This design comes from an exercise in tuning for small area on the open sky130 flow, not from production work.
In this exercise RTL edits were held to simulation tests only and were not proved equivalent to the original.
Some runs may be left out. An edit can pass the tests and still lose a function that they never use.

**design/flow/config.mk**
```make
export PLATFORM = sky130hd
export DESIGN_NAME = uart_alu_top
export DESIGN_NICKNAME = uart_alu_top
export VERILOG_FILES = /design/flow/design.v
export SDC_FILE = /design/flow/constraint.sdc
export NUM_CORES = 4
export LEC_CHECK = 0
export CAP_MARGIN = 20
export CORE_MARGIN = 2
export CORE_UTILIZATION = 40
export SLEW_MARGIN = 20
```
**design/flow/constraint.sdc**
```tcl
create_clock -name core_clock -period 10.0 [get_ports {clk}]
set_input_delay 2.0000 -clock core_clock [delete_from_list [all_inputs] [get_ports {clk}]]
set_output_delay 2.0000 -clock core_clock [all_outputs]
set_load 0.01 [all_outputs]
```
**design/flow/design.v**
```verilog
`timescale 1ns / 1ps
module alu (
    input  wire [7:0] a,
    input  wire [7:0] b,
    input  wire [3:0] e,
    output reg  [7:0] result,
    output wire       zero,
    output wire       overflow,
    output wire       carry
);
    wire arith = e[3] & ~e[2];
    wire sub   = ~e[2] & e[1];
    wire [7:0] bx = b ^ {8{sub}};
    wire [9:0] sum = {1'b0, a, sub} + {1'b0, bx, sub};
    wire [7:0] sh = $signed({e[0] & a[7], a}) >>> b[2:0];
    always @(*) begin
        if (e[3]) begin
            if (!e[2])
                result = sum[8:1];
            else case (e[1:0])
                2'b00: result = a & b;
                2'b01: result = a | b;
                2'b10: result = a ^ b;
                default: result = ~(a | b);
            endcase
        end else if (e[1])
            result = sh;
        else
            result = 8'd0;
    end
    assign zero     = (result == 8'd0);
    assign overflow = arith & (a[7] == bx[7]) & (a[7] != sum[8]);
    assign carry    = arith & ~e[1] & sum[9];
endmodule
`timescale 1ns / 1ps
module baud_rate_generator #(
    parameter DIVISOR = 651
)(
    input  wire clk,
    input  wire reset,
    output wire tick
);
    localparam COUNTER_WIDTH = $clog2(DIVISOR);
    reg [COUNTER_WIDTH-1:0] counter;
    assign tick = (counter == DIVISOR - 1);
    always @(posedge clk) begin
        if (reset || tick)
            counter <= 0;
        else
            counter <= counter + 1'b1;
    end
endmodule
`timescale 1ns / 1ps
module uart_rx (
    input  wire       clk,
    input  wire       reset,
    input  wire       rx,
    input  wire       s_tick,
    output wire       rx_done_tick,
    output reg  [7:0] dout
);
    localparam [3:0] Q_START = 4'd7;
    localparam [3:0] Q_STOP  = 4'd0;
    localparam [3:0] Q_IDLE  = 4'd1;
    reg [3:0] q;
    reg [3:0] s;
    wire idle  = (q == Q_IDLE);
    wire data  = q[3];
    wire s15   = (s == 4'd15);
    wire s7    = (s == 4'd7);
    assign rx_done_tick = idle && (s == 4'd0);
    always @(posedge clk) begin
        if (reset) begin
            q    <= Q_IDLE;
            s[0] <= 1'b1;
        end else if (idle) begin
            if (!rx) q <= Q_START;
            s <= {3'b000, rx};
        end else if (s_tick) begin
            s <= s + 1'b1;
            if (q == Q_START && s7 && rx)
                q <= Q_IDLE;
            else if (s15)
                q <= q + 1'b1;
        end
    end
    always @(posedge clk) begin
        if (data && s_tick && s7)
            dout <= {rx, dout[7:1]};
    end
endmodule
`timescale 1ns / 1ps
module uart_tx (
    input  wire [1:0] f,
    input  wire [2:0] k,
    input  wire [7:0] result,
    input  wire [2:0] flags,
    output wire       bit_out
);
    wire [7:0] flag_byte = {flags, 5'b00000};
    assign bit_out = (f == 2'd1) ? result[k] :
                     (f == 2'd2) ? flag_byte[k] : ~k[0];
endmodule
`timescale 1ns / 1ps
module uart_alu_top #(
    parameter CLK_FREQ = 100_000_000,
    parameter BAUD_RATE = 9600,
    parameter DATA_BITS = 8
)(
    input  wire clk,
    input  wire reset,
    input  wire rx,
    output wire tx,
    output wire [15:0] led
);
    localparam DIVISOR = CLK_FREQ / (BAUD_RATE * 16);
    wire tick;
    baud_rate_generator #(.DIVISOR(DIVISOR)) baud_gen (
        .clk(clk), .reset(reset), .tick(tick)
    );
    wire rx_done;
    wire [7:0] rx_data;
    uart_rx uart_rx_inst (
        .clk(clk), .reset(reset), .rx(rx), .s_tick(tick),
        .rx_done_tick(rx_done), .dout(rx_data)
    );
    reg [7:0] reg_A, reg_B;
    reg [3:0] reg_op;
    wire [7:0] alu_result;
    wire alu_zero, alu_overflow, alu_carry;
    alu alu_inst (
        .a(reg_A), .b(reg_B), .e(reg_op),
        .result(alu_result), .zero(alu_zero),
        .overflow(alu_overflow), .carry(alu_carry)
    );
    reg [1:0] f;
    reg [3:0] p;
    reg [3:0] ts;
    reg tx_reg;
    wire recv    = (f == 2'd0);
    wire sending = !recv && (p[3] || p == 4'd7 || p == 4'd0);
    wire ts15    = (ts == 4'd15);
    wire tx_done = !recv && (p == 4'd0) && ts15 && tick;
    wire op_valid = ~rx_data[4] & ~rx_data[3] &
                    (rx_data[5] ? ~(rx_data[0] & ~rx_data[2]) : (~rx_data[2] & rx_data[1]));
    always @(posedge clk) begin
        if (recv && p == 4'd1) reg_A <= rx_data;
        if (recv && p == 4'd3) reg_B <= rx_data;
    end
    always @(posedge clk) begin
        if (reset)
            reg_op <= 4'd0;
        else if (recv && p == 4'd5)
            reg_op <= {rx_data[5], rx_data[2:0]} & {4{op_valid}};
    end
    always @(posedge clk) begin
        if (reset) begin
            f <= 2'd0;
            p <= 4'd0;
        end else if (recv) begin
            if (p == 4'd5) begin
                f <= 2'd1;
                p <= 4'd4;
            end else if (p[0] || rx_done)
                p <= p + 1'b1;
        end else if (sending) begin
            if (tick && ts15) begin
                if (p == 4'd0) begin
                    f <= f + 1'b1;
                    p <= (f == 2'd3) ? 4'd0 : 4'd5;
                end else
                    p <= p + 1'b1;
            end
        end else
            p <= p + 1'b1;
    end
    always @(posedge clk) begin
        if (!sending)
            ts <= 4'd0;
        else if (tick)
            ts <= ts + 1'b1;
    end
    wire data_bit;
    uart_tx uart_tx_inst (
        .f(f), .k(p[2:0]), .result(alu_result),
        .flags({alu_zero, alu_overflow, alu_carry}), .bit_out(data_bit)
    );
    always @(posedge clk) begin
        if (reset)
            tx_reg <= 1'b1;
        else
            tx_reg <= !(sending && p == 4'd7) && !(sending && p[3] && !data_bit);
    end
    assign tx = tx_reg;
    assign led[7:0] = alu_result;
    assign led[8]   = alu_zero;
    assign led[9]   = alu_overflow;
    assign led[10]  = alu_carry;
    assign led[11]  = recv && (p == 4'd1);
    assign led[12]  = recv && (p == 4'd3);
    assign led[13]  = recv && (p == 4'd5);
    assign led[14]  = rx_done;
    assign led[15]  = tx_done;
endmodule
```
**design/flow/run.sh**
```bash
#!/bin/bash
# synth_recipe.tcl (not shown) runs the flow's synth.tcl, then flattens the netlist and writes it again
# the make line also repeats each setting of config.mk as NAME=value (left out here)
make -C /OpenROAD-flow-scripts/flow DESIGN_CONFIG=/design/flow/config.mk WORK_HOME=/design/flow/orfs CLKGATE_MAP_FILE= SYNTH_SCRIPT=/design/flow/synth_recipe.tcl finish
```
**Run 1: placement by cell class**

Scale bar: 20 um.
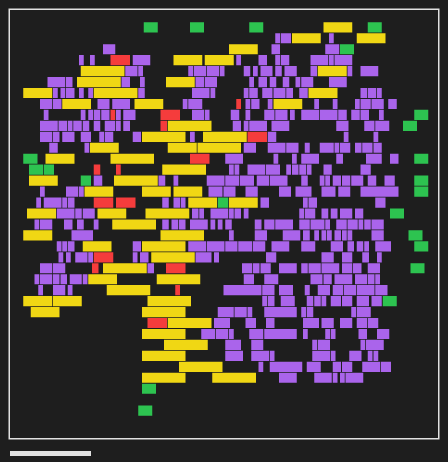
legend:
  purple:
    class: all other logic
    cells: 369
  red:
    class: clock drivers and dummy loads
    cells: 16
  yellow:
    class: flip-flops
    cells: 57
  green:
    class: other buffers and delay cells
    cells: 22
Finished Core Util: 0.446
# rows: 37
Seq area share: 0.309
core area: 10200 sq um

**Run 1: I/O nets highlighted**

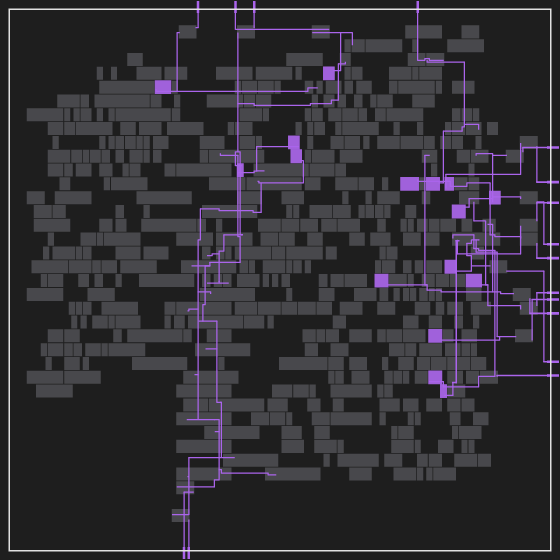
legend:
  purple:
    port: led
    bits: 16
    direction: output
    end_cells: 16
    buffers: 16
    wire: 950 um

==> out/metrics.csv, run 1 <==
metric,value,unit
status,"complete, no violations",
Max Cap Violations,0,
reg2reg start,reg_op[2]$_SDFFE_PP0P_,
H-tree levels,3,
number of global-route vias before repair,3184,
Ant. Diodes,0,
design area,4570,sq um
Ys Warns,4,
hold_sp,baud_gen.counter[0]$_SDFF_PP0_,
hold_buf cts,0,
Die X,106,um
Cells after Synth,458,
FF-to-FF path depth,11,
Worst Hold End,baud_gen.counter[0]$_SDFF_PP0_,
area of the die,11300,sq um
CTS tree,yes,
"area leader, netlist",edfxtp_1,
adder-cell share of the synthesized area,0.120,
capture point of the worst reg-to-reg path,tx_reg$_SDFF_PP1_,
CP Launch Type,flip-flop,
largest net degree at the start of global routing,26,
final setup fails,0,
crit path kind,flip-flop to primary output,
max FFs per register,10,
R2R Setup Slk,6.36,ns
Hold Path Cell Cnt,1,
Hold Crit Class,flip-flop to flip-flop,
DRC viols,0,
ys async rst share,0,
final wirelength,9.00,mm
Top reg by flops,baud_gen.counter,
Non-Filler Instances,600,
Routability Congestion,0.875,
Die Y,106,um
grt ovf,0,
wire per inst,15.0,um
DP HPWL,6.68,mm
# IOs,20,
sequential fraction of the synthesis area,0.337,
post-cts resize count,0,
most frequent cell after synthesis,nor2_1,
**Run 1: cell area per tile**

Scale bar: 20 um. The die is cut into 11 by 11 equal tiles; dark blue is low, red is high, 0 to 100% covered.
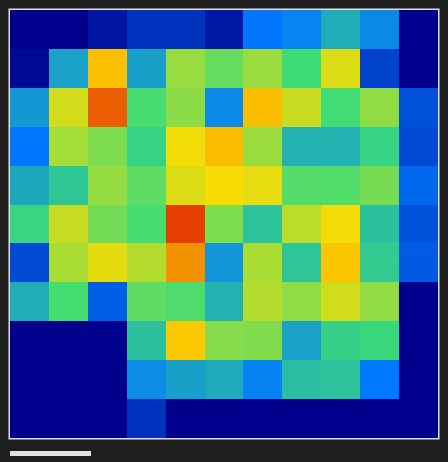
fullest tile: 93%
mean over tiles: 39%
nearly empty tiles: 20%
densest ninth of the die: center
Starting Density: 0.409

-- run 1: area by class of cell --
cell class                 instances  area [sq um]
clock inverter                     5          22.5
clock buffer                      11           131
fill                             983          5660
timing repair buffer              22           213
multi-input combinational        337          2500
inverter                          32           120
tap                              136           170
sequential                        57          1410
-- run 1: critical path, cell delays in order, from the launching register on --
cell and delay (ns):
dfxtp_1 0.65, nand2b_1 0.48, xnor2_1 0.13, ha_1 0.39, a21oi_1 0.26, nand2_1 0.14, xnor2_1 0.16, o211ai_1 0.16
or4_1 0.49, or4_1 0.42, nor2_2 0.12, clkdlybuf4s50_1 0.54
-- run 1: placed cells by master, fill, tap and decap left out, drive strengths merged, types with 19 or more instances in the layout --
cell type / netlist / layout
inv: 32 / 32
clkdlybuf4s50: 0 / 19
ha: 40 / 40
dfxtp: 30 / 30
edfxtp: 27 / 27
nand2: 31 / 31
a21oi: 19 / 19
xnor2: 22 / 22
nor2: 48 / 48
-- run 1: routing by layer --
layer	up-vias	global-route usage	wire (um)
met5	-	0	0
met3	18	0.0349	439
met2	77	0.276	4150
met1	1499	0.227	4220
li1	1631	-	-
met4	0	0.0573	186
-- run 1: how the worst max path moves through the flow --
stage	from	to	slack [ns]	cells past startpoint
after floorplan	reg_op[1]$_SDFFE_PP0P_	led[8]	4.40	15
after global placement	reg_op[2]$_SDFFE_PP0P_	led[8]	4.18	10
after detailed placement	reg_op[2]$_SDFFE_PP0P_	led[8]	4.10	11
after CTS	reg_op[2]$_SDFFE_PP0P_	led[8]	3.73	11
after global routing	reg_op[2]$_SDFFE_PP0P_	led[8]	3.44	11
final	reg_op[2]$_SDFFE_PP0P_	led[8]	3.73	11
-- run 1: metrics by stage --
| step | util | hold slack (ns) |
|---|---|---|
| 3_3_place_gp | 0.431 | 0.457 |
| 4_1_cts | 0.446 | 0.478 |
| 2_1_floorplan | - | 0.437 |
| 5_1_grt | 0.446 | 0.515 |
| 3_5_place_dp | 0.431 | 0.464 |
| 6_report | 0.446 | 0.472 |
-- run 1: logic make-up (layout without fill, tap and decap cells) --
group                    Yosys count  in the layout
flip-flops                        57             57
AND/OR/NAND/NOR                  152            152
AO/OA/AOI/OAI                     85             85
XOR/XNOR                          34             34
multiplexers                      26             26
buffers and inverters             64             70
adder cells (fa/ha/maj)           40             40
**Run 1: clock tree branches**

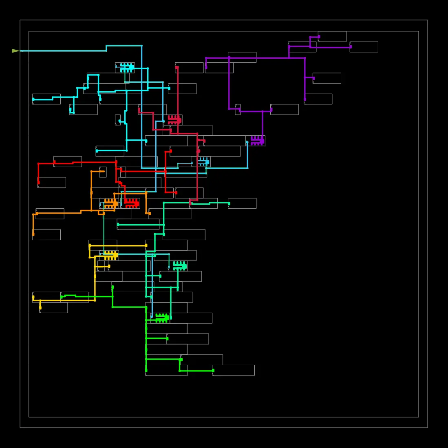

==> run 2: changes to the inputs <==
--- a/design/flow/design.v
+++ b/design/flow/design.v
@@ -1,36 +1,39 @@
-`timescale 1ns / 1ps
 module alu (
     input  wire [7:0] a,
     input  wire [7:0] b,
     input  wire [3:0] e,
-    output reg  [7:0] result,
+    output wire [7:0] result,
     output wire       zero,
     output wire       overflow,
     output wire       carry
 );
     wire arith = e[3] & ~e[2];
-    wire sub   = ~e[2] & e[1];
+    wire logic_ = e[3] & e[2];
+    wire sub   = arith & e[1];
+    wire L     = logic_ & e[0];           
+    wire useS  = arith | (logic_ & e[1] & ~e[0]);    
+    wire inv   = logic_ & e[1] & e[0];    
+    wire shift = ~e[3] & e[1];
+    wire la_en = e[3];
     wire [7:0] bx = b ^ {8{sub}};
-    wire [9:0] sum = {1'b0, a, sub} + {1'b0, bx, sub};
+    wire [8:0] c;
+    wire [7:0] cin;
+    wire [7:0] s;
+    genvar i;
+    generate
+        for (i = 0; i < 8; i = i + 1) begin : rc
+            if (i == 0) assign cin[i] = sub | L;
+            else        assign cin[i] = (arith & c[i]) | L;
+            assign s[i]     = a[i] ^ bx[i] ^ cin[i];
+            assign c[i + 1] = (a[i] & bx[i]) | (cin[i] & (a[i] ^ bx[i]));
+        end
+    endgenerate
+    wire [7:0] la = useS ? s : (c[8:1] ^ {8{inv}});
     wire [7:0] sh = $signed({e[0] & a[7], a}) >>> b[2:0];
-    always @(*) begin
-        if (e[3]) begin
-            if (!e[2])
-                result = sum[8:1];
-            else case (e[1:0])
-                2'b00: result = a & b;
-                2'b01: result = a | b;
-                2'b10: result = a ^ b;
-                default: result = ~(a | b);
-            endcase
-        end else if (e[1])
-            result = sh;
-        else
-            result = 8'd0;
-    end
-    assign zero     = (result == 8'd0);
-    assign overflow = arith & (a[7] == bx[7]) & (a[7] != sum[8]);
-    assign carry    = arith & ~e[1] & sum[9];
+    assign result = ({8{shift}} & sh) | ({8{la_en}} & la);
+    assign zero     = ~|result;
+    assign overflow = arith & (c[8] ^ c[7]);
+    assign carry    = arith & ~e[1] & c[8];
 endmodule
 `timescale 1ns / 1ps
 module baud_rate_generator #(
@@ -40,14 +43,25 @@
     input  wire reset,
     output wire tick
 );
-    localparam COUNTER_WIDTH = $clog2(DIVISOR);
-    reg [COUNTER_WIDTH-1:0] counter;
-    assign tick = (counter == DIVISOR - 1);
+    function [9:0] lfsr_after;
+        input integer n;
+        integer i;
+        reg [9:0] x;
+        begin
+            x = 10'd0;
+            for (i = 0; i < n; i = i + 1)
+                x = {x[8:0], ~(x[9] ^ x[6])};
+            lfsr_after = x;
+        end
+    endfunction
+    localparam [9:0] LAST = lfsr_after(DIVISOR - 1);
+    reg [9:0] counter;
+    assign tick = (counter == LAST);
     always @(posedge clk) begin
         if (reset || tick)
-            counter <= 0;
+            counter <= 10'd0;
         else
-            counter <= counter + 1'b1;
+            counter <= {counter[8:0], ~(counter[9] ^ counter[6])};
     end
 endmodule
 `timescale 1ns / 1ps
**Run 2: clock tree branches**

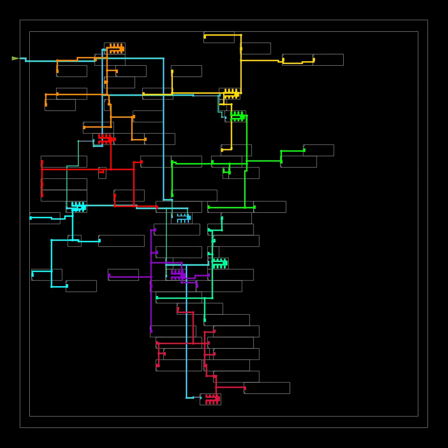
H-tree levels: 3
clk sinks: 57

**Run 2: logic cells by family**

Scale bar: 20 um.
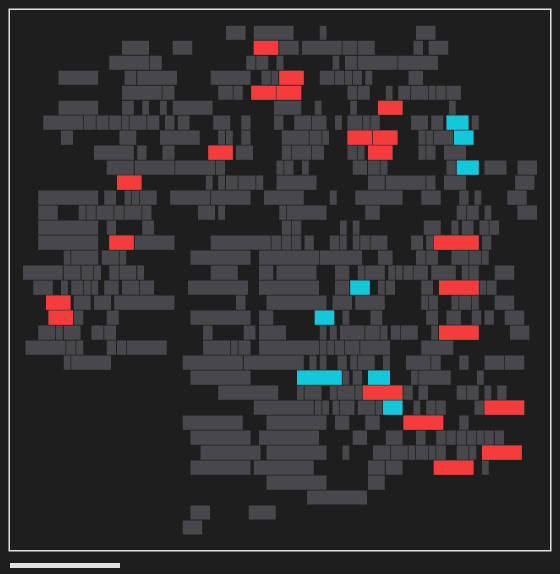
legend:
  red:
    family: adder and majority cells
    cells: 21
    most_used: ha_1
    where: all over the die
  cyan:
    family: multiplexers
    cells: 8
    most_used: mux2i_1
commonest non-fill, non-tap cell in the layout: nand2_1
Non-Filler Instances: 507
multi-input gate share of total cell area: 0.473

==> run 2 against run 1 <==
Fmax decreased by 34%. Critical endpoint unchanged. Final area decreased by 13%. Critical path depth increased by 19. Sequential cell count unchanged. Cell count decreased by 16%. Count of clock-buffer cells in the layout decreased by 1. Register-to-register slack got worse by 3.3 ns. Still clean on timing, DRC and antenna.
==> out/metrics.csv, run 2 <==
metric,value,unit,change
status,"complete, no violations",,unchanged
Hold Crit Class,flip-flop to flip-flop,,unchanged
Cells after Synth,379,,was 458
CP peak stage delay,0.56,ns,was 0.65 ns
gr usage total,0.170,,about the same
slowest CP cell,fa_2,,was dfxtp_1
Die X,98.0,um,was 106 um
Starting Density,0.409,,about the same
Ant. Diodes,0,,unchanged
Ys Warns,3,,was 4
commonest cells in the netlist,"nand2_1, a21oi_1, dfxtp_1",,"was nor2_1, ha_1, inv_1"
number of global-route vias before repair,2617,,was 3184
Top reg by flops,baud_gen.counter,,unchanged
Finished Core Util,0.458,,was 0.446
crit path kind,flip-flop to primary output,,unchanged
hold_buf cts,0,,unchanged
largest net degree at the start of global routing,27,,was 26
core area,8640,sq um,was 10200 sq um
ys async rst share,0,,unchanged
Synth Net Count,403,,was 501
most frequent cells in the layout,"nand2_1, a21oi_1, inv_1",,"was nor2_1, ha_1, inv_1"
area of the die,9600,sq um,was 11300 sq um
final setup fails,0,,unchanged
CTS tree,yes,,unchanged
Die Y,98.0,um,was 106 um
Max Cap Violations,0,,unchanged
max FFs per register,10,,unchanged
sequential fraction of the synthesis area,0.400,,was 0.337
max-slew violation count,0,,unchanged
pre-CTS WS,0.563,ns,was 4.10 ns
# IOs,20,,unchanged
first-pass GRT wire length,13.1,mm,was 15.5 mm
final wirelength,7.71,mm,was 9.00 mm
DP HPWL,5.67,mm,was 6.68 mm
# rows,34,,was 37
most frequent cell after synthesis,nand2_1,,was nor2_1
CP Launch Type,flip-flop,,unchanged
Routability Congestion,0.936,,was 0.875
"delay-heaviest family, CP",adder cells,,was simple AND/OR/NAND/NOR gates
grt ovf,0,,unchanged
number of buffers and inverters on the critical path,8,,was 1
DRC viols,0,,unchanged
clock skew,0.00763,ns,was 0.00928 ns
unrepaired setup endpoints after global routing,false,,unchanged
"area leader, netlist",edfxtp_1,,unchanged
ratio of cells with drive above 1 in the final layout,0.118,,was 0.0711
Critical Path Most Common Cell,o21ai_0,,
wire per inst,15.2,um,was 15.0 um
==> run 2: changes by cell type after synthesis, sizes merged, moves of 5 or more <==
cell / change
mux2i: -10
nor2: -22
ha: -27
nand2: +6
a21oi: +12
o21ai: +10
clkbuf: -9
xnor2: -16
o22ai: +5
fa: +8
==> run 2: through the flow <==
step           cell area [sq um]  hold WS, ns  cells
3_3_place_gp                3760        0.448    488
2_1_floorplan               3530        0.430    379
4_1_cts                     3920        0.467    504
3_5_place_dp                3760        0.446    488
5_1_grt                     3950        0.482    507
6_report                    3950        0.464    507
==> run 2: timing repair <==
| action | in CTS | in global routing |
|---|---|---|
| gates resized for setup | 0 | 4 |
| setup endpoints to repair | 0 | 1 |
| setup buffers | 0 | 3 |
==> run 2: cells by family after synthesis <==
| kind of cell | Yosys count | synth area share |
|---|---|---|
| adder cells (fa/ha/maj) | 21 | 0.0914 |
| AND/OR/NAND/NOR | 128 | 0.189 |
| AO/OA/AOI/OAI | 95 | 0.182 |
| XOR/XNOR | 16 | 0.0397 |
| buffers and inverters | 54 | 0.0716 |
| multiplexers | 8 | 0.0273 |
| flip-flops | 57 | 0.400 |
==> run 2: path summary, 6_finish.rpt <==
path,from,to,slack (ns),cells after the start
max,reg_op[2]$_SDFFE_PP0P_,led[8],0.50,30
min,baud_gen.counter[0]$_SDFF_PP0_,baud_gen.counter[1]$_SDFF_PP0_,0.46,1
min reg2reg,baud_gen.counter[0]$_SDFF_PP0_,baud_gen.counter[1]$_SDFF_PP0_,0.46,1
max reg2reg,reg_op[2]$_SDFFE_PP0P_,tx_reg$_SDFF_PP1_,3.07,31
==> run 2: cell type report <==
type                            instances  area (sq um)
Fill cell                             823          4680
Timing Repair Buffer                   27           250
Sequential cell                        57          1420
Inverter                               31           116
Multi-Input combinational cell        268          1870
Clock buffer                           10           128
Clock inverter                          6          35.0
Tap cell                              108           135
==> run 2: worst register-to-register path, delay by kind of cell, from the launching register on <==
family | cells | cell delay [ns]
adder cells (fa/ha/maj) | 8 | 3.89
AO/OA/AOI/OAI | 12 | 1.34
buffers and inverters | 7 | 0.50
flip-flops | 1 | 0.36
AND/OR/NAND/NOR | 2 | 0.31
multiplexers | 1 | 0.28
XOR/XNOR | 1 | 0.17
==> run 2: layer usage <==
layer  global-route usage  vias up  share of wire
li1                     -     1379              -
met1                0.229     1291           0.47
met2                0.259       62           0.45
met3               0.0365       17          0.048
met4               0.0823        0          0.030
met5                    0        -              0
**Run 2: congestion heat map**

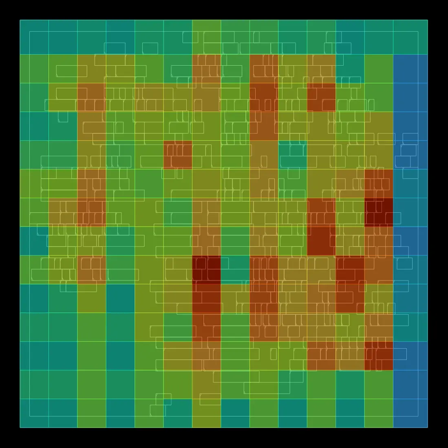

==> run 3: changes to the inputs <==
==> design/flow/flow/run.sh (new file) <==
#!/bin/bash
set -euo pipefail
W=$(pwd)
FLOWDIR=$W/flow
# synthesis script: ORFS's synth.tcl with an ABC script override
sed 's|^  log_cmd abc {\*}\$abc_args|  if { [env_var_exists_and_non_empty MY_ABC_SCRIPT] } { set abc_args [lreplace $abc_args 1 1 $::env(MY_ABC_SCRIPT)] }\n  log_cmd abc {*}$abc_args|' \
  "$FLOW_HOME/scripts/synth.tcl" > "$W/synth_mod.tcl"
grep -q MY_ABC_SCRIPT "$W/synth_mod.tcl"
sed "s|\$::env(SCRIPTS_DIR)/synth.tcl|$W/synth_mod.tcl|" "$W/synth_recipe.tcl" > "$W/synth_recipe_mod.tcl"
grep -q synth_mod.tcl "$W/synth_recipe_mod.tcl"

bash "$W/standard.sh" \
  SYNTH_SCRIPT="$W/synth_recipe_mod.tcl" \
  ADDER_MAP_FILE= \
  MY_ABC_SCRIPT="$FLOWDIR/abc_area.script" \
  BUFFER_PORTS_ARGS="-buffer_cell sky130_fd_sc_hd__buf_1" \
  CTS_ARGS="-sink_clustering_enable -repair_clock_nets -dont_use_dummy_load -buf_list sky130_fd_sc_hd__clkbuf_4 -root_buf sky130_fd_sc_hd__clkbuf_4 -sink_clustering_size 30 -sink_clustering_max_diameter 100" \
  finish > "$W/run_make.log" 2>&1
==> design/flow/flow/abc_area.script (new file) <==
strash
&get -n
&fraig -x
&put
dc2
strash
&get -n
&dch -f
&nf -a
&put
==> design/flow/standard.sh (new file) <==
#!/bin/bash
# synth_recipe.tcl (not shown) runs the flow's synth.tcl, then flattens the netlist and writes it again
# the make line also repeats each setting of config.mk as NAME=value (left out here)
make -C /OpenROAD-flow-scripts/flow DESIGN_CONFIG=/design/flow/config.mk WORK_HOME=/design/flow/orfs CLKGATE_MAP_FILE= SYNTH_SCRIPT=/design/flow/synth_recipe.tcl "${@:-finish}"
removed: design/flow/run.sh
**Run 3: congestion heat map**

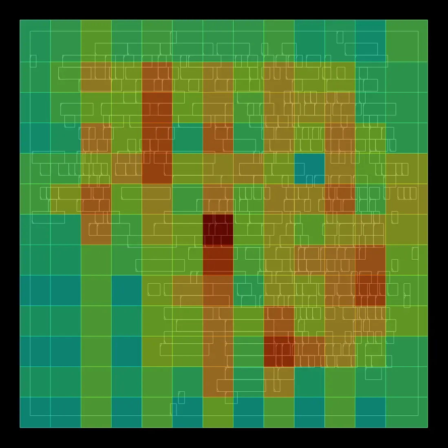
wire per inst: 13.6 um
gr usage total: 0.158

==> run 3 against run 2 <==
Final area fell by 14%. Core utilization decreased by 1.5 points. Critical endpoint unchanged. Count of clock-buffer cells in the layout decreased by 1. Die area is 11% lower. Global-route usage shrank 1.2 points.
==> out/metrics.csv, run 3 <==
metric,value,unit,change
core area,7650,sq um,was 8640 sq um
unrepaired setup endpoints after global routing,false,,unchanged
Ys Warns,3,,unchanged
DP HPWL,4.82,mm,was 5.67 mm
Cells after Synth,348,,was 379
most frequent cells in the layout,"nor2_1, dfxtp_1, a21oi_1",,"was nand2_1, a21oi_1, inv_1"
post-cts resize count,0,,unchanged
status,"complete, no violations",,unchanged
ys async rst share,0,,unchanged
Setup Buffers After CTS,0,,unchanged
Worst setup startpoint,reg_op[3]$_SDFFE_PP0P_,,was reg_op[2]$_SDFFE_PP0P_
Starting Density,0.408,,was 0.409
"commonest non-fill, non-tap cell in the layout",nor2_1,,was nand2_1
largest net degree at the start of global routing,23,,was 27
FF-to-FF path depth,23,,was 31
DRC viols,0,,unchanged
Die X,92.3,um,was 98.0 um
crit path kind,flip-flop to primary output,,unchanged
reg2reg start,reg_op[3]$_SDFFE_PP0P_,,was reg_op[2]$_SDFFE_PP0P_
Ant. Diodes,0,,unchanged
Routability Congestion,0.873,,was 0.936
final wirelength,6.45,mm,was 7.71 mm
CP Launch Type,flip-flop,,unchanged
Max Cap Violations,0,,unchanged
# IOs,20,,unchanged
ratio of cells with drive above 1 in the final layout,0.0374,,was 0.118
clock skew,0.0512,ns,was 0.00763 ns
Die Y,92.3,um,was 98.0 um
most frequent cell after synthesis,nor2_1,,was nand2_1
max FFs per register,10,,unchanged
first-pass GRT wire length,10.6,mm,was 13.1 mm
sequential fraction of the synthesis area,0.453,,was 0.400
Hold Path Cell Cnt,1,,unchanged
hold_sp,baud_gen.counter[4]$_SDFF_PP0_,,was baud_gen.counter[0]$_SDFF_PP0_
number of global-route vias before repair,2235,,was 2617
Synth Net Count,351,,was 403
Top reg by flops,baud_gen.counter,,unchanged
H-tree levels,3,,unchanged
area of the die,8520,sq um,was 9600 sq um
**Run 3: placement by cell class**

Scale bar: 20 um.
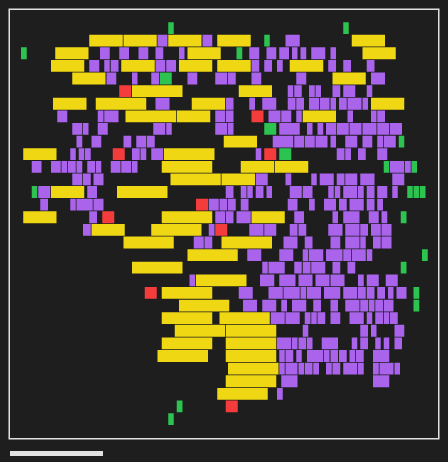
legend:
  purple:
    class: all other logic
    cells: 286
  red:
    class: cells driving clock nets
    cells: 9
  yellow:
    class: flip-flops
    cells: 57
  green:
    class: other buffers and delay cells
    cells: 22

## run 3: changes by cell type after synthesis, moves of 8 or more
cell | before | now
ha_1 | 13 | 0
and2_0 | 0 | 9
clkbuf_1 | 9 | 0
o21ai_0 | 15 | 23
clkinv_1 | 0 | 16
nand2_1 | 36 | 18
fa_1 | 8 | 0
xnor2_1 | 6 | 21
nor2_1 | 25 | 51
inv_1 | 29 | 0
## run 3: kinds of logic after synthesis
kind of cell    share of synthesized area
simple gates                        0.211
mux                                0.0193
fa+ha+maj                          0.0193
buf+inv                            0.0313
xor+xnor                            0.104
flops                               0.453
compound gates                      0.162
## run 3: routing by layer
| metal | wire [um] | GRT usage |
|---|---|---|
| met4 | 121 | 0.0684 |
| met5 | 0 | 0 |
| met1 | 3280 | 0.218 |
| met2 | 2830 | 0.240 |
| met3 | 219 | 0.0325 |
## run 3: critical path, stage by stage, from the launching register on
cell	delay, ns
dfxtp_1	0.61
nand3b_1	0.42
xnor2_1	0.27
maj3_1	0.38
o21ai_0	0.30
maj3_1	0.28
a21oi_1	0.11
maj3_1	0.40
o21ai_0	0.29
a21oi_1	0.15
o21ai_0	0.30
maj3_1	0.28
a21oi_1	0.11
maj3_1	0.40
o21ai_0	0.29
maj3_1	0.31
a21oi_1	0.13
xor2_1	0.17
o21ai_0	0.15
o22ai_1	0.13
nor4b_1	0.37
buf_1	0.20
## run 3: cell type report
type / instances / area (sq um)
inverter: 16 / 60.1
multi-input combinational: 270 / 1620
sequential: 57 / 1410
fill: 766 / 4270
timing repair buffer: 22 / 93.8
tap: 102 / 128
clock buffer: 9 / 67.6
## run 3: metrics by stage
| stage | cells | hold WS, ns | util | instance area [sq um] | setup WS (ns) |
|---|---|---|---|---|---|
| after floorplan | 348 | 0.431 | - | 3120 | 2.60 |
| after CTS | 476 | 0.434 | 0.442 | 3380 | 1.59 |
| after global placement | 467 | 0.444 | 0.433 | 3310 | 2.32 |
| after global routing | 476 | 0.454 | 0.442 | 3380 | 1.06 |
| final | 476 | 0.428 | 0.442 | 3380 | 1.56 |
| after detailed placement | 467 | 0.449 | 0.433 | 3310 | 2.05 |
## run 3: final timing paths
kind                            slack, ns                             end
worst max register to register       3.70               tx_reg$_SDFF_PP1_
worst max-delay path                 1.56                          led[8]
worst min register to register       0.43  baud_gen.counter[5]$_SDFF_PP0_
worst min-delay path                 0.43  baud_gen.counter[5]$_SDFF_PP0_
**Run 3: clock tree branches**

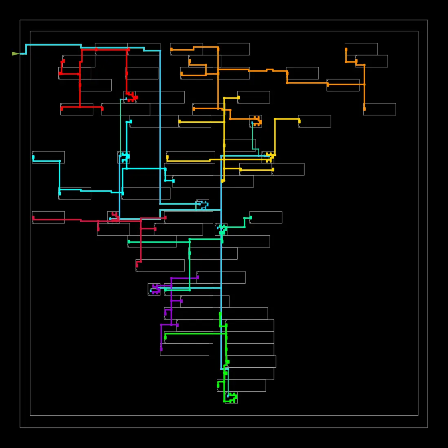

==> run 4: changes to the inputs <==
--- a/design/flow/flow/run.sh
+++ b/design/flow/flow/run.sh
@@ -14,5 +14,5 @@
   ADDER_MAP_FILE= \
   MY_ABC_SCRIPT="$FLOWDIR/abc_area.script" \
   BUFFER_PORTS_ARGS="-buffer_cell sky130_fd_sc_hd__buf_1" \
-  CTS_ARGS="-sink_clustering_enable -repair_clock_nets -dont_use_dummy_load -buf_list sky130_fd_sc_hd__clkbuf_4 -root_buf sky130_fd_sc_hd__clkbuf_4 -sink_clustering_size 30 -sink_clustering_max_diameter 100" \
+  CTS_ARGS="-sink_clustering_enable -repair_clock_nets -dont_use_dummy_load" \
   finish > "$W/run_make.log" 2>&1
**Run 4: clock tree branches**

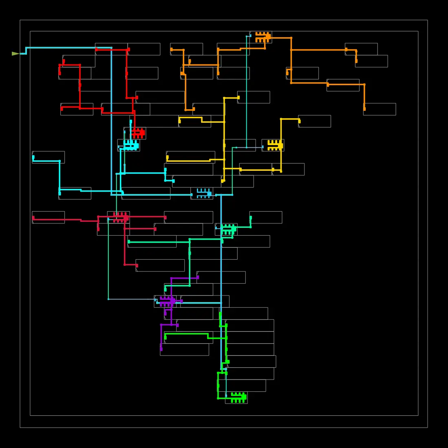
Seq Cell Count: 57
CTS buffer count: 9
Root Buffer: clkbuf_8

**Run 4: cell area per tile**

Scale bar: 20 um. The die is cut into 9 by 9 equal tiles; dark blue is low, red is high, 0 to 100% covered.
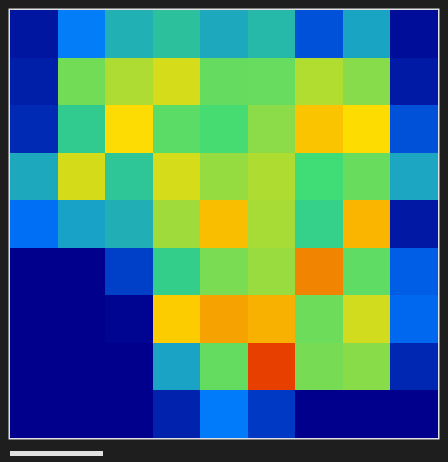
emptiest ninth of the die: lower left
mean over tiles: 39%
fullest tile: 93%
tiles over 75% full: 9.9%
nearly empty tiles: 17%
densest ninth of the die: center
core area: 7650 sq um
Starting Density: 0.408
Finished Core Util: 0.450

==> run 4 against run 3 <==
Routed wire length increased by 0.15%. Setup slack improved by 0.098 ns. First-iteration DRC count increased by 19%. Critical path depth unchanged. Via count about the same. Critical path type unchanged.
==> out/metrics.csv, run 4 <==
metric,value,unit,change
gr usage total,0.159,,was 0.158
Ys Warns,3,,unchanged
ys async rst share,0,,unchanged
final wirelength,6.46,mm,was 6.45 mm
max FFs per register,10,,unchanged
Die Y,92.3,um,unchanged
"Primary FF master, synth",dfxtp_1,,unchanged
slowest CP cell,dfxtp_1,,unchanged
drt pass-1 iters,4,,unchanged
Critical Path Stages,21,,unchanged
H-tree levels,3,,unchanged
number of buffers and inverters on the critical path,1,,unchanged
most frequent cells in the layout,"nor2_1, dfxtp_1, a21oi_1",,unchanged
final net count,379,,unchanged
first-pass GRT wire length,10.6,mm,about the same
Cells after Synth,348,,unchanged
clock skew,0.0303,ns,was 0.0512 ns
"Clk Latency, worst-skew pair",0.34,ns,was 0.41 ns
"delay-heaviest family, CP",adder cells,,unchanged
grt ovf,0,,unchanged
"Clk pin slew, worst setup/hold paths",0.08,ns,was 0.12 ns
antenna violations before repair,0,,unchanged
Final Hold Viols,0,,unchanged
ratio of cells with drive above 1 in the final layout,0.0374,,unchanged
Synth Net Count,351,,unchanged
post-placement cell count,467,,unchanged
"Avg Cell Area, Syn",8.96,sq um,unchanged
CP peak stage delay,0.60,ns,was 0.61 ns
crit path kind,flip-flop to primary output,,unchanged
Top reg by flops,baud_gen.counter,,unchanged
hold_buf cts,0,,unchanged
status,"complete, no violations",,unchanged
"commonest non-fill, non-tap cell in the layout",nor2_1,,unchanged
Max Cap Violations,0,,unchanged
DP HPWL,4.82,mm,unchanged
capture point of the worst reg-to-reg path,tx_reg$_SDFF_PP1_,,unchanged
# rows,32,,unchanged
Crit path arrival time,6.34,ns,was 6.44 ns
CP max FO,17,,unchanged
Critical Path Most Common Cell,maj3_1,,unchanged
average vias per placed instance,5.21,,about the same
clk sinks,57,,unchanged
largest net degree at the start of global routing,23,,unchanged
final setup fails,0,,unchanged
Non-Filler Instances,476,,unchanged
wire per inst,13.6,um,about the same
final setup margin,1.66,ns,was 1.56 ns
fin crit share,0.834,,was 0.844
most frequent cell after synthesis,nor2_1,,unchanged
I/O Buffers,19,,unchanged
Setup Buffers After CTS,0,,unchanged
reg2reg start,reg_op[3]$_SDFFE_PP0P_,,unchanged
Ant. Diodes,0,,unchanged
top post-synthesis cells by area,"edfxtp_1, dfxtp_1, nor2_1",,unchanged
Die X,92.3,um,unchanged
"area leader, netlist",edfxtp_1,,unchanged
commonest cells in the netlist,"nor2_1, dfxtp_1, a21oi_1",,unchanged
number of global-route vias before repair,2222,,was 2235
setup TNS,0,ns,unchanged
DR vias,2482,,was 2480
post-cts resize count,0,,unchanged
Routability Congestion,0.873,,unchanged
endpoint type of the worst setup path,primary output,,unchanged
FF-to-FF path depth,23,,unchanged
Post-synth EDFFs,27,,unchanged
CP cell instances,"nand3b_1, xnor2_1, maj3_1, o21ai_0, maj3_1, a21oi_1, maj3_1, o21ai_0, a21oi_1, o21ai_0, maj3_1, a21oi_1, maj3_1, o21ai_0, maj3_1, a21oi_1, xor2_1, o21ai_0, o22ai_1, nor4b_1, buf_1",,unchanged
fill count,762,,was 766
hold_sp,baud_gen.counter[4]$_SDFF_PP0_,,unchanged
Hold Crit Class,flip-flop to flip-flop,,unchanged
Hold Path Cell Cnt,1,,unchanged
unrepaired setup endpoints after global routing,false,,unchanged
max-slew violation count,0,,unchanged
R2R Setup Slk,3.72,ns,was 3.70 ns
# IOs,20,,unchanged
sequential fraction of the synthesis area,0.453,,unchanged
CP Launch Type,flip-flop,,unchanged
Worst Path Required,8.00,ns,about the same
DRC viols,0,,unchanged
pre-CTS WS,2.05,ns,unchanged
area of the die,8520,sq um,unchanged
Worst Hold End,baud_gen.counter[5]$_SDFF_PP0_,,unchanged
CTS tree,yes,,unchanged
[run 4: kinds of logic after synthesis]
logic type	Yosys count	share of synthesized area
flops	57	0.453
xor+xnor	37	0.104
buf+inv	21	0.0313
fa+ha+maj	6	0.0193
simple gates	135	0.211
compound gates	86	0.162
mux	6	0.0193
[run 4: cell type report]
class / instances / area, sq um / share of cell area
clock buffers: 9 / 124 / 0.0360
well taps: 102 / 128 / 0.0371
flip-flops and latches: 57 / 1410 / 0.410
repair buffers: 22 / 93.8 / 0.0273
inverters: 16 / 60.1 / 0.0175
multi-input cells: 270 / 1620 / 0.472
[run 4: how the worst max path moves through the flow]
| stage | startpoint | end |
|---|---|---|
| 2_1_floorplan | reg_op[3]$_SDFFE_PP0P_ | led[8] |
| 3_3_place_gp | reg_op[3]$_SDFFE_PP0P_ | led[8] |
| 3_5_place_dp | reg_op[3]$_SDFFE_PP0P_ | led[8] |
| 4_1_cts | reg_op[3]$_SDFFE_PP0P_ | led[8] |
| 5_1_grt | reg_op[3]$_SDFFE_PP0P_ | led[8] |
| 6_report | reg_op[3]$_SDFFE_PP0P_ | led[8] |
[run 4: through the flow]
step           instance area, sq um  hold WS [ns]  utilization
3_3_place_gp                   3310         0.444        0.433
4_1_cts                        3440         0.442        0.450
5_1_grt                        3440         0.470        0.450
2_1_floorplan                  3120         0.431            -
6_report                       3440         0.443        0.450
3_5_place_dp                   3310         0.449        0.433
[run 4: per-layer routing]
| layer | track usage | wire, um | vias to the layer above |
|---|---|---|---|
| met3 | 0.0399 | 230 | 8 |
| met1 | 0.219 | 3220 | 1133 |
| met4 | 0.0647 | 97 | 0 |
| met2 | 0.241 | 2910 | 54 |
| met5 | 0 | 0 | - |
| li1 | - | - | 1287 |
==> run 5: changes to the inputs <==
--- a/design/flow/flow/run.sh
+++ b/design/flow/flow/run.sh
@@ -14,5 +14,5 @@
   ADDER_MAP_FILE= \
   MY_ABC_SCRIPT="$FLOWDIR/abc_area.script" \
   BUFFER_PORTS_ARGS="-buffer_cell sky130_fd_sc_hd__buf_1" \
-  CTS_ARGS="-sink_clustering_enable -repair_clock_nets -dont_use_dummy_load" \
+  CTS_ARGS="-sink_clustering_enable -repair_clock_nets -dont_use_dummy_load -buf_list sky130_fd_sc_hd__clkbuf_8 -root_buf sky130_fd_sc_hd__clkbuf_8 -sink_clustering_size 60 -sink_clustering_max_diameter 400" \
   finish > "$W/run_make.log" 2>&1
**Run 5: congestion heat map**

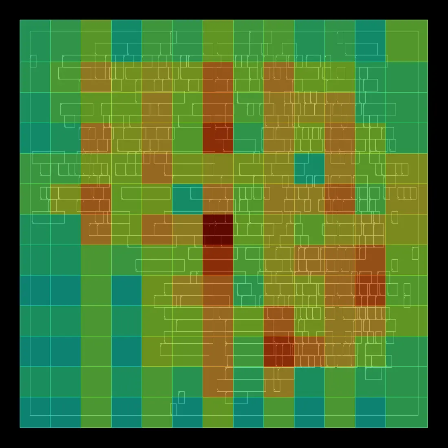
M3 GR Usage: 0.0399
grt peak-use layer: met2
met2 Usage GRT: 0.241

==> run 5 against run 4 <==
Cell count stayed put. Synthesized cell count did not move. First-iteration DRC count unchanged.
==> out/metrics.csv, run 5 <==
metric,value,unit,change
status,"complete, no violations",,unchanged
number of distinct library cells after synthesis,40,,unchanged
clock skew,0.0303,ns,unchanged
Final Hold Viols,0,,unchanged
unrepaired setup endpoints after global routing,false,,unchanged
top post-synthesis cells by area,"edfxtp_1, dfxtp_1, nor2_1",,unchanged
post-synth top area share,0.260,,unchanged
post-cts resize count,0,,unchanged
reg2reg start,reg_op[3]$_SDFFE_PP0P_,,unchanged
CTS tree,yes,,unchanged
hold_sp,baud_gen.counter[4]$_SDFF_PP0_,,unchanged
final setup margin,1.66,ns,unchanged
WHS,0.443,ns,unchanged
grt ovf,0,,unchanged
Post-synth EDFFs,27,,unchanged
CP max FO,17,,unchanged
commonest cells in the netlist,"nor2_1, dfxtp_1, a21oi_1",,unchanged
Cells after Synth,348,,unchanged
sequential fraction of the synthesis area,0.453,,unchanged
ys async rst share,0,,unchanged
crit path kind,flip-flop to primary output,,unchanged
Mapped Area,3120,sq um,unchanged
hold_buf cts,0,,unchanged
Longest Clk Path Bufs,2,,unchanged
final setup fails,0,,unchanged
Ys Warns,3,,unchanged
Worst Path Required,8.00,ns,about the same
I/O Buffers,19,,unchanged
antenna violations before repair,0,,unchanged
most frequent cell after synthesis,nor2_1,,unchanged
core area,7650,sq um,unchanged
"Primary FF master, synth",dfxtp_1,,unchanged
Worst setup startpoint,reg_op[3]$_SDFFE_PP0P_,,unchanged
area of the die,8520,sq um,unchanged
max-slew violation count,0,,unchanged
DR vias,2482,,unchanged
H-tree levels,3,,unchanged
CP Launch Type,flip-flop,,unchanged
fin crit share,0.834,,unchanged
Die X,92.3,um,unchanged
wire per inst,13.6,um,unchanged
Rel. slew slack,0.343,,unchanged
Fmax,120,MHz,unchanged
Synth Net Count,351,,unchanged
Setup Buffers After CTS,0,,unchanged
"commonest non-fill, non-tap cell in the layout",nor2_1,,unchanged
drt pass-1 iters,4,,unchanged
largest net degree at the start of global routing,23,,unchanged
"Clk pin slew, worst setup/hold paths",0.08,ns,about the same
Finished Core Util,0.450,,unchanged
minimum clock period,8.34,ns,unchanged
Max Cap Violations,0,,unchanged
average vias per placed instance,5.21,,unchanged
Ant. Diodes,0,,unchanged
"Clk Latency, worst-skew pair",0.34,ns,about the same
post-placement cell count,467,,unchanged
Crit path arrival time,6.34,ns,about the same
"area leader, netlist",edfxtp_1,,unchanged
Die Y,92.3,um,unchanged
Slew @ Worst Pin,0.986,ns,unchanged
gr usage total,0.159,,unchanged
Non-Filler Instances,476,,unchanged
Root Buffer,clkbuf_8,,unchanged
synth-to-layout area growth,10.3,%,unchanged
first-pass GRT wire length,10.6,mm,unchanged
Hold Crit Class,flip-flop to flip-flop,,unchanged
final wirelength,6.46,mm,unchanged
"Avg Cell Area, Syn",8.96,sq um,unchanged
register bit total from synthesis,57,,unchanged
DR iter-0 viols,145,,unchanged
DRC viols,0,,unchanged
DP HPWL,4.82,mm,unchanged
Routability Congestion,0.873,,unchanged
number of global-route vias before repair,2222,,unchanged
clk sinks,57,,unchanged
ratio of cells with drive above 1 in the final layout,0.0374,,unchanged
final net count,379,,unchanged
# rows,32,,unchanged
endpoint type of the worst setup path,primary output,,unchanged
CTS buffer count,9,,unchanged
most frequent cells in the layout,"nor2_1, dfxtp_1, a21oi_1",,unchanged
Starting Density,0.408,,unchanged
pre-CTS WS,2.05,ns,unchanged
max FFs per register,10,,unchanged
setup TNS,0,ns,unchanged
# IOs,20,,unchanged
Post-DRT Antenna Nets,0,,unchanged
Top reg by flops,baud_gen.counter,,unchanged
**Run 5: placement by cell class**

Scale bar: 20 um.
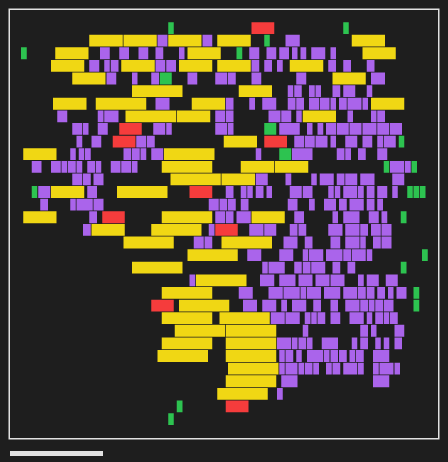
legend:
  yellow:
    class: flip-flops
    cells: 57
  green:
    class: other buffers and delay cells
    cells: 22
  red:
    class: cells driving clock nets
    cells: 9
  purple:
    class: all other logic
    cells: 286

-- run 5: cell counts in the layout (fill, tap and decap cells not counted) --
No cell type changed its count.
-- run 5: final cells by class --
class                           instances  area, sq um
Inverter                               16         60.1
Sequential cell                        57         1410
Timing Repair Buffer                   22         93.8
Fill cell                             762         4210
Clock buffer                            9          124
Multi-Input combinational cell        270         1620
Tap cell                              102          128
-- run 5: worst paths after layout --
path / end / slack (ns) / cells after the start
max: led[8] / 1.66 / 21
max reg2reg: tx_reg$_SDFF_PP1_ / 3.72 / 23
min: baud_gen.counter[5]$_SDFF_PP0_ / 0.44 / 1
min reg2reg: baud_gen.counter[5]$_SDFF_PP0_ / 0.44 / 1
-- run 5: logic make-up (layout without fill, tap and decap cells) --
kind of cell	count (synthesis)	in the layout	share of synthesized area
simple gates	135	135	0.211
buf+inv	21	47	0.0313
fa+ha+maj	6	6	0.0193
compound gates	86	86	0.162
xor+xnor	37	37	0.104
flops	57	57	0.453
mux	6	6	0.0193
-- run 5: layer usage --
| metal | share of wire | vias to the layer above | GRT usage | routed length (um) |
|---|---|---|---|---|
| met5 | 0 | - | 0 | 0 |
| met1 | 0.50 | 1133 | 0.219 | 3220 |
| li1 | - | 1287 | - | - |
| met3 | 0.036 | 8 | 0.0399 | 230 |
| met4 | 0.015 | 0 | 0.0647 | 97 |
| met2 | 0.45 | 54 | 0.241 | 2910 |
-- run 5: metrics by stage --
| step | cell area, sq um |
|---|---|
| 6_report | 3440 |
| 5_1_grt | 3440 |
| 4_1_cts | 3440 |
| 3_5_place_dp | 3310 |
| 3_3_place_gp | 3310 |
| 2_1_floorplan | 3120 |
-- run 5: critical path, cell delays in order, from the launching register on --
cell and delay [ns]:
dfxtp_1 0.60, nand3b_1 0.42, xnor2_1 0.27, maj3_1 0.38, o21ai_0 0.30, maj3_1 0.28
a21oi_1 0.11, maj3_1 0.40, o21ai_0 0.29, a21oi_1 0.15, o21ai_0 0.30, maj3_1 0.28
a21oi_1 0.11, maj3_1 0.40, o21ai_0 0.29, maj3_1 0.31, a21oi_1 0.13, xor2_1 0.17
o21ai_0 0.15, o22ai_1 0.13, nor4b_1 0.35, buf_1 0.20
**Run 5: I/O nets highlighted**

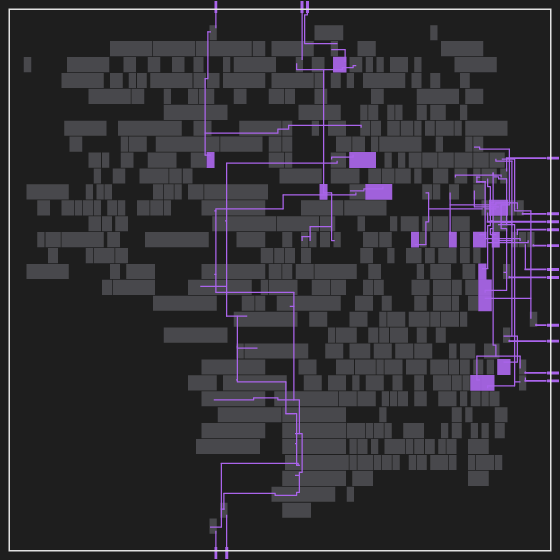

==> run 6: changes to the inputs <==
--- a/design/flow/design.v
+++ b/design/flow/design.v
@@ -160,12 +160,19 @@
     always @(posedge clk) begin
         if (recv && p == 4'd1) reg_A <= rx_data;
         if (recv && p == 4'd3) reg_B <= rx_data;
-    end
-    always @(posedge clk) begin
-        if (reset)
-            reg_op <= 4'd0;
-        else if (recv && p == 4'd5)
-            reg_op <= {rx_data[5], rx_data[2:0]} & {4{op_valid}};
+        if (recv && p == 4'd5) begin
+            reg_op[2] <= rx_data[2];
+            reg_op[0] <= rx_data[0];
+        end
+    end
+    always @(posedge clk) begin
+        if (reset) begin
+            reg_op[3] <= 1'b0;
+            reg_op[1] <= 1'b0;
+        end else if (recv && p == 4'd5) begin
+            reg_op[3] <= rx_data[5] & op_valid;
+            reg_op[1] <= rx_data[1] & op_valid;
+        end
     end
     always @(posedge clk) begin
         if (reset) begin
==> design/flow/flow/run.sh (replaced) <==
#!/bin/bash
# Layout flow: the standard ORFS flow (standard.sh) with these changes:
#  - synthesis: no full/half-adder extraction (ADDER_MAP_FILE empty), and ABC is run with each
#    area-oriented script flow/abc*.script in turn, keeping the smallest netlist (flow/abc_pick.tcl);
#    everything before ABC, the flip-flop mapping and everything after is ORFS's synth.tcl as is;
#  - ports are buffered with buf_1;
#  - CTS inserts no dummy loads.
# Floorplan, power grid, tap cells, placement, CTS, routing and finishing are the standard flow.
# Each tool's full output is in orfs/logs/ (one log per step); make's output is in run_make.log.
set -euo pipefail
W=$(pwd)
FLOWDIR=$W/flow
sed "s|^  log_cmd abc {\*}\$abc_args|  source $FLOWDIR/abc_pick.tcl|" \
  "$FLOW_HOME/scripts/synth.tcl" > "$W/synth_mod.tcl"
grep -q abc_pick.tcl "$W/synth_mod.tcl"
sed "s|\$::env(SCRIPTS_DIR)/synth.tcl|$W/synth_mod.tcl|" "$W/synth_recipe.tcl" > "$W/synth_recipe_mod.tcl"
grep -q synth_mod.tcl "$W/synth_recipe_mod.tcl"

bash "$W/standard.sh" \
  SYNTH_SCRIPT="$W/synth_recipe_mod.tcl" \
  ADDER_MAP_FILE= \
  MY_ABC_SCRIPTS="$(ls $FLOWDIR/abc*.script | tr '\n' ' ')" \
  BUFFER_PORTS_ARGS="-buffer_cell sky130_fd_sc_hd__buf_1" \
  CTS_ARGS="-sink_clustering_enable -repair_clock_nets -dont_use_dummy_load" \
  finish > "$W/run_make.log" 2>&1
==> design/flow/flow/abc1.script (new file) <==
strash
&get -n
&fraig -x
&put
dc2
strash
dch -f
amap
==> design/flow/flow/abc2.script (new file) <==
strash
&get -n
&fraig -x
&put
dc2
strash

dch -f
amap -F 4 -A 50 -C 1000
==> design/flow/flow/abc3.script (new file) <==
strash
&get -n
&fraig -x
&put
dc2
strash
&get -n
&deepsyn -T 20
&put
dch -f
amap
==> design/flow/flow/abc4.script (new file) <==
strash
&get -n
&fraig -x
&put
dc2
strash
&get -n
&dch -f
&nf -a
&put
==> design/flow/flow/abc_pick.tcl (new file) <==
# Run ABC with each script in MY_ABC_SCRIPTS on the same netlist and keep the smallest result.
design -save my_pre_abc
set my_best_area ""
set my_best_script ""
set my_i 0
foreach my_script $::env(MY_ABC_SCRIPTS) {
  incr my_i
  design -load my_pre_abc
  log_cmd abc {*}[lreplace $abc_args 1 1 $my_script]
  opt_clean -purge
  set my_stat [tee -q -s result.string stat {*}$lib_args]
  if { [regexp {Chip area for module[^:]*:\s*([0-9.]+)} $my_stat -> my_area] } {
    puts "ABC script $my_script: area $my_area"
    if { $my_best_area eq "" || $my_area < $my_best_area } {
      set my_best_area $my_area
      set my_best_script $my_script
      design -save my_abc_best
    }
  }
}
puts "ABC script chosen: $my_best_script (area $my_best_area)"
design -load my_abc_best
--- a/design/flow/config.mk
+++ b/design/flow/config.mk
@@ -7,5 +7,6 @@
 export LEC_CHECK = 0
 export CAP_MARGIN = 20
 export CORE_MARGIN = 2
-export CORE_UTILIZATION = 40
+export CORE_UTILIZATION = 70
+export PLACE_DENSITY = 0.85
 export SLEW_MARGIN = 20
removed: design/flow/flow/abc_area.script
**Run 6: I/O nets highlighted**

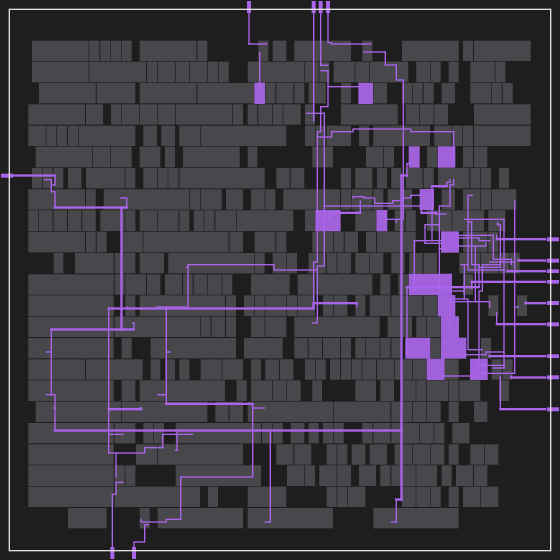
legend:
  purple:
    port: led
    bits: 16
    direction: output
    end_cells: 16
    buffers: 17
    wire: 850 um
# IOs: 20
I/O Buffers: 19

==> run 6 against run 5 <==
Sequential share of layout area up 3.4 points. Critical endpoint unchanged. Critical path type unchanged. Die area down 44%. Clock skew down 0.016 ns. Worst hold slack worse by 0.017 ns. Setup slack worse by 0.70 ns. Via count up 15%. Fmax down 7.8%.
==> out/metrics.csv, run 6 <==
metric,value,unit,change
Final Hold Viols,0,,unchanged
final wirelength,7.33,mm,was 6.46 mm
endpoint type of the worst setup path,primary output,,unchanged
hold_buf cts,0,,unchanged
Die X,69.1,um,was 92.3 um
sequential fraction of the synthesis area,0.482,,was 0.453
DR iter-0 viols,426,,was 145
capture point of the worst reg-to-reg path,tx_reg$_SDFF_PP1_,,unchanged
FF-to-FF path depth,40,,was 23
post-synth top area share,0.293,,was 0.260
hold_sp,baud_gen.counter[8]$_SDFF_PP0_,,was baud_gen.counter[4]$_SDFF_PP0_
slowest CP cell,dfxtp_1,,unchanged
Worst Path Required,8.00,ns,about the same
DR WL met3,747,um,was 230 um
ratio of cells with drive above 1 in the final layout,0.0339,,was 0.0374
commonest cells in the netlist,"nor2_1, clkinv_1, o21ai_0",,"was nor2_1, dfxtp_1, a21oi_1"
"Avg Cell Area, Syn",8.30,sq um,was 8.96 sq um
max-slew violation count,0,,unchanged
register bit total from synthesis,57,,unchanged
most frequent cells in the layout,"nor2_1, clkinv_1, o21ai_0",,"was nor2_1, dfxtp_1, a21oi_1"
Hold Crit Class,flip-flop to flip-flop,,unchanged
Max Cap Violations,0,,unchanged
Detail Route met2 WL,3.42,mm,was 2.91 mm
Worst setup startpoint,reg_op[3]$_SDFFE_PP0P_,,unchanged
"Clk Latency, worst-skew pair",0.33,ns,was 0.34 ns
H-tree levels,3,,unchanged
"commonest non-fill, non-tap cell in the layout",nor2_1,,unchanged
minimum clock period,9.04,ns,was 8.34 ns
Critical Path Most Common Cell,o21ai_0,,was maj3_1
CP Launch Type,flip-flop,,unchanged
register area,1430,sq um,was 1410 sq um
Mapped Area,2970,sq um,was 3120 sq um
Worst Hold End,baud_gen.counter[9]$_SDFF_PP0_,,was baud_gen.counter[5]$_SDFF_PP0_
Rel. slew slack,0.319,,was 0.343
Post-synth EDFFs,29,,was 27
area of the die,4780,sq um,was 8520 sq um
CP peak stage delay,0.52,ns,was 0.60 ns
DP HPWL,5.16,mm,was 4.82 mm
most frequent cell after synthesis,nor2_1,,unchanged
Fmax,111,MHz,was 120 MHz
unrepaired setup endpoints after global routing,false,,unchanged
Root Buffer,clkbuf_8,,unchanged
first-pass GRT wire length,12.2,mm,was 10.6 mm
status,"complete, no violations",,unchanged
antenna violations before repair,0,,unchanged
DRC viols,0,,unchanged
WL met1,2.95,mm,was 3.22 mm
Top reg by flops,baud_gen.counter,,unchanged
Synth Net Count,361,,was 351
"area leader, netlist",edfxtp_1,,unchanged
setup TNS,0,ns,unchanged
reg2reg start,reg_op[3]$_SDFFE_PP0P_,,unchanged
R2R Setup Slk,2.58,ns,was 3.72 ns
synth-to-layout area growth,8.42,%,was 10.3%
Post-DRT Antenna Nets,0,,unchanged
crit path kind,flip-flop to primary output,,unchanged
average vias per placed instance,6.59,,was 5.21
Ys Warns,3,,unchanged
Starting Density,0.737,,was 0.408
Cells after Synth,358,,was 348
top sig layer,met4,,unchanged
Routability Congestion,1.01,,was 0.873
core area,4030,sq um,was 7650 sq um
gr usage total,0.325,,was 0.159
largest net degree at the start of global routing,16,,was 23
"Clk pin slew, worst setup/hold paths",0.06,ns,was 0.08 ns
top post-synthesis cells by area,"edfxtp_1, dfxtp_1, nor2_1",,unchanged
Ant. Diodes,0,,unchanged
# rows,23,,was 32
number of distinct library cells after synthesis,32,,was 40
drt pass-1 iters,5,,was 4
clock skew,0.0142,ns,was 0.0303 ns
Hold Path Cell Cnt,2,,was 1
Crit path arrival time,7.04,ns,was 6.34 ns
DR vias,2861,,was 2482
CP max FO,12,,was 17
final net count,389,,was 379
max FFs per register,10,,unchanged
clk sinks,57,,unchanged
ys async rst share,0,,unchanged
CTS tree,yes,,unchanged
CTS buffer count,9,,unchanged
fin crit share,0.904,,was 0.834
final setup fails,0,,unchanged
area of the multi-input gates,1330,sq um,was 1620 sq um
number of global-route vias before repair,2605,,was 2222
Die Y,69.1,um,was 92.3 um
fill count,262,,was 762
Longest Clk Path Bufs,2,,unchanged
Slew @ Worst Pin,1.02,ns,was 0.986 ns
"Primary FF master, synth",edfxtp_1,,was dfxtp_1
grt ovf,0,,unchanged
**Run 6: congestion heat map**

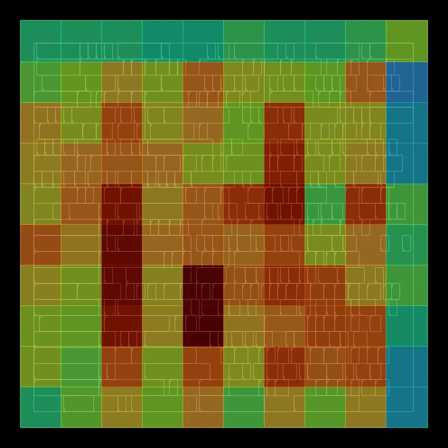
wire per inst: 16.9 um
Finished Core Util: 0.799

[run 6: worst max path at each step]
stage                        end  slack, ns  cells after the start
after CTS                 led[8]       0.49                     37
after global routing      led[8]       0.01                     37
after global placement    led[8]       1.50                     37
final                     led[8]       0.96                     37
after floorplan           led[8]       2.12                     37
after detailed placement  led[8]        1.0                     37
[run 6: stage by stage]
| stage | setup slack, ns | cells | hold slack, ns | area (sq um) |
|---|---|---|---|---|
| after floorplan | 2.12 | 358 | 0.403 | 2970 |
| after global placement | 1.50 | 424 | 0.411 | 3080 |
| after detailed placement | 0.996 | 424 | 0.417 | 3080 |
| after CTS | 0.488 | 433 | 0.426 | 3210 |
| after global routing | 0.0135 | 434 | 0.440 | 3220 |
| final | 0.959 | 434 | 0.426 | 3220 |
[run 6: repair_timing]
item                                    4_1_cts  5_1_grt
setup buffers                                 0        1
endpoints found under the setup margin        0        4
gates resized for setup                       0        2
[run 6: worst max-delay path, delay by kind of cell, from the launching register on]
family,cells,cell delay [ns]
simple gates,12,1.79
compound gates,18,3.34
buf+inv,7,1.03
flops,1,0.52
[run 6: kinds of logic after synthesis]
family          Yosys count  synth area share
simple gates            129             0.193
compound gates          118             0.251
flops                    57             0.482
buf+inv                  54            0.0746
[run 6: routing by layer]
layer,up-vias,GRT usage
met5,-,0
met3,30,0.0965
met4,0,0.133
met2,189,0.505
met1,1279,0.427
li1,1363,-
[run 6: layout make-up]
class,instances,share of cell area
tap,50,0.0194
clock buffer,9,0.0385
multi-input combinational,247,0.411
timing repair buffer,22,0.0291
sequential,57,0.444
inverter,49,0.0571
**Run 6: cell area per tile**

Scale bar: 20 um. The die is cut into 7 by 7 equal tiles; dark blue is low, red is high, 0 to 100% covered.
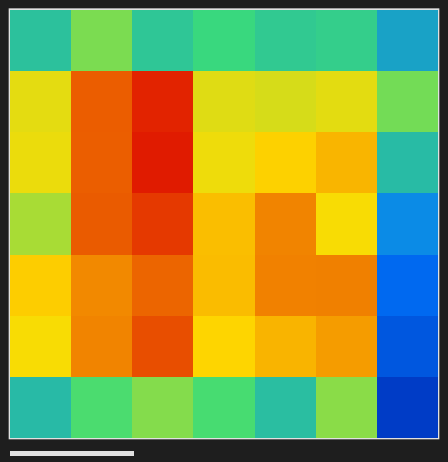

==> run 7: changes to the inputs <==
--- a/design/flow/config.mk
+++ b/design/flow/config.mk
@@ -7,6 +7,5 @@
 export LEC_CHECK = 0
 export CAP_MARGIN = 20
 export CORE_MARGIN = 2
-export CORE_UTILIZATION = 70
-export PLACE_DENSITY = 0.85
+export CORE_UTILIZATION = 40
 export SLEW_MARGIN = 20
**Run 7: cell area per tile**

Scale bar: 20 um. The die is cut into 9 by 9 equal tiles; dark blue is low, red is high, 0 to 100% covered.
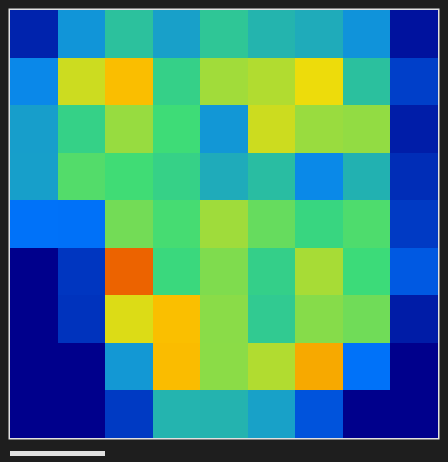
fullest tile: 89%
nearly empty tiles: 11%
tiles over 75% full: 6.2%
mean over tiles: 39%
emptiest ninth of the die: lower left

==> run 7 against run 6 <==
Global-route usage shrank 15 points. Routed wire length shrank 5.7%. Via count shrank 7.9%. Critical path depth is the same. Setup slack gained 0.057 ns. Sequential share of layout area shrank 1.1 points. Synthesized cell count is the same. First-iteration DRC count shrank 62%. Cell count grew 12%. Area after synthesis is the same. Highest routed layer unchanged.
==> out/metrics.csv, run 7 <==
metric,value,unit,change
Ys Warns,3,,unchanged
"area leader, netlist",edfxtp_1,,unchanged
DR WL met3,198,um,was 747 um
number of distinct library cells after synthesis,32,,unchanged
unrepaired setup endpoints after global routing,false,,unchanged
register bit total from synthesis,57,,unchanged
DP HPWL,5.17,mm,was 5.16 mm
most frequent cell after synthesis,nor2_1,,unchanged
CTS tree,yes,,unchanged
clock skew,0.0241,ns,was 0.0142 ns
setup TNS,0,ns,unchanged
slowest CP cell,dfxtp_1,,unchanged
Rel. slew slack,0.580,,was 0.319
Post-synth EDFFs,29,,unchanged
# rows,31,,was 23
mux share of post-synthesis cell area,0,,unchanged
DR vias,2636,,was 2861
"delay-heaviest family, CP",compound AO/OA/AOI/OAI gates,,unchanged
synth-to-layout area growth,11.2,%,was 8.42%
status,"complete, no violations",,unchanged
area of the die,8130,sq um,was 4780 sq um
top sig layer,met4,,unchanged
first-pass GRT wire length,11.5,mm,was 12.2 mm
average vias per placed instance,5.42,,was 6.59
Worst Path Required,8.00,ns,about the same
gr usage total,0.177,,was 0.325
Top reg by flops,baud_gen.counter,,unchanged
top post-synthesis cells by area,"edfxtp_1, dfxtp_1, nor2_1",,unchanged
Longest Clk Path Bufs,2,,unchanged
"Clk Latency, worst-skew pair",0.34,ns,was 0.33 ns
post-synthesis xor/xnor area fraction,0,,unchanged
Ant. Diodes,0,,unchanged
DR iter-0 viols,160,,was 426
Detail Route met2 WL,3.11,mm,was 3.42 mm
CP Launch Type,flip-flop,,unchanged
number of global-route vias before repair,2415,,was 2605
final setup margin,1.02,ns,was 0.959 ns
most frequent cells in the layout,"nor2_1, clkinv_1, o21ai_0",,unchanged
Compound-Gate Fraction of Synth Area,0.251,,unchanged
CP peak stage delay,0.54,ns,was 0.52 ns
post-synthesis simple-gate area fraction,0.193,,unchanged
"Primary FF master, synth",edfxtp_1,,unchanged
DRC viols,0,,unchanged
Post-DRT Antenna Nets,0,,unchanged
pre-CTS WS,0.845,ns,was 0.996 ns
"Clk pin slew, worst setup/hold paths",0.08,ns,was 0.06 ns
Final Hold Viols,0,,unchanged
core area,7210,sq um,was 4030 sq um
"Avg Cell Area, Syn",8.30,sq um,unchanged
sequential fraction of the synthesis area,0.482,,unchanged
Die Y,90.2,um,was 69.1 um
ys async rst share,0,,unchanged
**Run 7: clock tree branches**

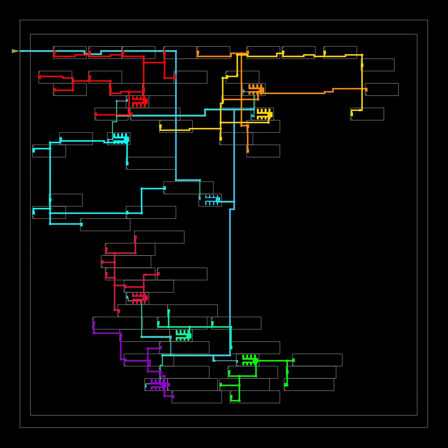

==> run 7: final cells by class <==
cell class	instances	area [sq um]
tap	99	124
clock buffer	9	124
sequential	57	1430
timing repair buffer	25	116
multi-input combinational	247	1330
inverter	49	184
fill	734	3910
==> run 7: cells by family after synthesis <==
logic type / count (synthesis)
AO/OA/AOI/OAI: 118
AND/OR/NAND/NOR: 129
buffers and inverters: 54
flip-flops: 57
==> run 7: per-stage QoR <==
step	cells	utilization	hold WS, ns	area (sq um)
after floorplan	358	-	0.403	2970
after global placement	476	0.439	0.414	3170
after CTS	485	0.456	0.425	3290
after global routing	486	0.458	0.436	3300
after detailed placement	476	0.439	0.414	3170
final	486	0.458	0.421	3300
==> run 7: worst paths after layout <==
kind | start | endpoint | slack [ns] | depth (start not counted)
setup reg to reg | reg_op[3]$_SDFFE_PP0P_ | tx_reg$_SDFF_PP1_ | 2.61 | 40
setup / recovery | reg_op[3]$_SDFFE_PP0P_ | led[8] | 1.02 | 37
hold reg to reg | baud_gen.counter[8]$_SDFF_PP0_ | baud_gen.counter[9]$_SDFF_PP0_ | 0.42 | 2
hold / removal | baud_gen.counter[8]$_SDFF_PP0_ | baud_gen.counter[9]$_SDFF_PP0_ | 0.42 | 2
==> run 7: layer usage <==
metal / vias to the layer above / track usage
li1: 1363 / -
met1: 1229 / 0.243
met2: 37 / 0.273
met3: 7 / 0.0377
met4: 0 / 0.0731
met5: - / 0
==> run 7: what timing repair did <==
item                       CTS  global route
gates resized for setup      0             2
buffers inserted             0             1
setup endpoints to repair    0             4
==> run 7: worst reg2reg max path, delay by kind of cell, from the launching register on <==
family,cells,cell delay [ns]
compound gates,21,4.01
simple gates,12,1.83
buf+inv,7,0.92
flops,1,0.54
**Run 7: I/O nets highlighted**

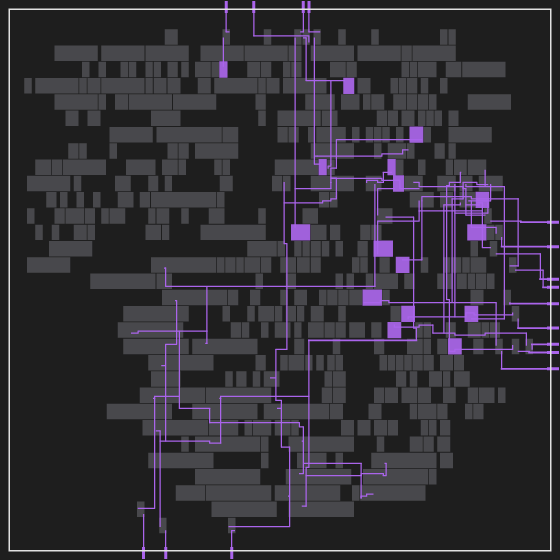

==> run 8: changes to the inputs <==
--- a/design/flow/design.v
+++ b/design/flow/design.v
@@ -11,8 +11,8 @@
     wire logic_ = e[3] & e[2];
     wire sub   = arith & e[1];
     wire L     = logic_ & e[0];           
-    wire useS  = arith | (logic_ & e[1] & ~e[0]);    
-    wire inv   = logic_ & e[1] & e[0];    
+    wire kx    = logic_ & e[1];           
+    wire useS  = arith | kx;
     wire shift = ~e[3] & e[1];
     wire la_en = e[3];
     wire [7:0] bx = b ^ {8{sub}};
@@ -28,7 +28,7 @@
             assign c[i + 1] = (a[i] & bx[i]) | (cin[i] & (a[i] ^ bx[i]));
         end
     endgenerate
-    wire [7:0] la = useS ? s : (c[8:1] ^ {8{inv}});
+    wire [7:0] la = useS ? (s & ~(c[8:1] & {8{kx}})) : c[8:1];
     wire [7:0] sh = $signed({e[0] & a[7], a}) >>> b[2:0];
     assign result = ({8{shift}} & sh) | ({8{la_en}} & la);
     assign zero     = ~|result;
--- a/design/flow/flow/run.sh
+++ b/design/flow/flow/run.sh
@@ -4,7 +4,7 @@
 #    area-oriented script flow/abc*.script in turn, keeping the smallest netlist (flow/abc_pick.tcl);
 #    everything before ABC, the flip-flop mapping and everything after is ORFS's synth.tcl as is;
 #  - ports are buffered with buf_1;
-#  - CTS inserts no dummy loads.
+#  - CTS builds its tree from clkbuf_4 cells and inserts no dummy loads.
 # Floorplan, power grid, tap cells, placement, CTS, routing and finishing are the standard flow.
 # Each tool's full output is in orfs/logs/ (one log per step); make's output is in run_make.log.
 set -euo pipefail
@@ -21,5 +21,5 @@
   ADDER_MAP_FILE= \
   MY_ABC_SCRIPTS="$(ls $FLOWDIR/abc*.script | tr '\n' ' ')" \
   BUFFER_PORTS_ARGS="-buffer_cell sky130_fd_sc_hd__buf_1" \
-  CTS_ARGS="-sink_clustering_enable -repair_clock_nets -dont_use_dummy_load" \
+  CTS_ARGS="-sink_clustering_enable -repair_clock_nets -dont_use_dummy_load -buf_list sky130_fd_sc_hd__clkbuf_4 -root_buf sky130_fd_sc_hd__clkbuf_4" \
   finish > "$W/run_make.log" 2>&1
--- a/design/flow/config.mk
+++ b/design/flow/config.mk
@@ -7,5 +7,6 @@
 export LEC_CHECK = 0
 export CAP_MARGIN = 20
 export CORE_MARGIN = 2
-export CORE_UTILIZATION = 40
+export CORE_UTILIZATION = 70
+export PLACE_DENSITY = 0.85
 export SLEW_MARGIN = 20
**Run 8: I/O nets highlighted**

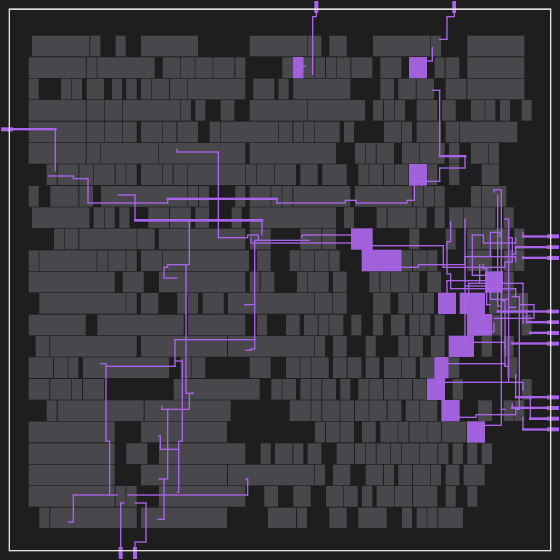
legend:
  purple:
    port: led
    bits: 16
    direction: output
    end_cells: 16
    buffers: 18
    wire: 681 um

**Run 8: logic cells by family**

Scale bar: 20 um.
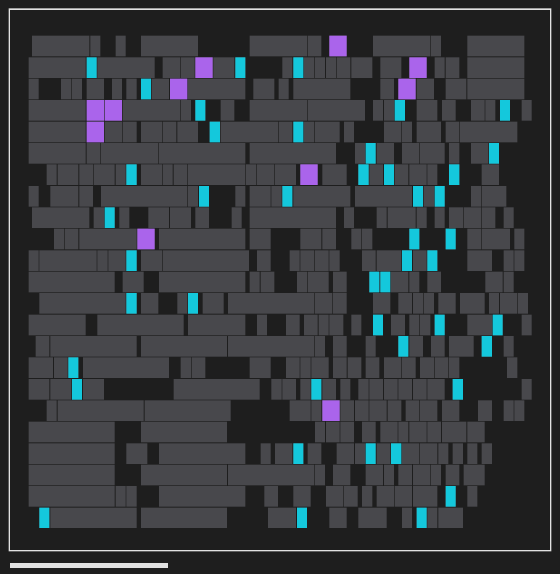
legend:
  cyan:
    family: inverters
    cells: 45
    most_used: clkinv_1
    where: all over the die
  purple:
    family: AND and OR gates
    cells: 11
    most_used: and3_1

==> run 8 against run 7 <==
Still clean. Sequential share of layout area is 2.6 points higher. Sequential cell count did not move. Count of clock-buffer cells in the layout unchanged.
==> out/metrics.csv, run 8 <==
metric,value,unit,change
status,"complete, no violations",,unchanged
fill count,291,,was 734
# rows,23,,was 31
pre-CTS WS,1.29,ns,was 0.845 ns
Hold Path Cell Cnt,2,,unchanged
CTS buffer count,9,,unchanged
"area leader, netlist",edfxtp_1,,unchanged
Longest Clk Path Bufs,2,,unchanged
post-synth top area share,0.299,,was 0.293
register bit total from synthesis,57,,unchanged
FF-to-FF path depth,34,,was 40
Rel. slew slack,0.302,,was 0.580
clock skew,0.0345,ns,was 0.0241 ns
Routability Congestion,0.951,,was 0.943
Top reg by flops,baud_gen.counter,,unchanged
hold_sp,baud_gen.counter[0]$_SDFF_PP0_,,was baud_gen.counter[8]$_SDFF_PP0_
antenna violations before repair,0,,unchanged
H-tree levels,3,,unchanged
Fmax,110,MHz,was 111 MHz
placed inst area,3050,sq um,was 3170 sq um
Critical Path Most Common Cell,a21oi_1,,was o21ai_0
number of distinct library cells after synthesis,36,,was 32
CP Launch Type,flip-flop,,unchanged
Cells after Synth,347,,was 358
area of the die,4690,sq um,was 8130 sq um
DP HPWL,5.07,mm,was 5.17 mm
most frequent cells in the layout,"nor2_1, clkinv_1, a21oi_1",,"was nor2_1, clkinv_1, o21ai_0"
"Clk Latency, worst-skew pair",0.39,ns,was 0.34 ns
Worst Hold End,baud_gen.counter[1]$_SDFF_PP0_,,was baud_gen.counter[9]$_SDFF_PP0_
core area,4000,sq um,was 7210 sq um
setup TNS,0,ns,unchanged
DRC viols,0,,unchanged
Synth Net Count,350,,was 361
Starting Density,0.728,,was 0.412
most frequent cell after synthesis,nor2_1,,unchanged
Setup Buffers After CTS,0,,unchanged
design area,3120,sq um,was 3300 sq um
Root Buffer,clkbuf_4,,was clkbuf_8
Final Hold Viols,0,,unchanged
slowest CP cell,nor2_1,,was dfxtp_1
Slew @ Worst Pin,1.04,ns,was 0.630 ns
max FFs per register,10,,unchanged
drt pass-1 iters,6,,was 4
gr usage total,0.307,,was 0.177
sequential fraction of the synthesis area,0.491,,was 0.482
number of global-route vias before repair,2290,,was 2415
Worst Path Required,8.00,ns,about the same
final setup fails,0,,unchanged
average vias per placed instance,6.54,,was 5.42
max-slew violation count,0,,unchanged
Mapped Area,2910,sq um,was 2970 sq um
reg2reg start,reg_op[3]$_SDFFE_PP0P_,,unchanged
unrepaired setup endpoints after global routing,false,,unchanged
"Clk pin slew, worst setup/hold paths",0.08,ns,about the same
wire per inst,16.0,um,was 14.2 um
"Avg Cell Area, Syn",8.39,sq um,was 8.30 sq um
Die Y,68.5,um,was 90.2 um
Max Cap Violations,0,,unchanged
R2R Setup Slk,2.87,ns,was 2.61 ns
Post-DRT Antenna Nets,0,,unchanged
CP max FO,15,,was 12
final wirelength,6.79,mm,was 6.92 mm
first-pass GRT wire length,10.2,mm,was 11.5 mm
clk sinks,57,,unchanged
"commonest non-fill, non-tap cell in the layout",nor2_1,,unchanged
Finished Core Util,0.779,,was 0.458
final net count,380,,was 392
Hold Crit Class,flip-flop to flip-flop,,unchanged
Ys Warns,3,,unchanged
minimum clock period,9.07,ns,was 8.98 ns
# IOs,20,,unchanged
endpoint type of the worst setup path,primary output,,unchanged
Die X,68.5,um,was 90.2 um
CP peak stage delay,0.49,ns,was 0.54 ns
run 8: changes by cell type after synthesis, moves of 3 or more:
cell | before | now
a21oi_1 | 19 | 30
o21a_1 | 14 | 4
nand2_1 | 25 | 18
o21ai_0 | 35 | 28
nor4_1 | 4 | 10
nor2_1 | 60 | 65
nor3_1 | 14 | 9
clkinv_1 | 49 | 45
a2111oi_0 | 3 | 0
a221oi_1 | 1 | 4
a22oi_1 | 4 | 1
run 8: cells by family (layout without fill, tap and decap cells):
kind of cell	after synthesis	after routing	share of synthesized area
DFF	57	57	0.491
buffers and inverters	50	78	0.0709
and+or+nand+nor	124	124	0.189
AOI/OAI and AO/OA	116	116	0.248
run 8: area by class of cell:
type / instances / area (sq um) / area share
inverter: 45 / 169 / 0.0542
multi-input combinational: 240 / 1280 / 0.410
sequential: 57 / 1430 / 0.459
tap: 50 / 62.6 / 0.0201
timing repair buffer: 24 / 109 / 0.0349
clock buffer: 9 / 67.6 / 0.0217
run 8: worst max path at each step:
| stage | end | slack [ns] | startpoint |
|---|---|---|---|
| 2_1_floorplan | led[8] | 2.27 | reg_op[3]$_SDFFE_PP0P_ |
| 3_3_place_gp | led[8] | 1.72 | reg_op[3]$_SDFFE_PP0P_ |
| 3_5_place_dp | led[8] | 1.29 | reg_op[3]$_SDFFE_PP0P_ |
| 4_1_cts | led[8] | 0.90 | reg_op[3]$_SDFFE_PP0P_ |
| 5_1_grt | led[8] | 0.18 | reg_op[3]$_SDFFE_PP0P_ |
| 6_report | led[8] | 0.93 | reg_op[3]$_SDFFE_PP0P_ |
run 8: what timing repair did:
item | in CTS | in global routing
resized for setup | 0 | 1
hold buffers | 0 | 0
setup endpoints to repair | 0 | 1
run 8: worst max-delay path: cells and delay by family, from the launching register on:
kind | cells | cell delay (ns)
buffers and inverters | 6 | 1.14
AO/OA/AOI/OAI | 18 | 3.48
AND/OR/NAND/NOR | 7 | 1.62
flip-flops | 1 | 0.48
run 8: through the flow:
step	hold WS (ns)	instances
finish	0.425	425
global placement	0.411	416
floorplan	0.403	347
global route	0.432	425
detailed placement	0.416	416
CTS	0.427	425
run 8: routing by layer:
layer  up-vias  routed length [um]  global-route usage
li1       1342                   -                   -
met1      1261                3050               0.422
met2       146                3050               0.476
met3        29                 504              0.0682
met4         0                 184               0.120
met5         -                   0                   0
**Run 8: placement by cell class**

Scale bar: 20 um.
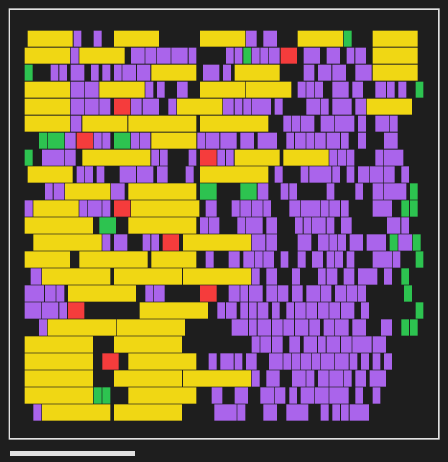

==> run 9: changes to the inputs <==
==> design/flow/flow/run.sh (replaced) <==
#!/bin/bash
# Layout flow: the standard ORFS flow (standard.sh) with these changes:
#  - synthesis: no full/half-adder extraction (ADDER_MAP_FILE empty), and ABC is run with each of
#    a set of area-oriented scripts (written below into abc_scripts/) in turn, keeping the
#    smallest netlist (flow/abc_pick.tcl). Everything before ABC, the flip-flop mapping and
#    everything after ABC is ORFS's synth.tcl as is;
#  - ports are buffered with buf_1;
#  - CTS builds its tree from clkbuf_4 cells and inserts no dummy loads.
# Floorplan, power grid, tap cells, placement, CTS, routing and finishing are the standard flow.
# Each tool's full output is in orfs/logs/ (one log per step); make's output is in run_make.log.
set -euo pipefail
W=$(pwd)
FLOWDIR=$W/flow

# ABC scripts: logic optimisation x choice computation x area-recovering standard-cell mapping
mkdir -p "$W/abc_scripts"
PRE_p0="strash"
PRE_p1=$'strash\ndc2'
PRE_p2=$'strash\n&get -n\n&fraig -x\n&put\ndc2\nstrash'
PRE_p3=$'strash\ndc2\ndc2\nstrash'
PRE_p4=$'strash\nrewrite\nrefactor\nbalance\nrewrite -z\nrefactor -z\nrewrite -z\nbalance\nstrash'
CH_c0="dch"
CH_c1="dch -f"
MAP_m1="amap -F 4 -A 50 -C 1000"
MAP_m4="amap -F 8 -A 100 -C 5000"
MAP_m5="amap -F 2 -A 20 -C 500"
MAP_m6="amap -F 4 -A 50 -C 1000 -m"
for p in p0 p1 p2 p3 p4; do
  for c in c0 c1; do
    for m in m1 m4 m5 m6; do
      pv=PRE_$p; cv=CH_$c; mv=MAP_$m
      printf '%s\n%s\n%s\n' "${!pv}" "${!cv}" "${!mv}" > "$W/abc_scripts/$p$c$m.script"
    done
  done
done

sed "s|^  log_cmd abc {\*}\$abc_args|  source $FLOWDIR/abc_pick.tcl|" \
  "$FLOW_HOME/scripts/synth.tcl" > "$W/synth_mod.tcl"
grep -q abc_pick.tcl "$W/synth_mod.tcl"
sed "s|\$::env(SCRIPTS_DIR)/synth.tcl|$W/synth_mod.tcl|" "$W/synth_recipe.tcl" > "$W/synth_recipe_mod.tcl"
grep -q synth_mod.tcl "$W/synth_recipe_mod.tcl"

bash "$W/standard.sh" \
  SYNTH_SCRIPT="$W/synth_recipe_mod.tcl" \
  ADDER_MAP_FILE= \
  MY_ABC_SCRIPTS="$(ls "$W"/abc_scripts/*.script | tr '\n' ' ')" \
  BUFFER_PORTS_ARGS="-buffer_cell sky130_fd_sc_hd__buf_1" \
  CTS_ARGS="-sink_clustering_enable -repair_clock_nets -dont_use_dummy_load -buf_list sky130_fd_sc_hd__clkbuf_4 -root_buf sky130_fd_sc_hd__clkbuf_4" \
  finish > "$W/run_make.log" 2>&1
--- a/design/flow/flow/abc_pick.tcl
+++ b/design/flow/flow/abc_pick.tcl
@@ -11,6 +11,9 @@
   set my_stat [tee -q -s result.string stat {*}$lib_args]
   if { [regexp {Chip area for module[^:]*:\s*([0-9.]+)} $my_stat -> my_area] } {
     puts "ABC script $my_script: area $my_area"
+    if { $my_i == 1 } { set my_first_area $my_area }
+    # a result far below the first script's is taken for a failed ABC run and not used
+    if { $my_area < 0.8 * $my_first_area } { continue }
     if { $my_best_area eq "" || $my_area < $my_best_area } {
       set my_best_area $my_area
       set my_best_script $my_script
removed: design/flow/flow/abc1.script
removed: design/flow/flow/abc2.script
removed: design/flow/flow/abc3.script
removed: design/flow/flow/abc4.script
**Run 9: placement by cell class**

Scale bar: 20 um.
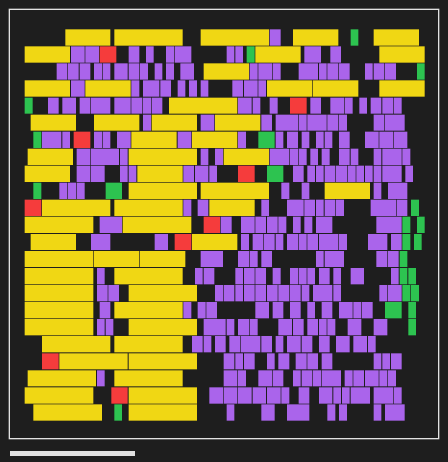
legend:
  yellow:
    class: flip-flops
    cells: 57
  red:
    class: cells driving clock nets
    cells: 9
  green:
    class: other buffers and delay cells
    cells: 23
  purple:
    class: all other logic
    cells: 279
# rows: 23
Seq area share: 0.463
design area: 3090 sq um
Finished Core Util: 0.773
core area: 4000 sq um

==> run 9 against run 8 <==
Cell count shrank 1.6%. Core utilization shrank 0.59 points. Worst hold slack gained 0.025 ns. Count of clock-buffer cells in the layout is the same. Global-route usage shrank 0.057 points. Fmax grew 1.4%. Area after synthesis shrank 0.64%. Clock skew grew 0.0016 ns. Sequential share of layout area grew 0.35 points. Highest routed layer unchanged. Critical path depth grew 1.
==> out/metrics.csv, run 9 <==
metric,value,unit,change
status,"complete, no violations",,unchanged
Starting Density,0.723,,was 0.728
endpoint type of the worst setup path,primary output,,unchanged
drt pass-1 iters,5,,was 6
"commonest non-fill, non-tap cell in the layout",nor2_1,,unchanged
"area leader, netlist",edfxtp_1,,unchanged
post-placement cell count,409,,was 416
number of global-route vias before repair,2252,,was 2290
DR WL met3,488,um,was 504 um
top sig layer,met4,,unchanged
max FFs per register,10,,unchanged
Rel. slew slack,0.431,,was 0.302
setup TNS,0,ns,unchanged
DP HPWL,4.76,mm,was 5.07 mm
R2R Setup Slk,2.89,ns,was 2.87 ns
Post-DRT Antenna Nets,0,,unchanged
crit path kind,flip-flop to primary output,,unchanged
Detail Route met2 WL,2.93,mm,was 3.05 mm
WL met1,3.06,mm,was 3.05 mm
Crit path arrival time,6.94,ns,was 7.07 ns
fin crit share,0.894,,was 0.907
final wirelength,6.61,mm,was 6.79 mm
clock skew,0.0361,ns,was 0.0345 ns
Ant. Diodes,0,,unchanged
register bit total from synthesis,57,,unchanged
DR iter-0 viols,311,,was 354
CP peak stage delay,0.54,ns,was 0.49 ns
sequential fraction of the synthesis area,0.495,,was 0.491
final net count,373,,was 380
synth-to-layout area growth,6.87,%,was 7.00%
"Clk pin slew, worst setup/hold paths",0.07,ns,was 0.08 ns
average vias per placed instance,6.47,,was 6.54
Top reg by flops,baud_gen.counter,,unchanged
Cells after Synth,341,,was 347
max-slew violation count,0,,unchanged
post-cts resize count,0,,unchanged
ys async rst share,0,,unchanged
Longest Clk Path Bufs,2,,unchanged
Worst Path Required,8.00,ns,about the same
Synth Net Count,344,,was 350
hold_buf cts,0,,unchanged
Die Y,68.3,um,was 68.5 um
number of distinct library cells after synthesis,32,,was 36
CP max FO,15,,unchanged
wire per inst,15.8,um,was 16.0 um
area of the die,4660,sq um,was 4690 sq um
Critical Path Most Common Cell,a21oi_1,,unchanged
DRC viols,0,,unchanged
ratio of cells with drive above 1 in the final layout,0.0380,,was 0.0400
"Avg Cell Area, Syn",8.49,sq um,was 8.39 sq um
Max Cap Violations,0,,unchanged
post-synth top area share,0.301,,was 0.299
final setup fails,0,,unchanged
"Clk Latency, worst-skew pair",0.40,ns,was 0.39 ns
fill count,287,,was 291
most frequent cells in the layout,"nor2_1, clkinv_1, a21oi_1",,unchanged
antenna violations before repair,0,,unchanged
first-pass GRT wire length,10.2,mm,unchanged
CP Launch Type,flip-flop,,unchanged
**Run 9: I/O nets highlighted**

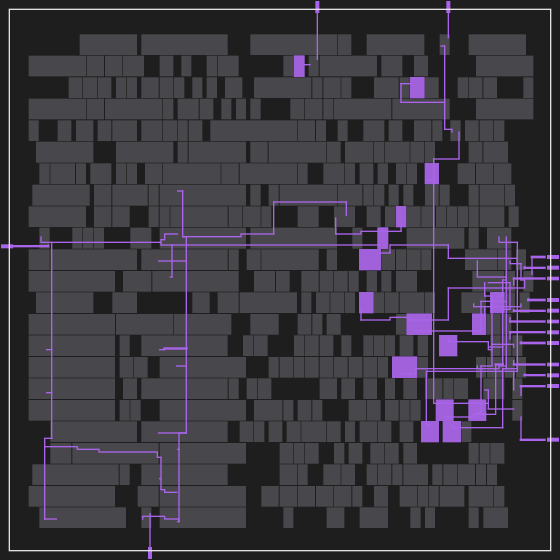
legend:
  purple:
    port: led
    bits: 16
    direction: output
    end_cells: 16
    buffers: 17
    wire: 587 um

==> run 9: cell types whose count changed after synthesis, moves of 3 or more <==
cell | before | now
nand2_1 | 18 | 23
nor4_1 | 10 | 6
o22ai_1 | 24 | 20
clkinv_1 | 45 | 38
o21ai_0 | 28 | 33
a21oi_1 | 30 | 36
nor3_1 | 9 | 13
o221ai_1 | 1 | 5
nand3_1 | 5 | 2
nor2_1 | 65 | 59
==> run 9: area by class of cell <==
| cell class | count | area (sq um) | area share |
|---|---|---|---|
| Tap cell | 50 | 62.6 | 0.0202 |
| Sequential cell | 57 | 1430 | 0.463 |
| Clock buffer | 9 | 67.6 | 0.0218 |
| Inverter | 38 | 143 | 0.0461 |
| Timing Repair Buffer | 23 | 101 | 0.0328 |
| Multi-Input combinational cell | 241 | 1290 | 0.416 |
==> run 9: critical path, delay by kind of cell, from the launching register on <==
| kind | cells | cell delay (ns) |
|---|---|---|
| compound gates | 19 | 3.70 |
| buf+inv | 6 | 1.11 |
| simple gates | 7 | 1.21 |
| flops | 1 | 0.54 |
==> run 9: path summary, 6_finish.rpt <==
path,to,cells past startpoint,start
max,led[8],32,reg_op[3]$_SDFFE_PP0P_
min reg2reg,baud_gen.counter[2]$_SDFF_PP0_,2,baud_gen.counter[1]$_SDFF_PP0_
max reg2reg,tx_reg$_SDFF_PP1_,36,reg_op[3]$_SDFFE_PP0P_
min,baud_gen.counter[2]$_SDFF_PP0_,2,baud_gen.counter[1]$_SDFF_PP0_
==> run 9: metal layers <==
| metal | up-vias | global-route usage |
|---|---|---|
| met5 | - | 0 |
| met4 | 0 | 0.135 |
| met3 | 19 | 0.0905 |
| met2 | 128 | 0.460 |
| met1 | 1235 | 0.412 |
| li1 | 1323 | - |
==> run 9: through the flow <==
step / setup slack [ns] / area, sq um / hold slack, ns
3_5_place_dp: 1.71 / 3020 / 0.420
2_1_floorplan: 2.15 / 2890 / 0.403
3_3_place_gp: 2.08 / 3020 / 0.411
5_1_grt: 0.267 / 3090 / 0.463
6_report: 1.06 / 3090 / 0.450
4_1_cts: 1.27 / 3090 / 0.446
==> run 9: kinds of logic after synthesis <==
group                  after synthesis  synth area share
AOI/OAI and AO/OA                  123             0.265
DFF                                 57             0.495
and+or+nand+nor                    118             0.178
buffers and inverters               43            0.0623
**Run 9: congestion heat map**

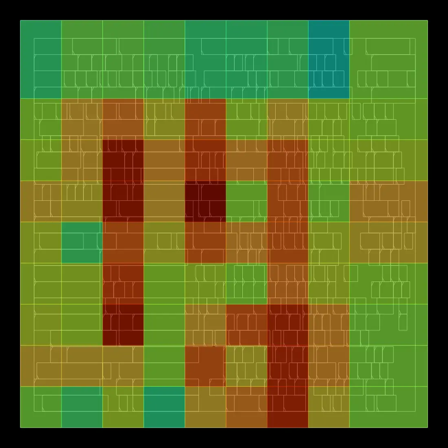

==> run 10: changes to the inputs <==
--- a/design/flow/design.v
+++ b/design/flow/design.v
@@ -54,12 +54,12 @@
             lfsr_after = x;
         end
     endfunction
-    localparam [9:0] LAST = lfsr_after(DIVISOR - 1);
+    localparam [9:0] FIRST = lfsr_after(1023 - (DIVISOR - 1));
     reg [9:0] counter;
-    assign tick = (counter == LAST);
+    assign tick = (counter == 10'd0);
     always @(posedge clk) begin
         if (reset || tick)
-            counter <= 10'd0;
+            counter <= FIRST;
         else
             counter <= {counter[8:0], ~(counter[9] ^ counter[6])};
     end
**Run 10: congestion heat map**

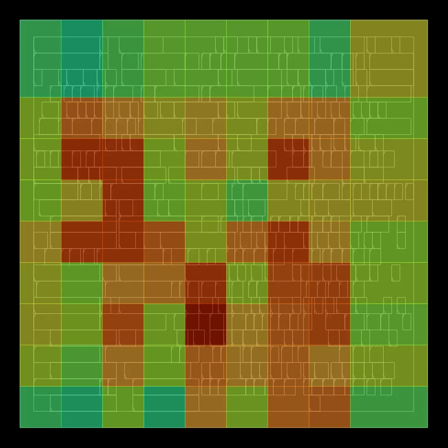
gr usage total: 0.317
met1 usage in global routing: 0.430
M3 GR Usage: 0.0970
Finished Core Util: 0.775
wire per inst: 16.1 um

==> run 10 against run 9 <==
Still clean. Sequential cell count stayed put. Via count is 3.7% higher. Setup slack worse by 0.14 ns. Cell count is 0.24% higher. Register-to-register slack worse by 0.15 ns. Sequential share of layout area is 0.21 points higher. Global-route usage is 1.0 points higher. Fmax is 1.6% lower. Area after synthesis is 0.61% lower. Non-clock buffer count stayed put. Largest cell class unchanged.
==> out/metrics.csv, run 10 <==
metric,value,unit,change
post-placement cell count,410,,was 409
Hold Crit Class,flip-flop to flip-flop,,unchanged
Worst Path Required,8.00,ns,about the same
fin crit share,0.908,,was 0.894
grt ovf,0,,unchanged
Max Cap Violations,0,,unchanged
capture point of the worst reg-to-reg path,tx_reg$_SDFF_PP1_,,unchanged
setup TNS,0,ns,unchanged
max FFs per register,10,,unchanged
endpoint type of the worst setup path,primary output,,unchanged
DRC viols,0,,unchanged
minimum clock period,9.08,ns,was 8.94 ns
post-cts resize count,0,,unchanged
Cells after Synth,342,,was 341
Ant. Diodes,0,,unchanged
ratio of cells with drive above 1 in the final layout,0.0407,,was 0.0380
"Clk Latency, worst-skew pair",0.38,ns,was 0.40 ns
post-synth top area share,0.303,,was 0.301
# IOs,20,,unchanged
status,"complete, no violations",,unchanged
FF-to-FF path depth,34,,was 36
Routability Congestion,0.964,,was 0.945
DR iter-0 viols,424,,was 311
clock skew,0.0154,ns,was 0.0361 ns
Starting Density,0.724,,was 0.723
average vias per placed instance,6.70,,was 6.47
final setup fails,0,,unchanged
"area leader, netlist",edfxtp_1,,unchanged
unrepaired setup endpoints after global routing,false,,unchanged
most frequent cells in the layout,"nor2_1, o21ai_0, a21oi_1",,"was nor2_1, clkinv_1, a21oi_1"
most frequent cell after synthesis,nor2_1,,unchanged
synth-to-layout area growth,7.05,%,was 6.87%
Post-DRT Antenna Nets,0,,unchanged
CP peak stage delay,0.46,ns,was 0.54 ns
Rel. slew slack,0.386,,was 0.431
Crit path arrival time,7.08,ns,was 6.94 ns
largest net degree at the start of global routing,15,,was 16
I/O Buffers,19,,unchanged
"Clk pin slew, worst setup/hold paths",0.08,ns,was 0.07 ns
# rows,23,,unchanged
Top reg by flops,baud_gen.counter,,unchanged
top post-synthesis cells by area,"edfxtp_1, dfxtp_1, nor2_1",,unchanged
Hold Path Cell Cnt,1,,was 2
Non-Filler Instances,419,,was 418
"delay-heaviest family, CP",compound AO/OA/AOI/OAI gates,,unchanged
R2R Setup Slk,2.74,ns,was 2.89 ns
Setup Buffers After CTS,0,,unchanged
DR vias,2806,,was 2705
number of buffers and inverters on the critical path,5,,was 6
slowest CP cell,dfxtp_1,,unchanged
hold_buf cts,0,,unchanged
core area,3970,sq um,was 4000 sq um
DP HPWL,5.07,mm,was 4.76 mm
Root Buffer,clkbuf_4,,unchanged
hold_sp,baud_gen.counter[5]$_SDFF_PP0_,,was baud_gen.counter[1]$_SDFF_PP0_
number of distinct library cells after synthesis,33,,was 32
"Avg Cell Area, Syn",8.41,sq um,was 8.49 sq um
Die X,68.1,um,was 68.3 um
**Run 10: logic cells by family**

Scale bar: 20 um.
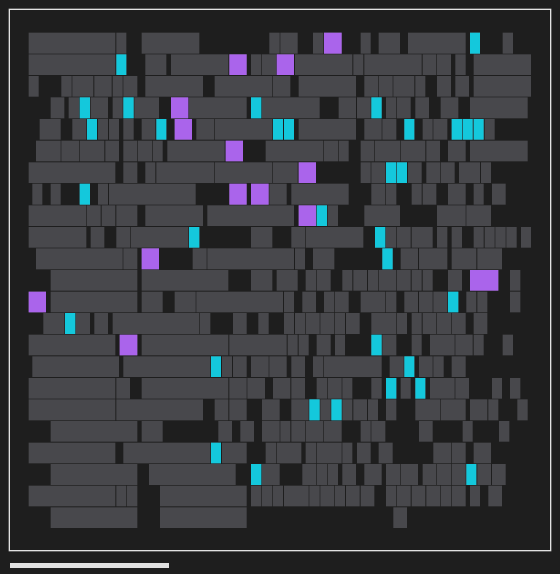
legend:
  cyan:
    family: inverters
    cells: 33
    most_used: clkinv_1
  purple:
    family: AND and OR gates
    cells: 14
    most_used: and3_1

run 10: worst max-delay path by stage:
stage / cells after the start / startpoint / slack [ns] / end
2_1_floorplan: 31 / reg_op[3]$_SDFFE_PP0P_ / 2.49 / led[8]
3_3_place_gp: 31 / reg_op[3]$_SDFFE_PP0P_ / 1.90 / led[8]
3_5_place_dp: 31 / reg_op[3]$_SDFFE_PP0P_ / 1.48 / led[8]
4_1_cts: 31 / reg_op[3]$_SDFFE_PP0P_ / 1.01 / led[8]
5_1_grt: 31 / reg_op[3]$_SDFFE_PP0P_ / 0.11 / led[8]
6_report: 31 / reg_op[3]$_SDFFE_PP0P_ / 0.92 / led[8]
run 10: logic make-up after synthesis:
| group | count (synthesis) | synth area share |
|---|---|---|
| buf+inv | 38 | 0.0561 |
| compound gates | 117 | 0.244 |
| flops | 57 | 0.498 |
| simple gates | 130 | 0.203 |
run 10: worst reg2reg max path: cells and delay by family (launching register included):
family | cells | cell delay (ns)
buffers and inverters | 4 | 0.94
DFF | 1 | 0.46
AOI/OAI and AO/OA | 20 | 4.00
and+or+nand+nor | 10 | 1.80
run 10: cell type report:
type	instances	area, sq um
Inverter	33	124
Sequential cell	57	1430
Timing Repair Buffer	23	101
Clock buffer	9	67.6
Multi-Input combinational cell	247	1290
Fill cell	289	892
Tap cell	50	62.6
run 10: through the flow:
step | instance area [sq um] | hold slack, ns | utilization | setup slack [ns]
floorplan | 2880 | 0.410 | - | 2.49
global route | 3080 | 0.470 | 0.775 | 0.110
global placement | 3010 | 0.415 | 0.758 | 1.90
detailed placement | 3010 | 0.423 | 0.758 | 1.48
CTS | 3080 | 0.443 | 0.775 | 1.01
finish | 3080 | 0.440 | 0.775 | 0.916
run 10: per-layer routing:
| layer | global-route usage | part of all wire | up-vias |
|---|---|---|---|
| li1 | - | - | 1330 |
| met1 | 0.430 | 0.43 | 1273 |
| met2 | 0.481 | 0.44 | 183 |
| met3 | 0.0970 | 0.11 | 20 |
| met4 | 0.115 | 0.023 | 0 |
| met5 | 0 | 0 | - |
**Run 10: placement by cell class**

Scale bar: 20 um.
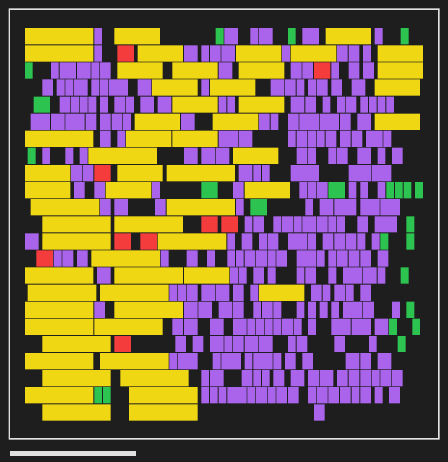

==> run 11: changes to the inputs <==
--- a/design/flow/config.mk
+++ b/design/flow/config.mk
@@ -5,8 +5,9 @@
 export SDC_FILE = /design/flow/constraint.sdc
 export NUM_CORES = 4
 export LEC_CHECK = 0
-export CAP_MARGIN = 20
+export CAP_MARGIN = 0
 export CORE_MARGIN = 2
 export CORE_UTILIZATION = 70
+export GPL_TIMING_DRIVEN = 0
 export PLACE_DENSITY = 0.85
-export SLEW_MARGIN = 20
+export SLEW_MARGIN = 0
**Run 11: placement by cell class**

Scale bar: 20 um.
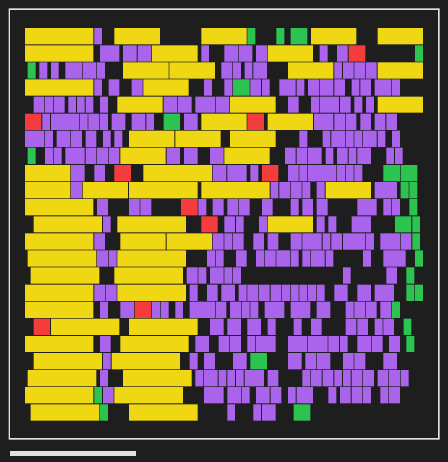
legend:
  purple:
    class: all other logic
    cells: 280
  green:
    class: other buffers and delay cells
    cells: 27
  red:
    class: cells driving clock nets
    cells: 9
  yellow:
    class: flip-flops
    cells: 57

==> run 11 against run 10 <==
Die area unchanged. Non-clock buffer count increased by 4. Sequential cell count did not move. Still clean. Highest routed layer unchanged. Critical endpoint unchanged. Routed wire length is 3.8% lower. Register-to-register slack improved by 0.34 ns.
==> out/metrics.csv, run 11 <==
metric,value,unit,change
status,"complete, no violations",,unchanged
Routability Congestion,0.989,,was 0.964
"Primary FF master, synth",edfxtp_1,,unchanged
H-tree levels,3,,unchanged
"commonest non-fill, non-tap cell in the layout",nor2_1,,unchanged
Slew @ Worst Pin,1.06,ns,was 0.914 ns
area of the die,4640,sq um,unchanged
# IOs,20,,unchanged
Die Y,68.1,um,unchanged
final wirelength,6.51,mm,was 6.76 mm
WL met1,2.84,mm,was 2.90 mm
Cells after Synth,342,,unchanged
CP peak stage delay,0.48,ns,was 0.46 ns
first-pass GRT wire length,10.4,mm,was 10.8 mm
Root Buffer,clkbuf_4,,unchanged
Fmax,112,MHz,was 110 MHz
DR vias,2741,,was 2806
hold_buf cts,0,,unchanged
DP HPWL,4.76,mm,was 5.07 mm
crit path kind,flip-flop to primary output,,unchanged
Crit path arrival time,6.95,ns,was 7.08 ns
DR iter-0 viols,282,,was 424
Ys Warns,3,,unchanged
post-synth top area share,0.303,,unchanged
most frequent cell after synthesis,nor2_1,,unchanged
"Avg Cell Area, Syn",8.41,sq um,unchanged
Final Hold Viols,0,,unchanged
register area,1430,sq um,unchanged
Rel. slew slack,0.290,,was 0.386
Ant. Diodes,0,,unchanged
top post-synthesis cells by area,"edfxtp_1, dfxtp_1, nor2_1",,unchanged
grt ovf,0,,unchanged
antenna violations before repair,0,,unchanged
setup TNS,0,ns,unchanged
Critical Path Most Common Cell,a21oi_1,,unchanged
Max Cap Violations,0,,unchanged
Synth Net Count,345,,unchanged
final setup fails,0,,unchanged
drt pass-1 iters,6,,was 5
register bit total from synthesis,57,,unchanged
placed inst area,3020,sq um,was 3010 sq um
Starting Density,0.724,,unchanged
fill count,299,,was 289
sequential fraction of the synthesis area,0.498,,unchanged
pre-CTS WS,0.983,ns,was 1.48 ns
area of the multi-input gates,1310,sq um,was 1290 sq um
Hold Crit Class,flip-flop to flip-flop,,unchanged
number of global-route vias before repair,2334,,was 2431
top sig layer,met4,,unchanged
Longest Clk Path Bufs,2,,unchanged
"area leader, netlist",edfxtp_1,,unchanged
**Run 11: cell area per tile**

Scale bar: 20 um. The die is cut into 7 by 7 equal tiles; dark blue is low, red is high, 0 to 100% covered.
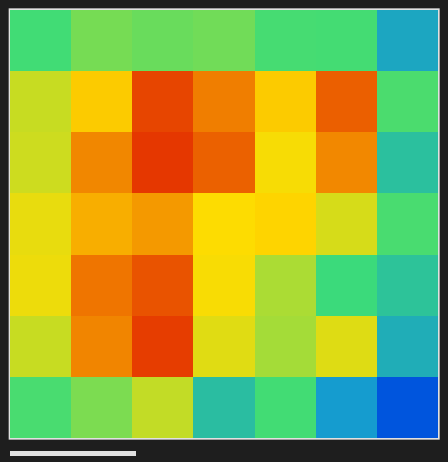
fullest tile: 94%
mean over tiles: 66%
tiles over 75% full: 33%
Finished Core Util: 0.787
core area: 3970 sq um

run 11: stage by stage:
| stage | hold WS, ns | instances |
|---|---|---|
| 2_1_floorplan | 0.410 | 342 |
| 3_3_place_gp | 0.418 | 411 |
| 3_5_place_dp | 0.422 | 412 |
| 4_1_cts | 0.449 | 421 |
| 5_1_grt | 0.469 | 423 |
| 6_report | 0.453 | 423 |
run 11: cell families (layout without fill, tap and decap cells):
logic type      Yosys count  in the layout  share of synthesized area
simple gates            130            130                      0.203
compound gates          117            117                      0.244
buf+inv                  38             69                     0.0561
flops                    57             57                      0.498
run 11: worst max-delay path: cells and delay by family, from the launching register on:
kind,cells,cell delay [ns]
compound gates,18,3.66
flops,1,0.48
buf+inv,6,1.08
simple gates,8,1.34
run 11: timing repair:
action / CTS / global route
gates resized for setup: 0 / 4
setup endpoints to repair: 0 / 4
buffers inserted: 0 / 2
run 11: path summary, 6_finish.rpt:
check | start | to | slack, ns | cells after the start
setup / recovery | reg_op[3]$_SDFFE_PP0P_ | led[8] | 1.05 | 32
hold / removal | baud_gen.counter[5]$_SDFF_PP0_ | baud_gen.counter[6]$_SDFF_PP1_ | 0.45 | 1
setup reg to reg | reg_op[3]$_SDFFE_PP0P_ | tx_reg$_SDFF_PP1_ | 3.08 | 34
hold reg to reg | baud_gen.counter[5]$_SDFF_PP0_ | baud_gen.counter[6]$_SDFF_PP1_ | 0.45 | 1
run 11: layer usage:
| metal | vias up | track usage |
|---|---|---|
| li1 | 1337 | - |
| met1 | 1271 | 0.435 |
| met2 | 121 | 0.467 |
| met3 | 12 | 0.0773 |
| met4 | 0 | 0.118 |
| met5 | - | 0 |
run 11: final cells by class:
cell class,count,area share
Sequential cell,57,0.458
Timing Repair Buffer,22,0.0300
Tap cell,50,0.0200
Clock buffer,9,0.0216
Inverter,33,0.0408
Buffer,5,0.0120
Multi-Input combinational cell,247,0.418
**Run 11: logic cells by family**

Scale bar: 20 um.
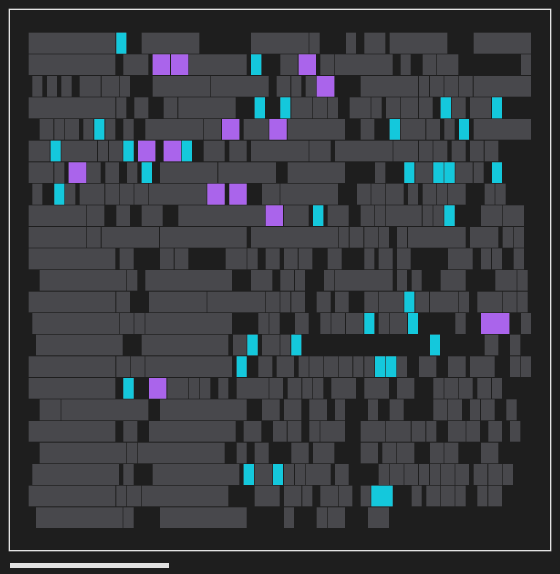

==> run 12: changes to the inputs <==
--- a/design/flow/flow/run.sh
+++ b/design/flow/flow/run.sh
@@ -33,6 +33,22 @@
     done
   done
 done
+# the same, with the mapped netlist restructured and mapped again (2 or 3 rounds)
+for p in p1 p2 p3; do
+  pv=PRE_$p
+  for n in 2 3; do
+    {
+      printf '%s\n' "${!pv}"
+      for ((r = 1; r < n; r++)); do printf 'dch -f\n%s\nstrash\n' "$MAP_m4"; done
+      printf 'dch -f\n%s\n' "$MAP_m4"
+    } > "$W/abc_scripts/${p}i$n.script"
+    {
+      printf '%s\n' "${!pv}"
+      for ((r = 1; r < n; r++)); do printf 'dch\n%s\nstrash\ndc2\n' "$MAP_m1"; done
+      printf 'dch\n%s\n' "$MAP_m1"
+    } > "$W/abc_scripts/${p}j$n.script"
+  done
+done
 
 sed "s|^  log_cmd abc {\*}\$abc_args|  source $FLOWDIR/abc_pick.tcl|" \
   "$FLOW_HOME/scripts/synth.tcl" > "$W/synth_mod.tcl"
==> design/flow/config.mk (replaced) <==
export PLATFORM = sky130hd
export DESIGN_NAME = uart_alu_top
export DESIGN_NICKNAME = uart_alu_top
export VERILOG_FILES = /design/flow/design.v
export SDC_FILE = /design/flow/constraint.sdc
export NUM_CORES = 4
export LEC_CHECK = 0
export CAP_MARGIN = 20
export CORE_MARGIN = 2
export CORE_UTILIZATION = 70
export PLACE_DENSITY = 0.85
export SLEW_MARGIN = 20
**Run 12: logic cells by family**

Scale bar: 20 um.
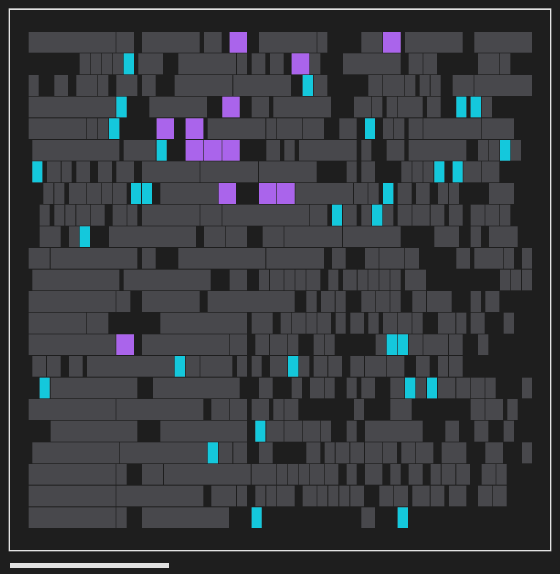
legend:
  purple:
    family: AND and OR gates
    cells: 13
    most_used: and3_1
    where: top center
  cyan:
    family: inverters
    cells: 29
    most_used: clkinv_1
    where: all over the die
multi-input gate share of total cell area: 0.422
Non-Filler Instances: 418
commonest non-fill, non-tap cell in the layout: nor2_1

==> run 12 against run 11 <==
Die area shrank 0.37%. Setup slack gained 0.10 ns. Critical path depth shrank 1. Core utilization shrank 1.8 points. First-iteration DRC count grew 2.1%. Count of clock-buffer cells in the layout is the same. Register-to-register slack lost 0.03 ns. Final area shrank 2.3%. Via count shrank 1.8%. Sequential cell count is the same. Fmax grew 1.2%. Area after synthesis shrank 0.39%. Critical endpoint unchanged.
==> out/metrics.csv, run 12 <==
metric,value,unit,change
post-synthesis simple-gate area fraction,0.216,,was 0.203
Setup Buffers After CTS,0,,unchanged
status,"complete, no violations",,unchanged
setup TNS,0,ns,unchanged
max-slew violation count,0,,unchanged
mux share of post-synthesis cell area,0,,unchanged
Post-synth EDFFs,29,,unchanged
H-tree levels,3,,unchanged
largest net degree at the start of global routing,17,,was 15
CP max FO,13,,was 9
ratio of cells with drive above 1 in the final layout,0.0380,,was 0.0590
DRC viols,0,,unchanged
DR iter-0 viols,288,,was 282
Slew @ Worst Pin,0.988,ns,was 1.06 ns
"Clk pin slew, worst setup/hold paths",0.08,ns,was 0.09 ns
sequential fraction of the synthesis area,0.500,,was 0.498
antenna violations before repair,0,,unchanged
register bit total from synthesis,57,,unchanged
post-synthesis xor/xnor area fraction,0,,unchanged
ys async rst share,0,,unchanged
adder-cell share of the synthesized area,0,,unchanged
Post-DRT Antenna Nets,0,,unchanged
drt pass-1 iters,7,,was 6
slowest CP cell,dfxtp_1,,unchanged
Top reg by flops,baud_gen.counter,,unchanged
CP peak stage delay,0.45,ns,was 0.48 ns
endpoint type of the worst setup path,primary output,,unchanged
CP Launch Type,flip-flop,,unchanged
Final Hold Viols,0,,unchanged
"area leader, netlist",edfxtp_1,,unchanged
final setup fails,0,,unchanged
unrepaired setup endpoints after global routing,false,,unchanged
Longest Clk Path Bufs,2,,unchanged
final net count,373,,was 378
CTS tree,yes,,unchanged
crit path kind,flip-flop to primary output,,unchanged
# rows,23,,unchanged
most frequent cell after synthesis,nor2_1,,unchanged
Hold Path Cell Cnt,1,,unchanged
main combinational cell family by area after synthesis,compound AO/OA/AOI/OAI gates,,unchanged
Max Cap Violations,0,,unchanged
Worst Path Required,8.00,ns,about the same
number of global-route vias before repair,2270,,was 2334
Mapped Area,2870,sq um,was 2880 sq um
post-placement cell count,409,,was 412
CTS buffer count,9,,unchanged
I/O Buffers,19,,unchanged
top post-synthesis cells by area,"edfxtp_1, dfxtp_1, nor2_1",,unchanged
number of distinct library cells after synthesis,32,,was 33
area of the die,4620,sq um,was 4640 sq um
max FFs per register,10,,unchanged
"Avg Cell Area, Syn",8.38,sq um,was 8.41 sq um
first-pass GRT wire length,10.5,mm,was 10.4 mm
**Run 12: cell area per tile**

Scale bar: 20 um. The die is cut into 7 by 7 equal tiles; dark blue is low, red is high, 0 to 100% covered.
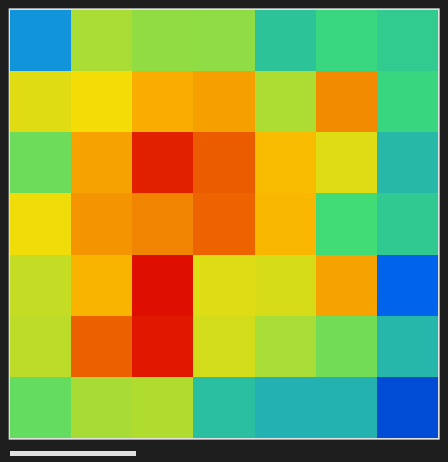
fullest tile: 98%
tiles over 75% full: 33%
densest ninth of the die: center
mean over tiles: 65%
emptiest ninth of the die: lower right
Starting Density: 0.721
Finished Core Util: 0.769

run 12: worst max-delay path: cells and delay by family, from the launching register on:
kind            cells  cell delay, ns
flops               1            0.45
buf+inv             4            0.82
simple gates        8            1.57
compound gates     19            3.64
run 12: routing by layer:
metal	wire length [um]	share of wire	vias to the layer above	GRT usage
li1	-	-	1318	-
met1	3000	0.46	1229	0.454
met2	2940	0.45	135	0.454
met3	530	0.081	11	0.0773
met4	77	0.012	0	0.108
met5	0	0	-	0
run 12: final timing paths:
path | start | end | slack (ns)
worst max-delay path | reg_op[3]$_SDFFE_PP0P_ | led[8] | 1.15
worst min-delay path | baud_gen.counter[5]$_SDFF_PP0_ | baud_gen.counter[6]$_SDFF_PP1_ | 0.46
worst max register to register | reg_op[3]$_SDFFE_PP0P_ | tx_reg$_SDFF_PP1_ | 3.05
worst min register to register | baud_gen.counter[5]$_SDFF_PP0_ | baud_gen.counter[6]$_SDFF_PP1_ | 0.46
run 12: cells by family after synthesis:
| family | after synthesis |
|---|---|
| and+or+nand+nor | 139 |
| buffers and inverters | 34 |
| DFF | 57 |
| AOI/OAI and AO/OA | 112 |
run 12: what timing repair did:
item,CTS,global route
endpoints found under the setup margin,0,1
hold buffers,0,0
gates resized for setup,0,2
endpoints found under the hold margin,0,0
run 12: layout make-up:
class,count,area (sq um)
repair buffers,22,93.8
fillers,287,917
well taps,50,62.6
inverters,29,109
clock buffers,9,67.6
flip-flops and latches,57,1430
multi-input cells,251,1290
run 12: per-stage QoR:
step | setup slack [ns] | hold slack, ns | area (sq um)
2_1_floorplan | 2.35 | 0.410 | 2870
3_3_place_gp | 1.79 | 0.416 | 2980
3_5_place_dp | 1.45 | 0.430 | 2980
4_1_cts | 0.938 | 0.454 | 3050
5_1_grt | 0.232 | 0.472 | 3050
6_report | 1.15 | 0.457 | 3050
==> run 13: changes to the inputs <==
--- a/design/flow/config.mk
+++ b/design/flow/config.mk
@@ -7,6 +7,6 @@
 export LEC_CHECK = 0
 export CAP_MARGIN = 20
 export CORE_MARGIN = 2
-export CORE_UTILIZATION = 70
-export PLACE_DENSITY = 0.85
+export CORE_UTILIZATION = 85
+export PLACE_DENSITY = 0.92
 export SLEW_MARGIN = 20
==> run 13 against run 12 <==
The run now fails in global placement without I/O. Synthesized cell count unchanged. Area after synthesis unchanged.
==> out/metrics.csv, run 13 <==
metric,value,unit,change
status,did not finish,,"was complete, no violations"
stage where the run ended,global placement without I/O,,
Log Error,[ERROR GPL-0301] Utilization 101.335 % exceeds 100%.,,
# rows,21,,was 23
Ys Warns,3,,unchanged
post-synth top area share,0.304,,unchanged
"area leader, netlist",edfxtp_1,,unchanged
"Avg Cell Area, Syn",8.38,sq um,unchanged
Synth Net Count,345,,unchanged
Cells after Synth,342,,unchanged
"Primary FF master, synth",edfxtp_1,,unchanged
Die Y,62.1,um,was 68.0 um
number of distinct library cells after synthesis,32,,unchanged
Mapped Area,2870,sq um,unchanged
register bit total from synthesis,57,,unchanged
commonest cells in the netlist,"nor2_1, o21ai_0, a21oi_1",,unchanged
ys async rst share,0,,unchanged
most frequent cell after synthesis,nor2_1,,unchanged
Starting Density,0.872,,was 0.721
sequential fraction of the synthesis area,0.500,,unchanged
Die X,62.1,um,was 68.0 um
top post-synthesis cells by area,"edfxtp_1, dfxtp_1, nor2_1",,unchanged
Post-synth EDFFs,29,,unchanged
## run 13: cell counts after synthesis
No cell type changed its count.
## run 13: logic make-up after synthesis
kind of cell,Yosys count,synth area share
AO/OA/AOI/OAI,112,0.234
buffers and inverters,34,0.0511
flip-flops,57,0.500
AND/OR/NAND/NOR,139,0.216
==> run 14: changes to the inputs <==
--- a/design/flow/config.mk
+++ b/design/flow/config.mk
@@ -7,6 +7,6 @@
 export LEC_CHECK = 0
 export CAP_MARGIN = 20
 export CORE_MARGIN = 2
-export CORE_UTILIZATION = 85
-export PLACE_DENSITY = 0.92
+export CORE_UTILIZATION = 78
+export PLACE_DENSITY = 0.9
 export SLEW_MARGIN = 20
**Run 14: clock tree branches**

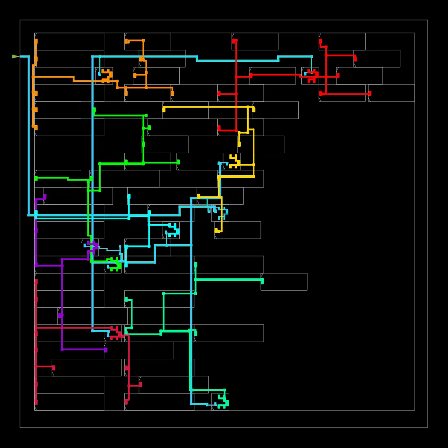
Root Buffer: clkbuf_4

**Run 14: placement by cell class**

Scale bar: 20 um.
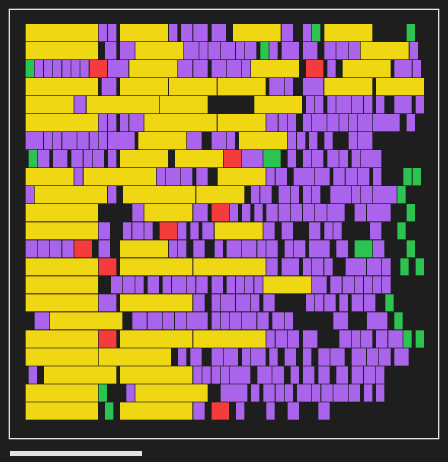
legend:
  red:
    class: cells driving clock nets
    cells: 9
  yellow:
    class: flip-flops
    cells: 57
  purple:
    class: all other logic
    cells: 280
  green:
    class: other buffers and delay cells
    cells: 21
# rows: 22
Seq area share: 0.470

==> run 14 against run 13 <==
Now clean on timing, DRC and antenna. Synthesized cell count unchanged. Area after synthesis unchanged.
==> out/metrics.csv, run 14 <==
metric,value,unit,change
status,"complete, no violations",,was did not finish
max FFs per register,10,,
Die X,64.6,um,was 62.1 um
post-synthesis xor/xnor area fraction,0,,unchanged
area of the die,4170,sq um,
H-tree levels,3,,
DR iter-0 viols,529,,
first-pass GRT wire length,12.7,mm,
synth-to-layout area growth,6.24,%,
final setup fails,0,,
Ant. Diodes,0,,
WHS,0.448,ns,
CP max FO,13,,
Slew @ Worst Pin,1.03,ns,
crit path kind,flip-flop to primary output,,
post-synthesis simple-gate area fraction,0.216,,unchanged
clock skew,0.0266,ns,
mux share of post-synthesis cell area,0,,unchanged
most frequent cells in the layout,"nor2_1, o21ai_0, a21oi_1",,
wire per inst,19.0,um,
commonest cells in the netlist,"nor2_1, o21ai_0, a21oi_1",,unchanged
I/O Buffers,19,,
Die Y,64.6,um,was 62.1 um
max-slew violation count,0,,
grt ovf,0,,
adder-cell share of the synthesized area,0,,unchanged
core area,3610,sq um,
Starting Density,0.795,,was 0.872
endpoint type of the worst setup path,primary output,,
Fmax,109,MHz,
CP peak stage delay,0.46,ns,
DP HPWL,5.50,mm,
gr usage total,0.414,,
average vias per placed instance,6.97,,
number of buffers and inverters on the critical path,4,,
"Clk pin slew, worst setup/hold paths",0.10,ns,
drt pass-1 iters,6,,
setup TNS,0,ns,
number of distinct library cells after synthesis,32,,unchanged
Setup Buffers After CTS,0,,
clk sinks,57,,
CP Launch Type,flip-flop,,
top post-synthesis cells by area,"edfxtp_1, dfxtp_1, nor2_1",,unchanged
post-cts resize count,0,,
fill count,204,,
main combinational cell family by area after synthesis,compound AO/OA/AOI/OAI gates,,unchanged
CTS tree,yes,,
Longest Clk Path Bufs,2,,
Hold Crit Class,flip-flop to flip-flop,,
"commonest non-fill, non-tap cell in the layout",nor2_1,,
Post-synth EDFFs,29,,unchanged
"Primary FF master, synth",edfxtp_1,,unchanged
ys async rst share,0,,unchanged
Mapped Area,2870,sq um,unchanged
"area leader, netlist",edfxtp_1,,unchanged
Routability Congestion,1.06,,
CTS buffer count,9,,
Compound-Gate Fraction of Synth Area,0.234,,unchanged
"Clk Latency, worst-skew pair",0.41,ns,
sequential fraction of the synthesis area,0.500,,unchanged
Crit path arrival time,7.20,ns,
Critical Path Most Common Cell,o21ai_0,,
number of global-route vias before repair,2633,,
Max Cap Violations,0,,
-- run 14: cell counts after synthesis --
Identical to the previous run, type by type.
-- run 14: final timing paths --
path	startpoint	to	slack (ns)	cells after the start
hold reg to reg	baud_gen.counter[2]$_SDFF_PP0_	baud_gen.counter[3]$_SDFF_PP1_	0.45	1
setup / recovery	reg_op[3]$_SDFFE_PP0P_	led[8]	0.80	31
setup reg to reg	reg_op[3]$_SDFFE_PP0P_	tx_reg$_SDFF_PP1_	2.73	33
hold / removal	baud_gen.counter[2]$_SDFF_PP0_	baud_gen.counter[3]$_SDFF_PP1_	0.45	1
-- run 14: cell type report --
cell class / instances / area (sq um) / area share
clock buffers: 9 / 67.6 / 0.0222
well taps: 48 / 60.1 / 0.0197
repair buffers: 21 / 86.3 / 0.0284
flip-flops and latches: 57 / 1430 / 0.470
multi-input cells: 251 / 1290 / 0.424
inverters: 29 / 109 / 0.0358
-- run 14: layer usage --
metal / GRT usage / up-vias / routed length (um)
li1: - / 1313 / -
met1: 0.523 / 1254 / 2850
met2: 0.648 / 267 / 3580
met3: 0.104 / 59 / 974
met4: 0.247 / 0 / 487
met5: 0 / - / 0
-- run 14: per-stage QoR --
stage,setup slack [ns],util,instances
after floorplan,2.35,-,342
after global placement,1.76,0.825,406
after detailed placement,1.41,0.825,406
after CTS,0.948,0.844,415
after global routing,0.0505,0.844,415
final,0.805,0.844,415
-- run 14: kinds of logic (layout without fill, tap and decap cells) --
group | Yosys count | after routing
compound gates | 112 | 112
buf+inv | 34 | 59
flops | 57 | 57
simple gates | 139 | 139

==> separate check: timing with driven ports <==
How much do the figures lean on ideal ports? The routed layouts below were timed once more, with nothing changed but the port constraints.
Step 1, drivers: a clkbuf_16 drives clk and a buf_2 each remaining input, both assumed.
Step 2 also shifts input and output timing later by t, the mid clock arrival at the registers, as if the neighbouring blocks saw the same clock.
a / b / c = no drivers / after step 1 / after step 2; a / b = the first two.
run	t, ns	setup WS [ns]	worst slew at a driven data input, ns	pins driven straight from the clock port
run 1	0.355	3.728 / 3.699 / 4.054	0.03	1
run 2	0.359	0.500 / 0.471 / 0.831	0.03	1
run 3	0.408	1.561 / 1.534 / 1.942	0.03	1
run 4	0.350	1.659 / 1.630 / 1.980	0.03	1
run 5	0.350	1.659 / 1.630 / 1.980	0.03	1
run 6	0.352	0.959 / 0.932 / 1.284	0.03	1
run 7	0.354	1.015 / 0.986 / 1.340	0.03	1
run 8	0.398	0.930 / 0.900 / 1.298	0.03	1
run 9	0.407	1.059 / 1.032 / 1.439	0.03	1
run 10	0.396	0.916 / 0.889 / 1.285	0.03	1
run 11	0.395	1.050 / 1.026 / 1.421	0.03	1
run 12	0.404	1.152 / 1.124 / 1.528	0.03	1
run 14	0.420	0.805 / 0.779 / 1.199	0.03	1
After both steps setup and hold are still met in every run listed.
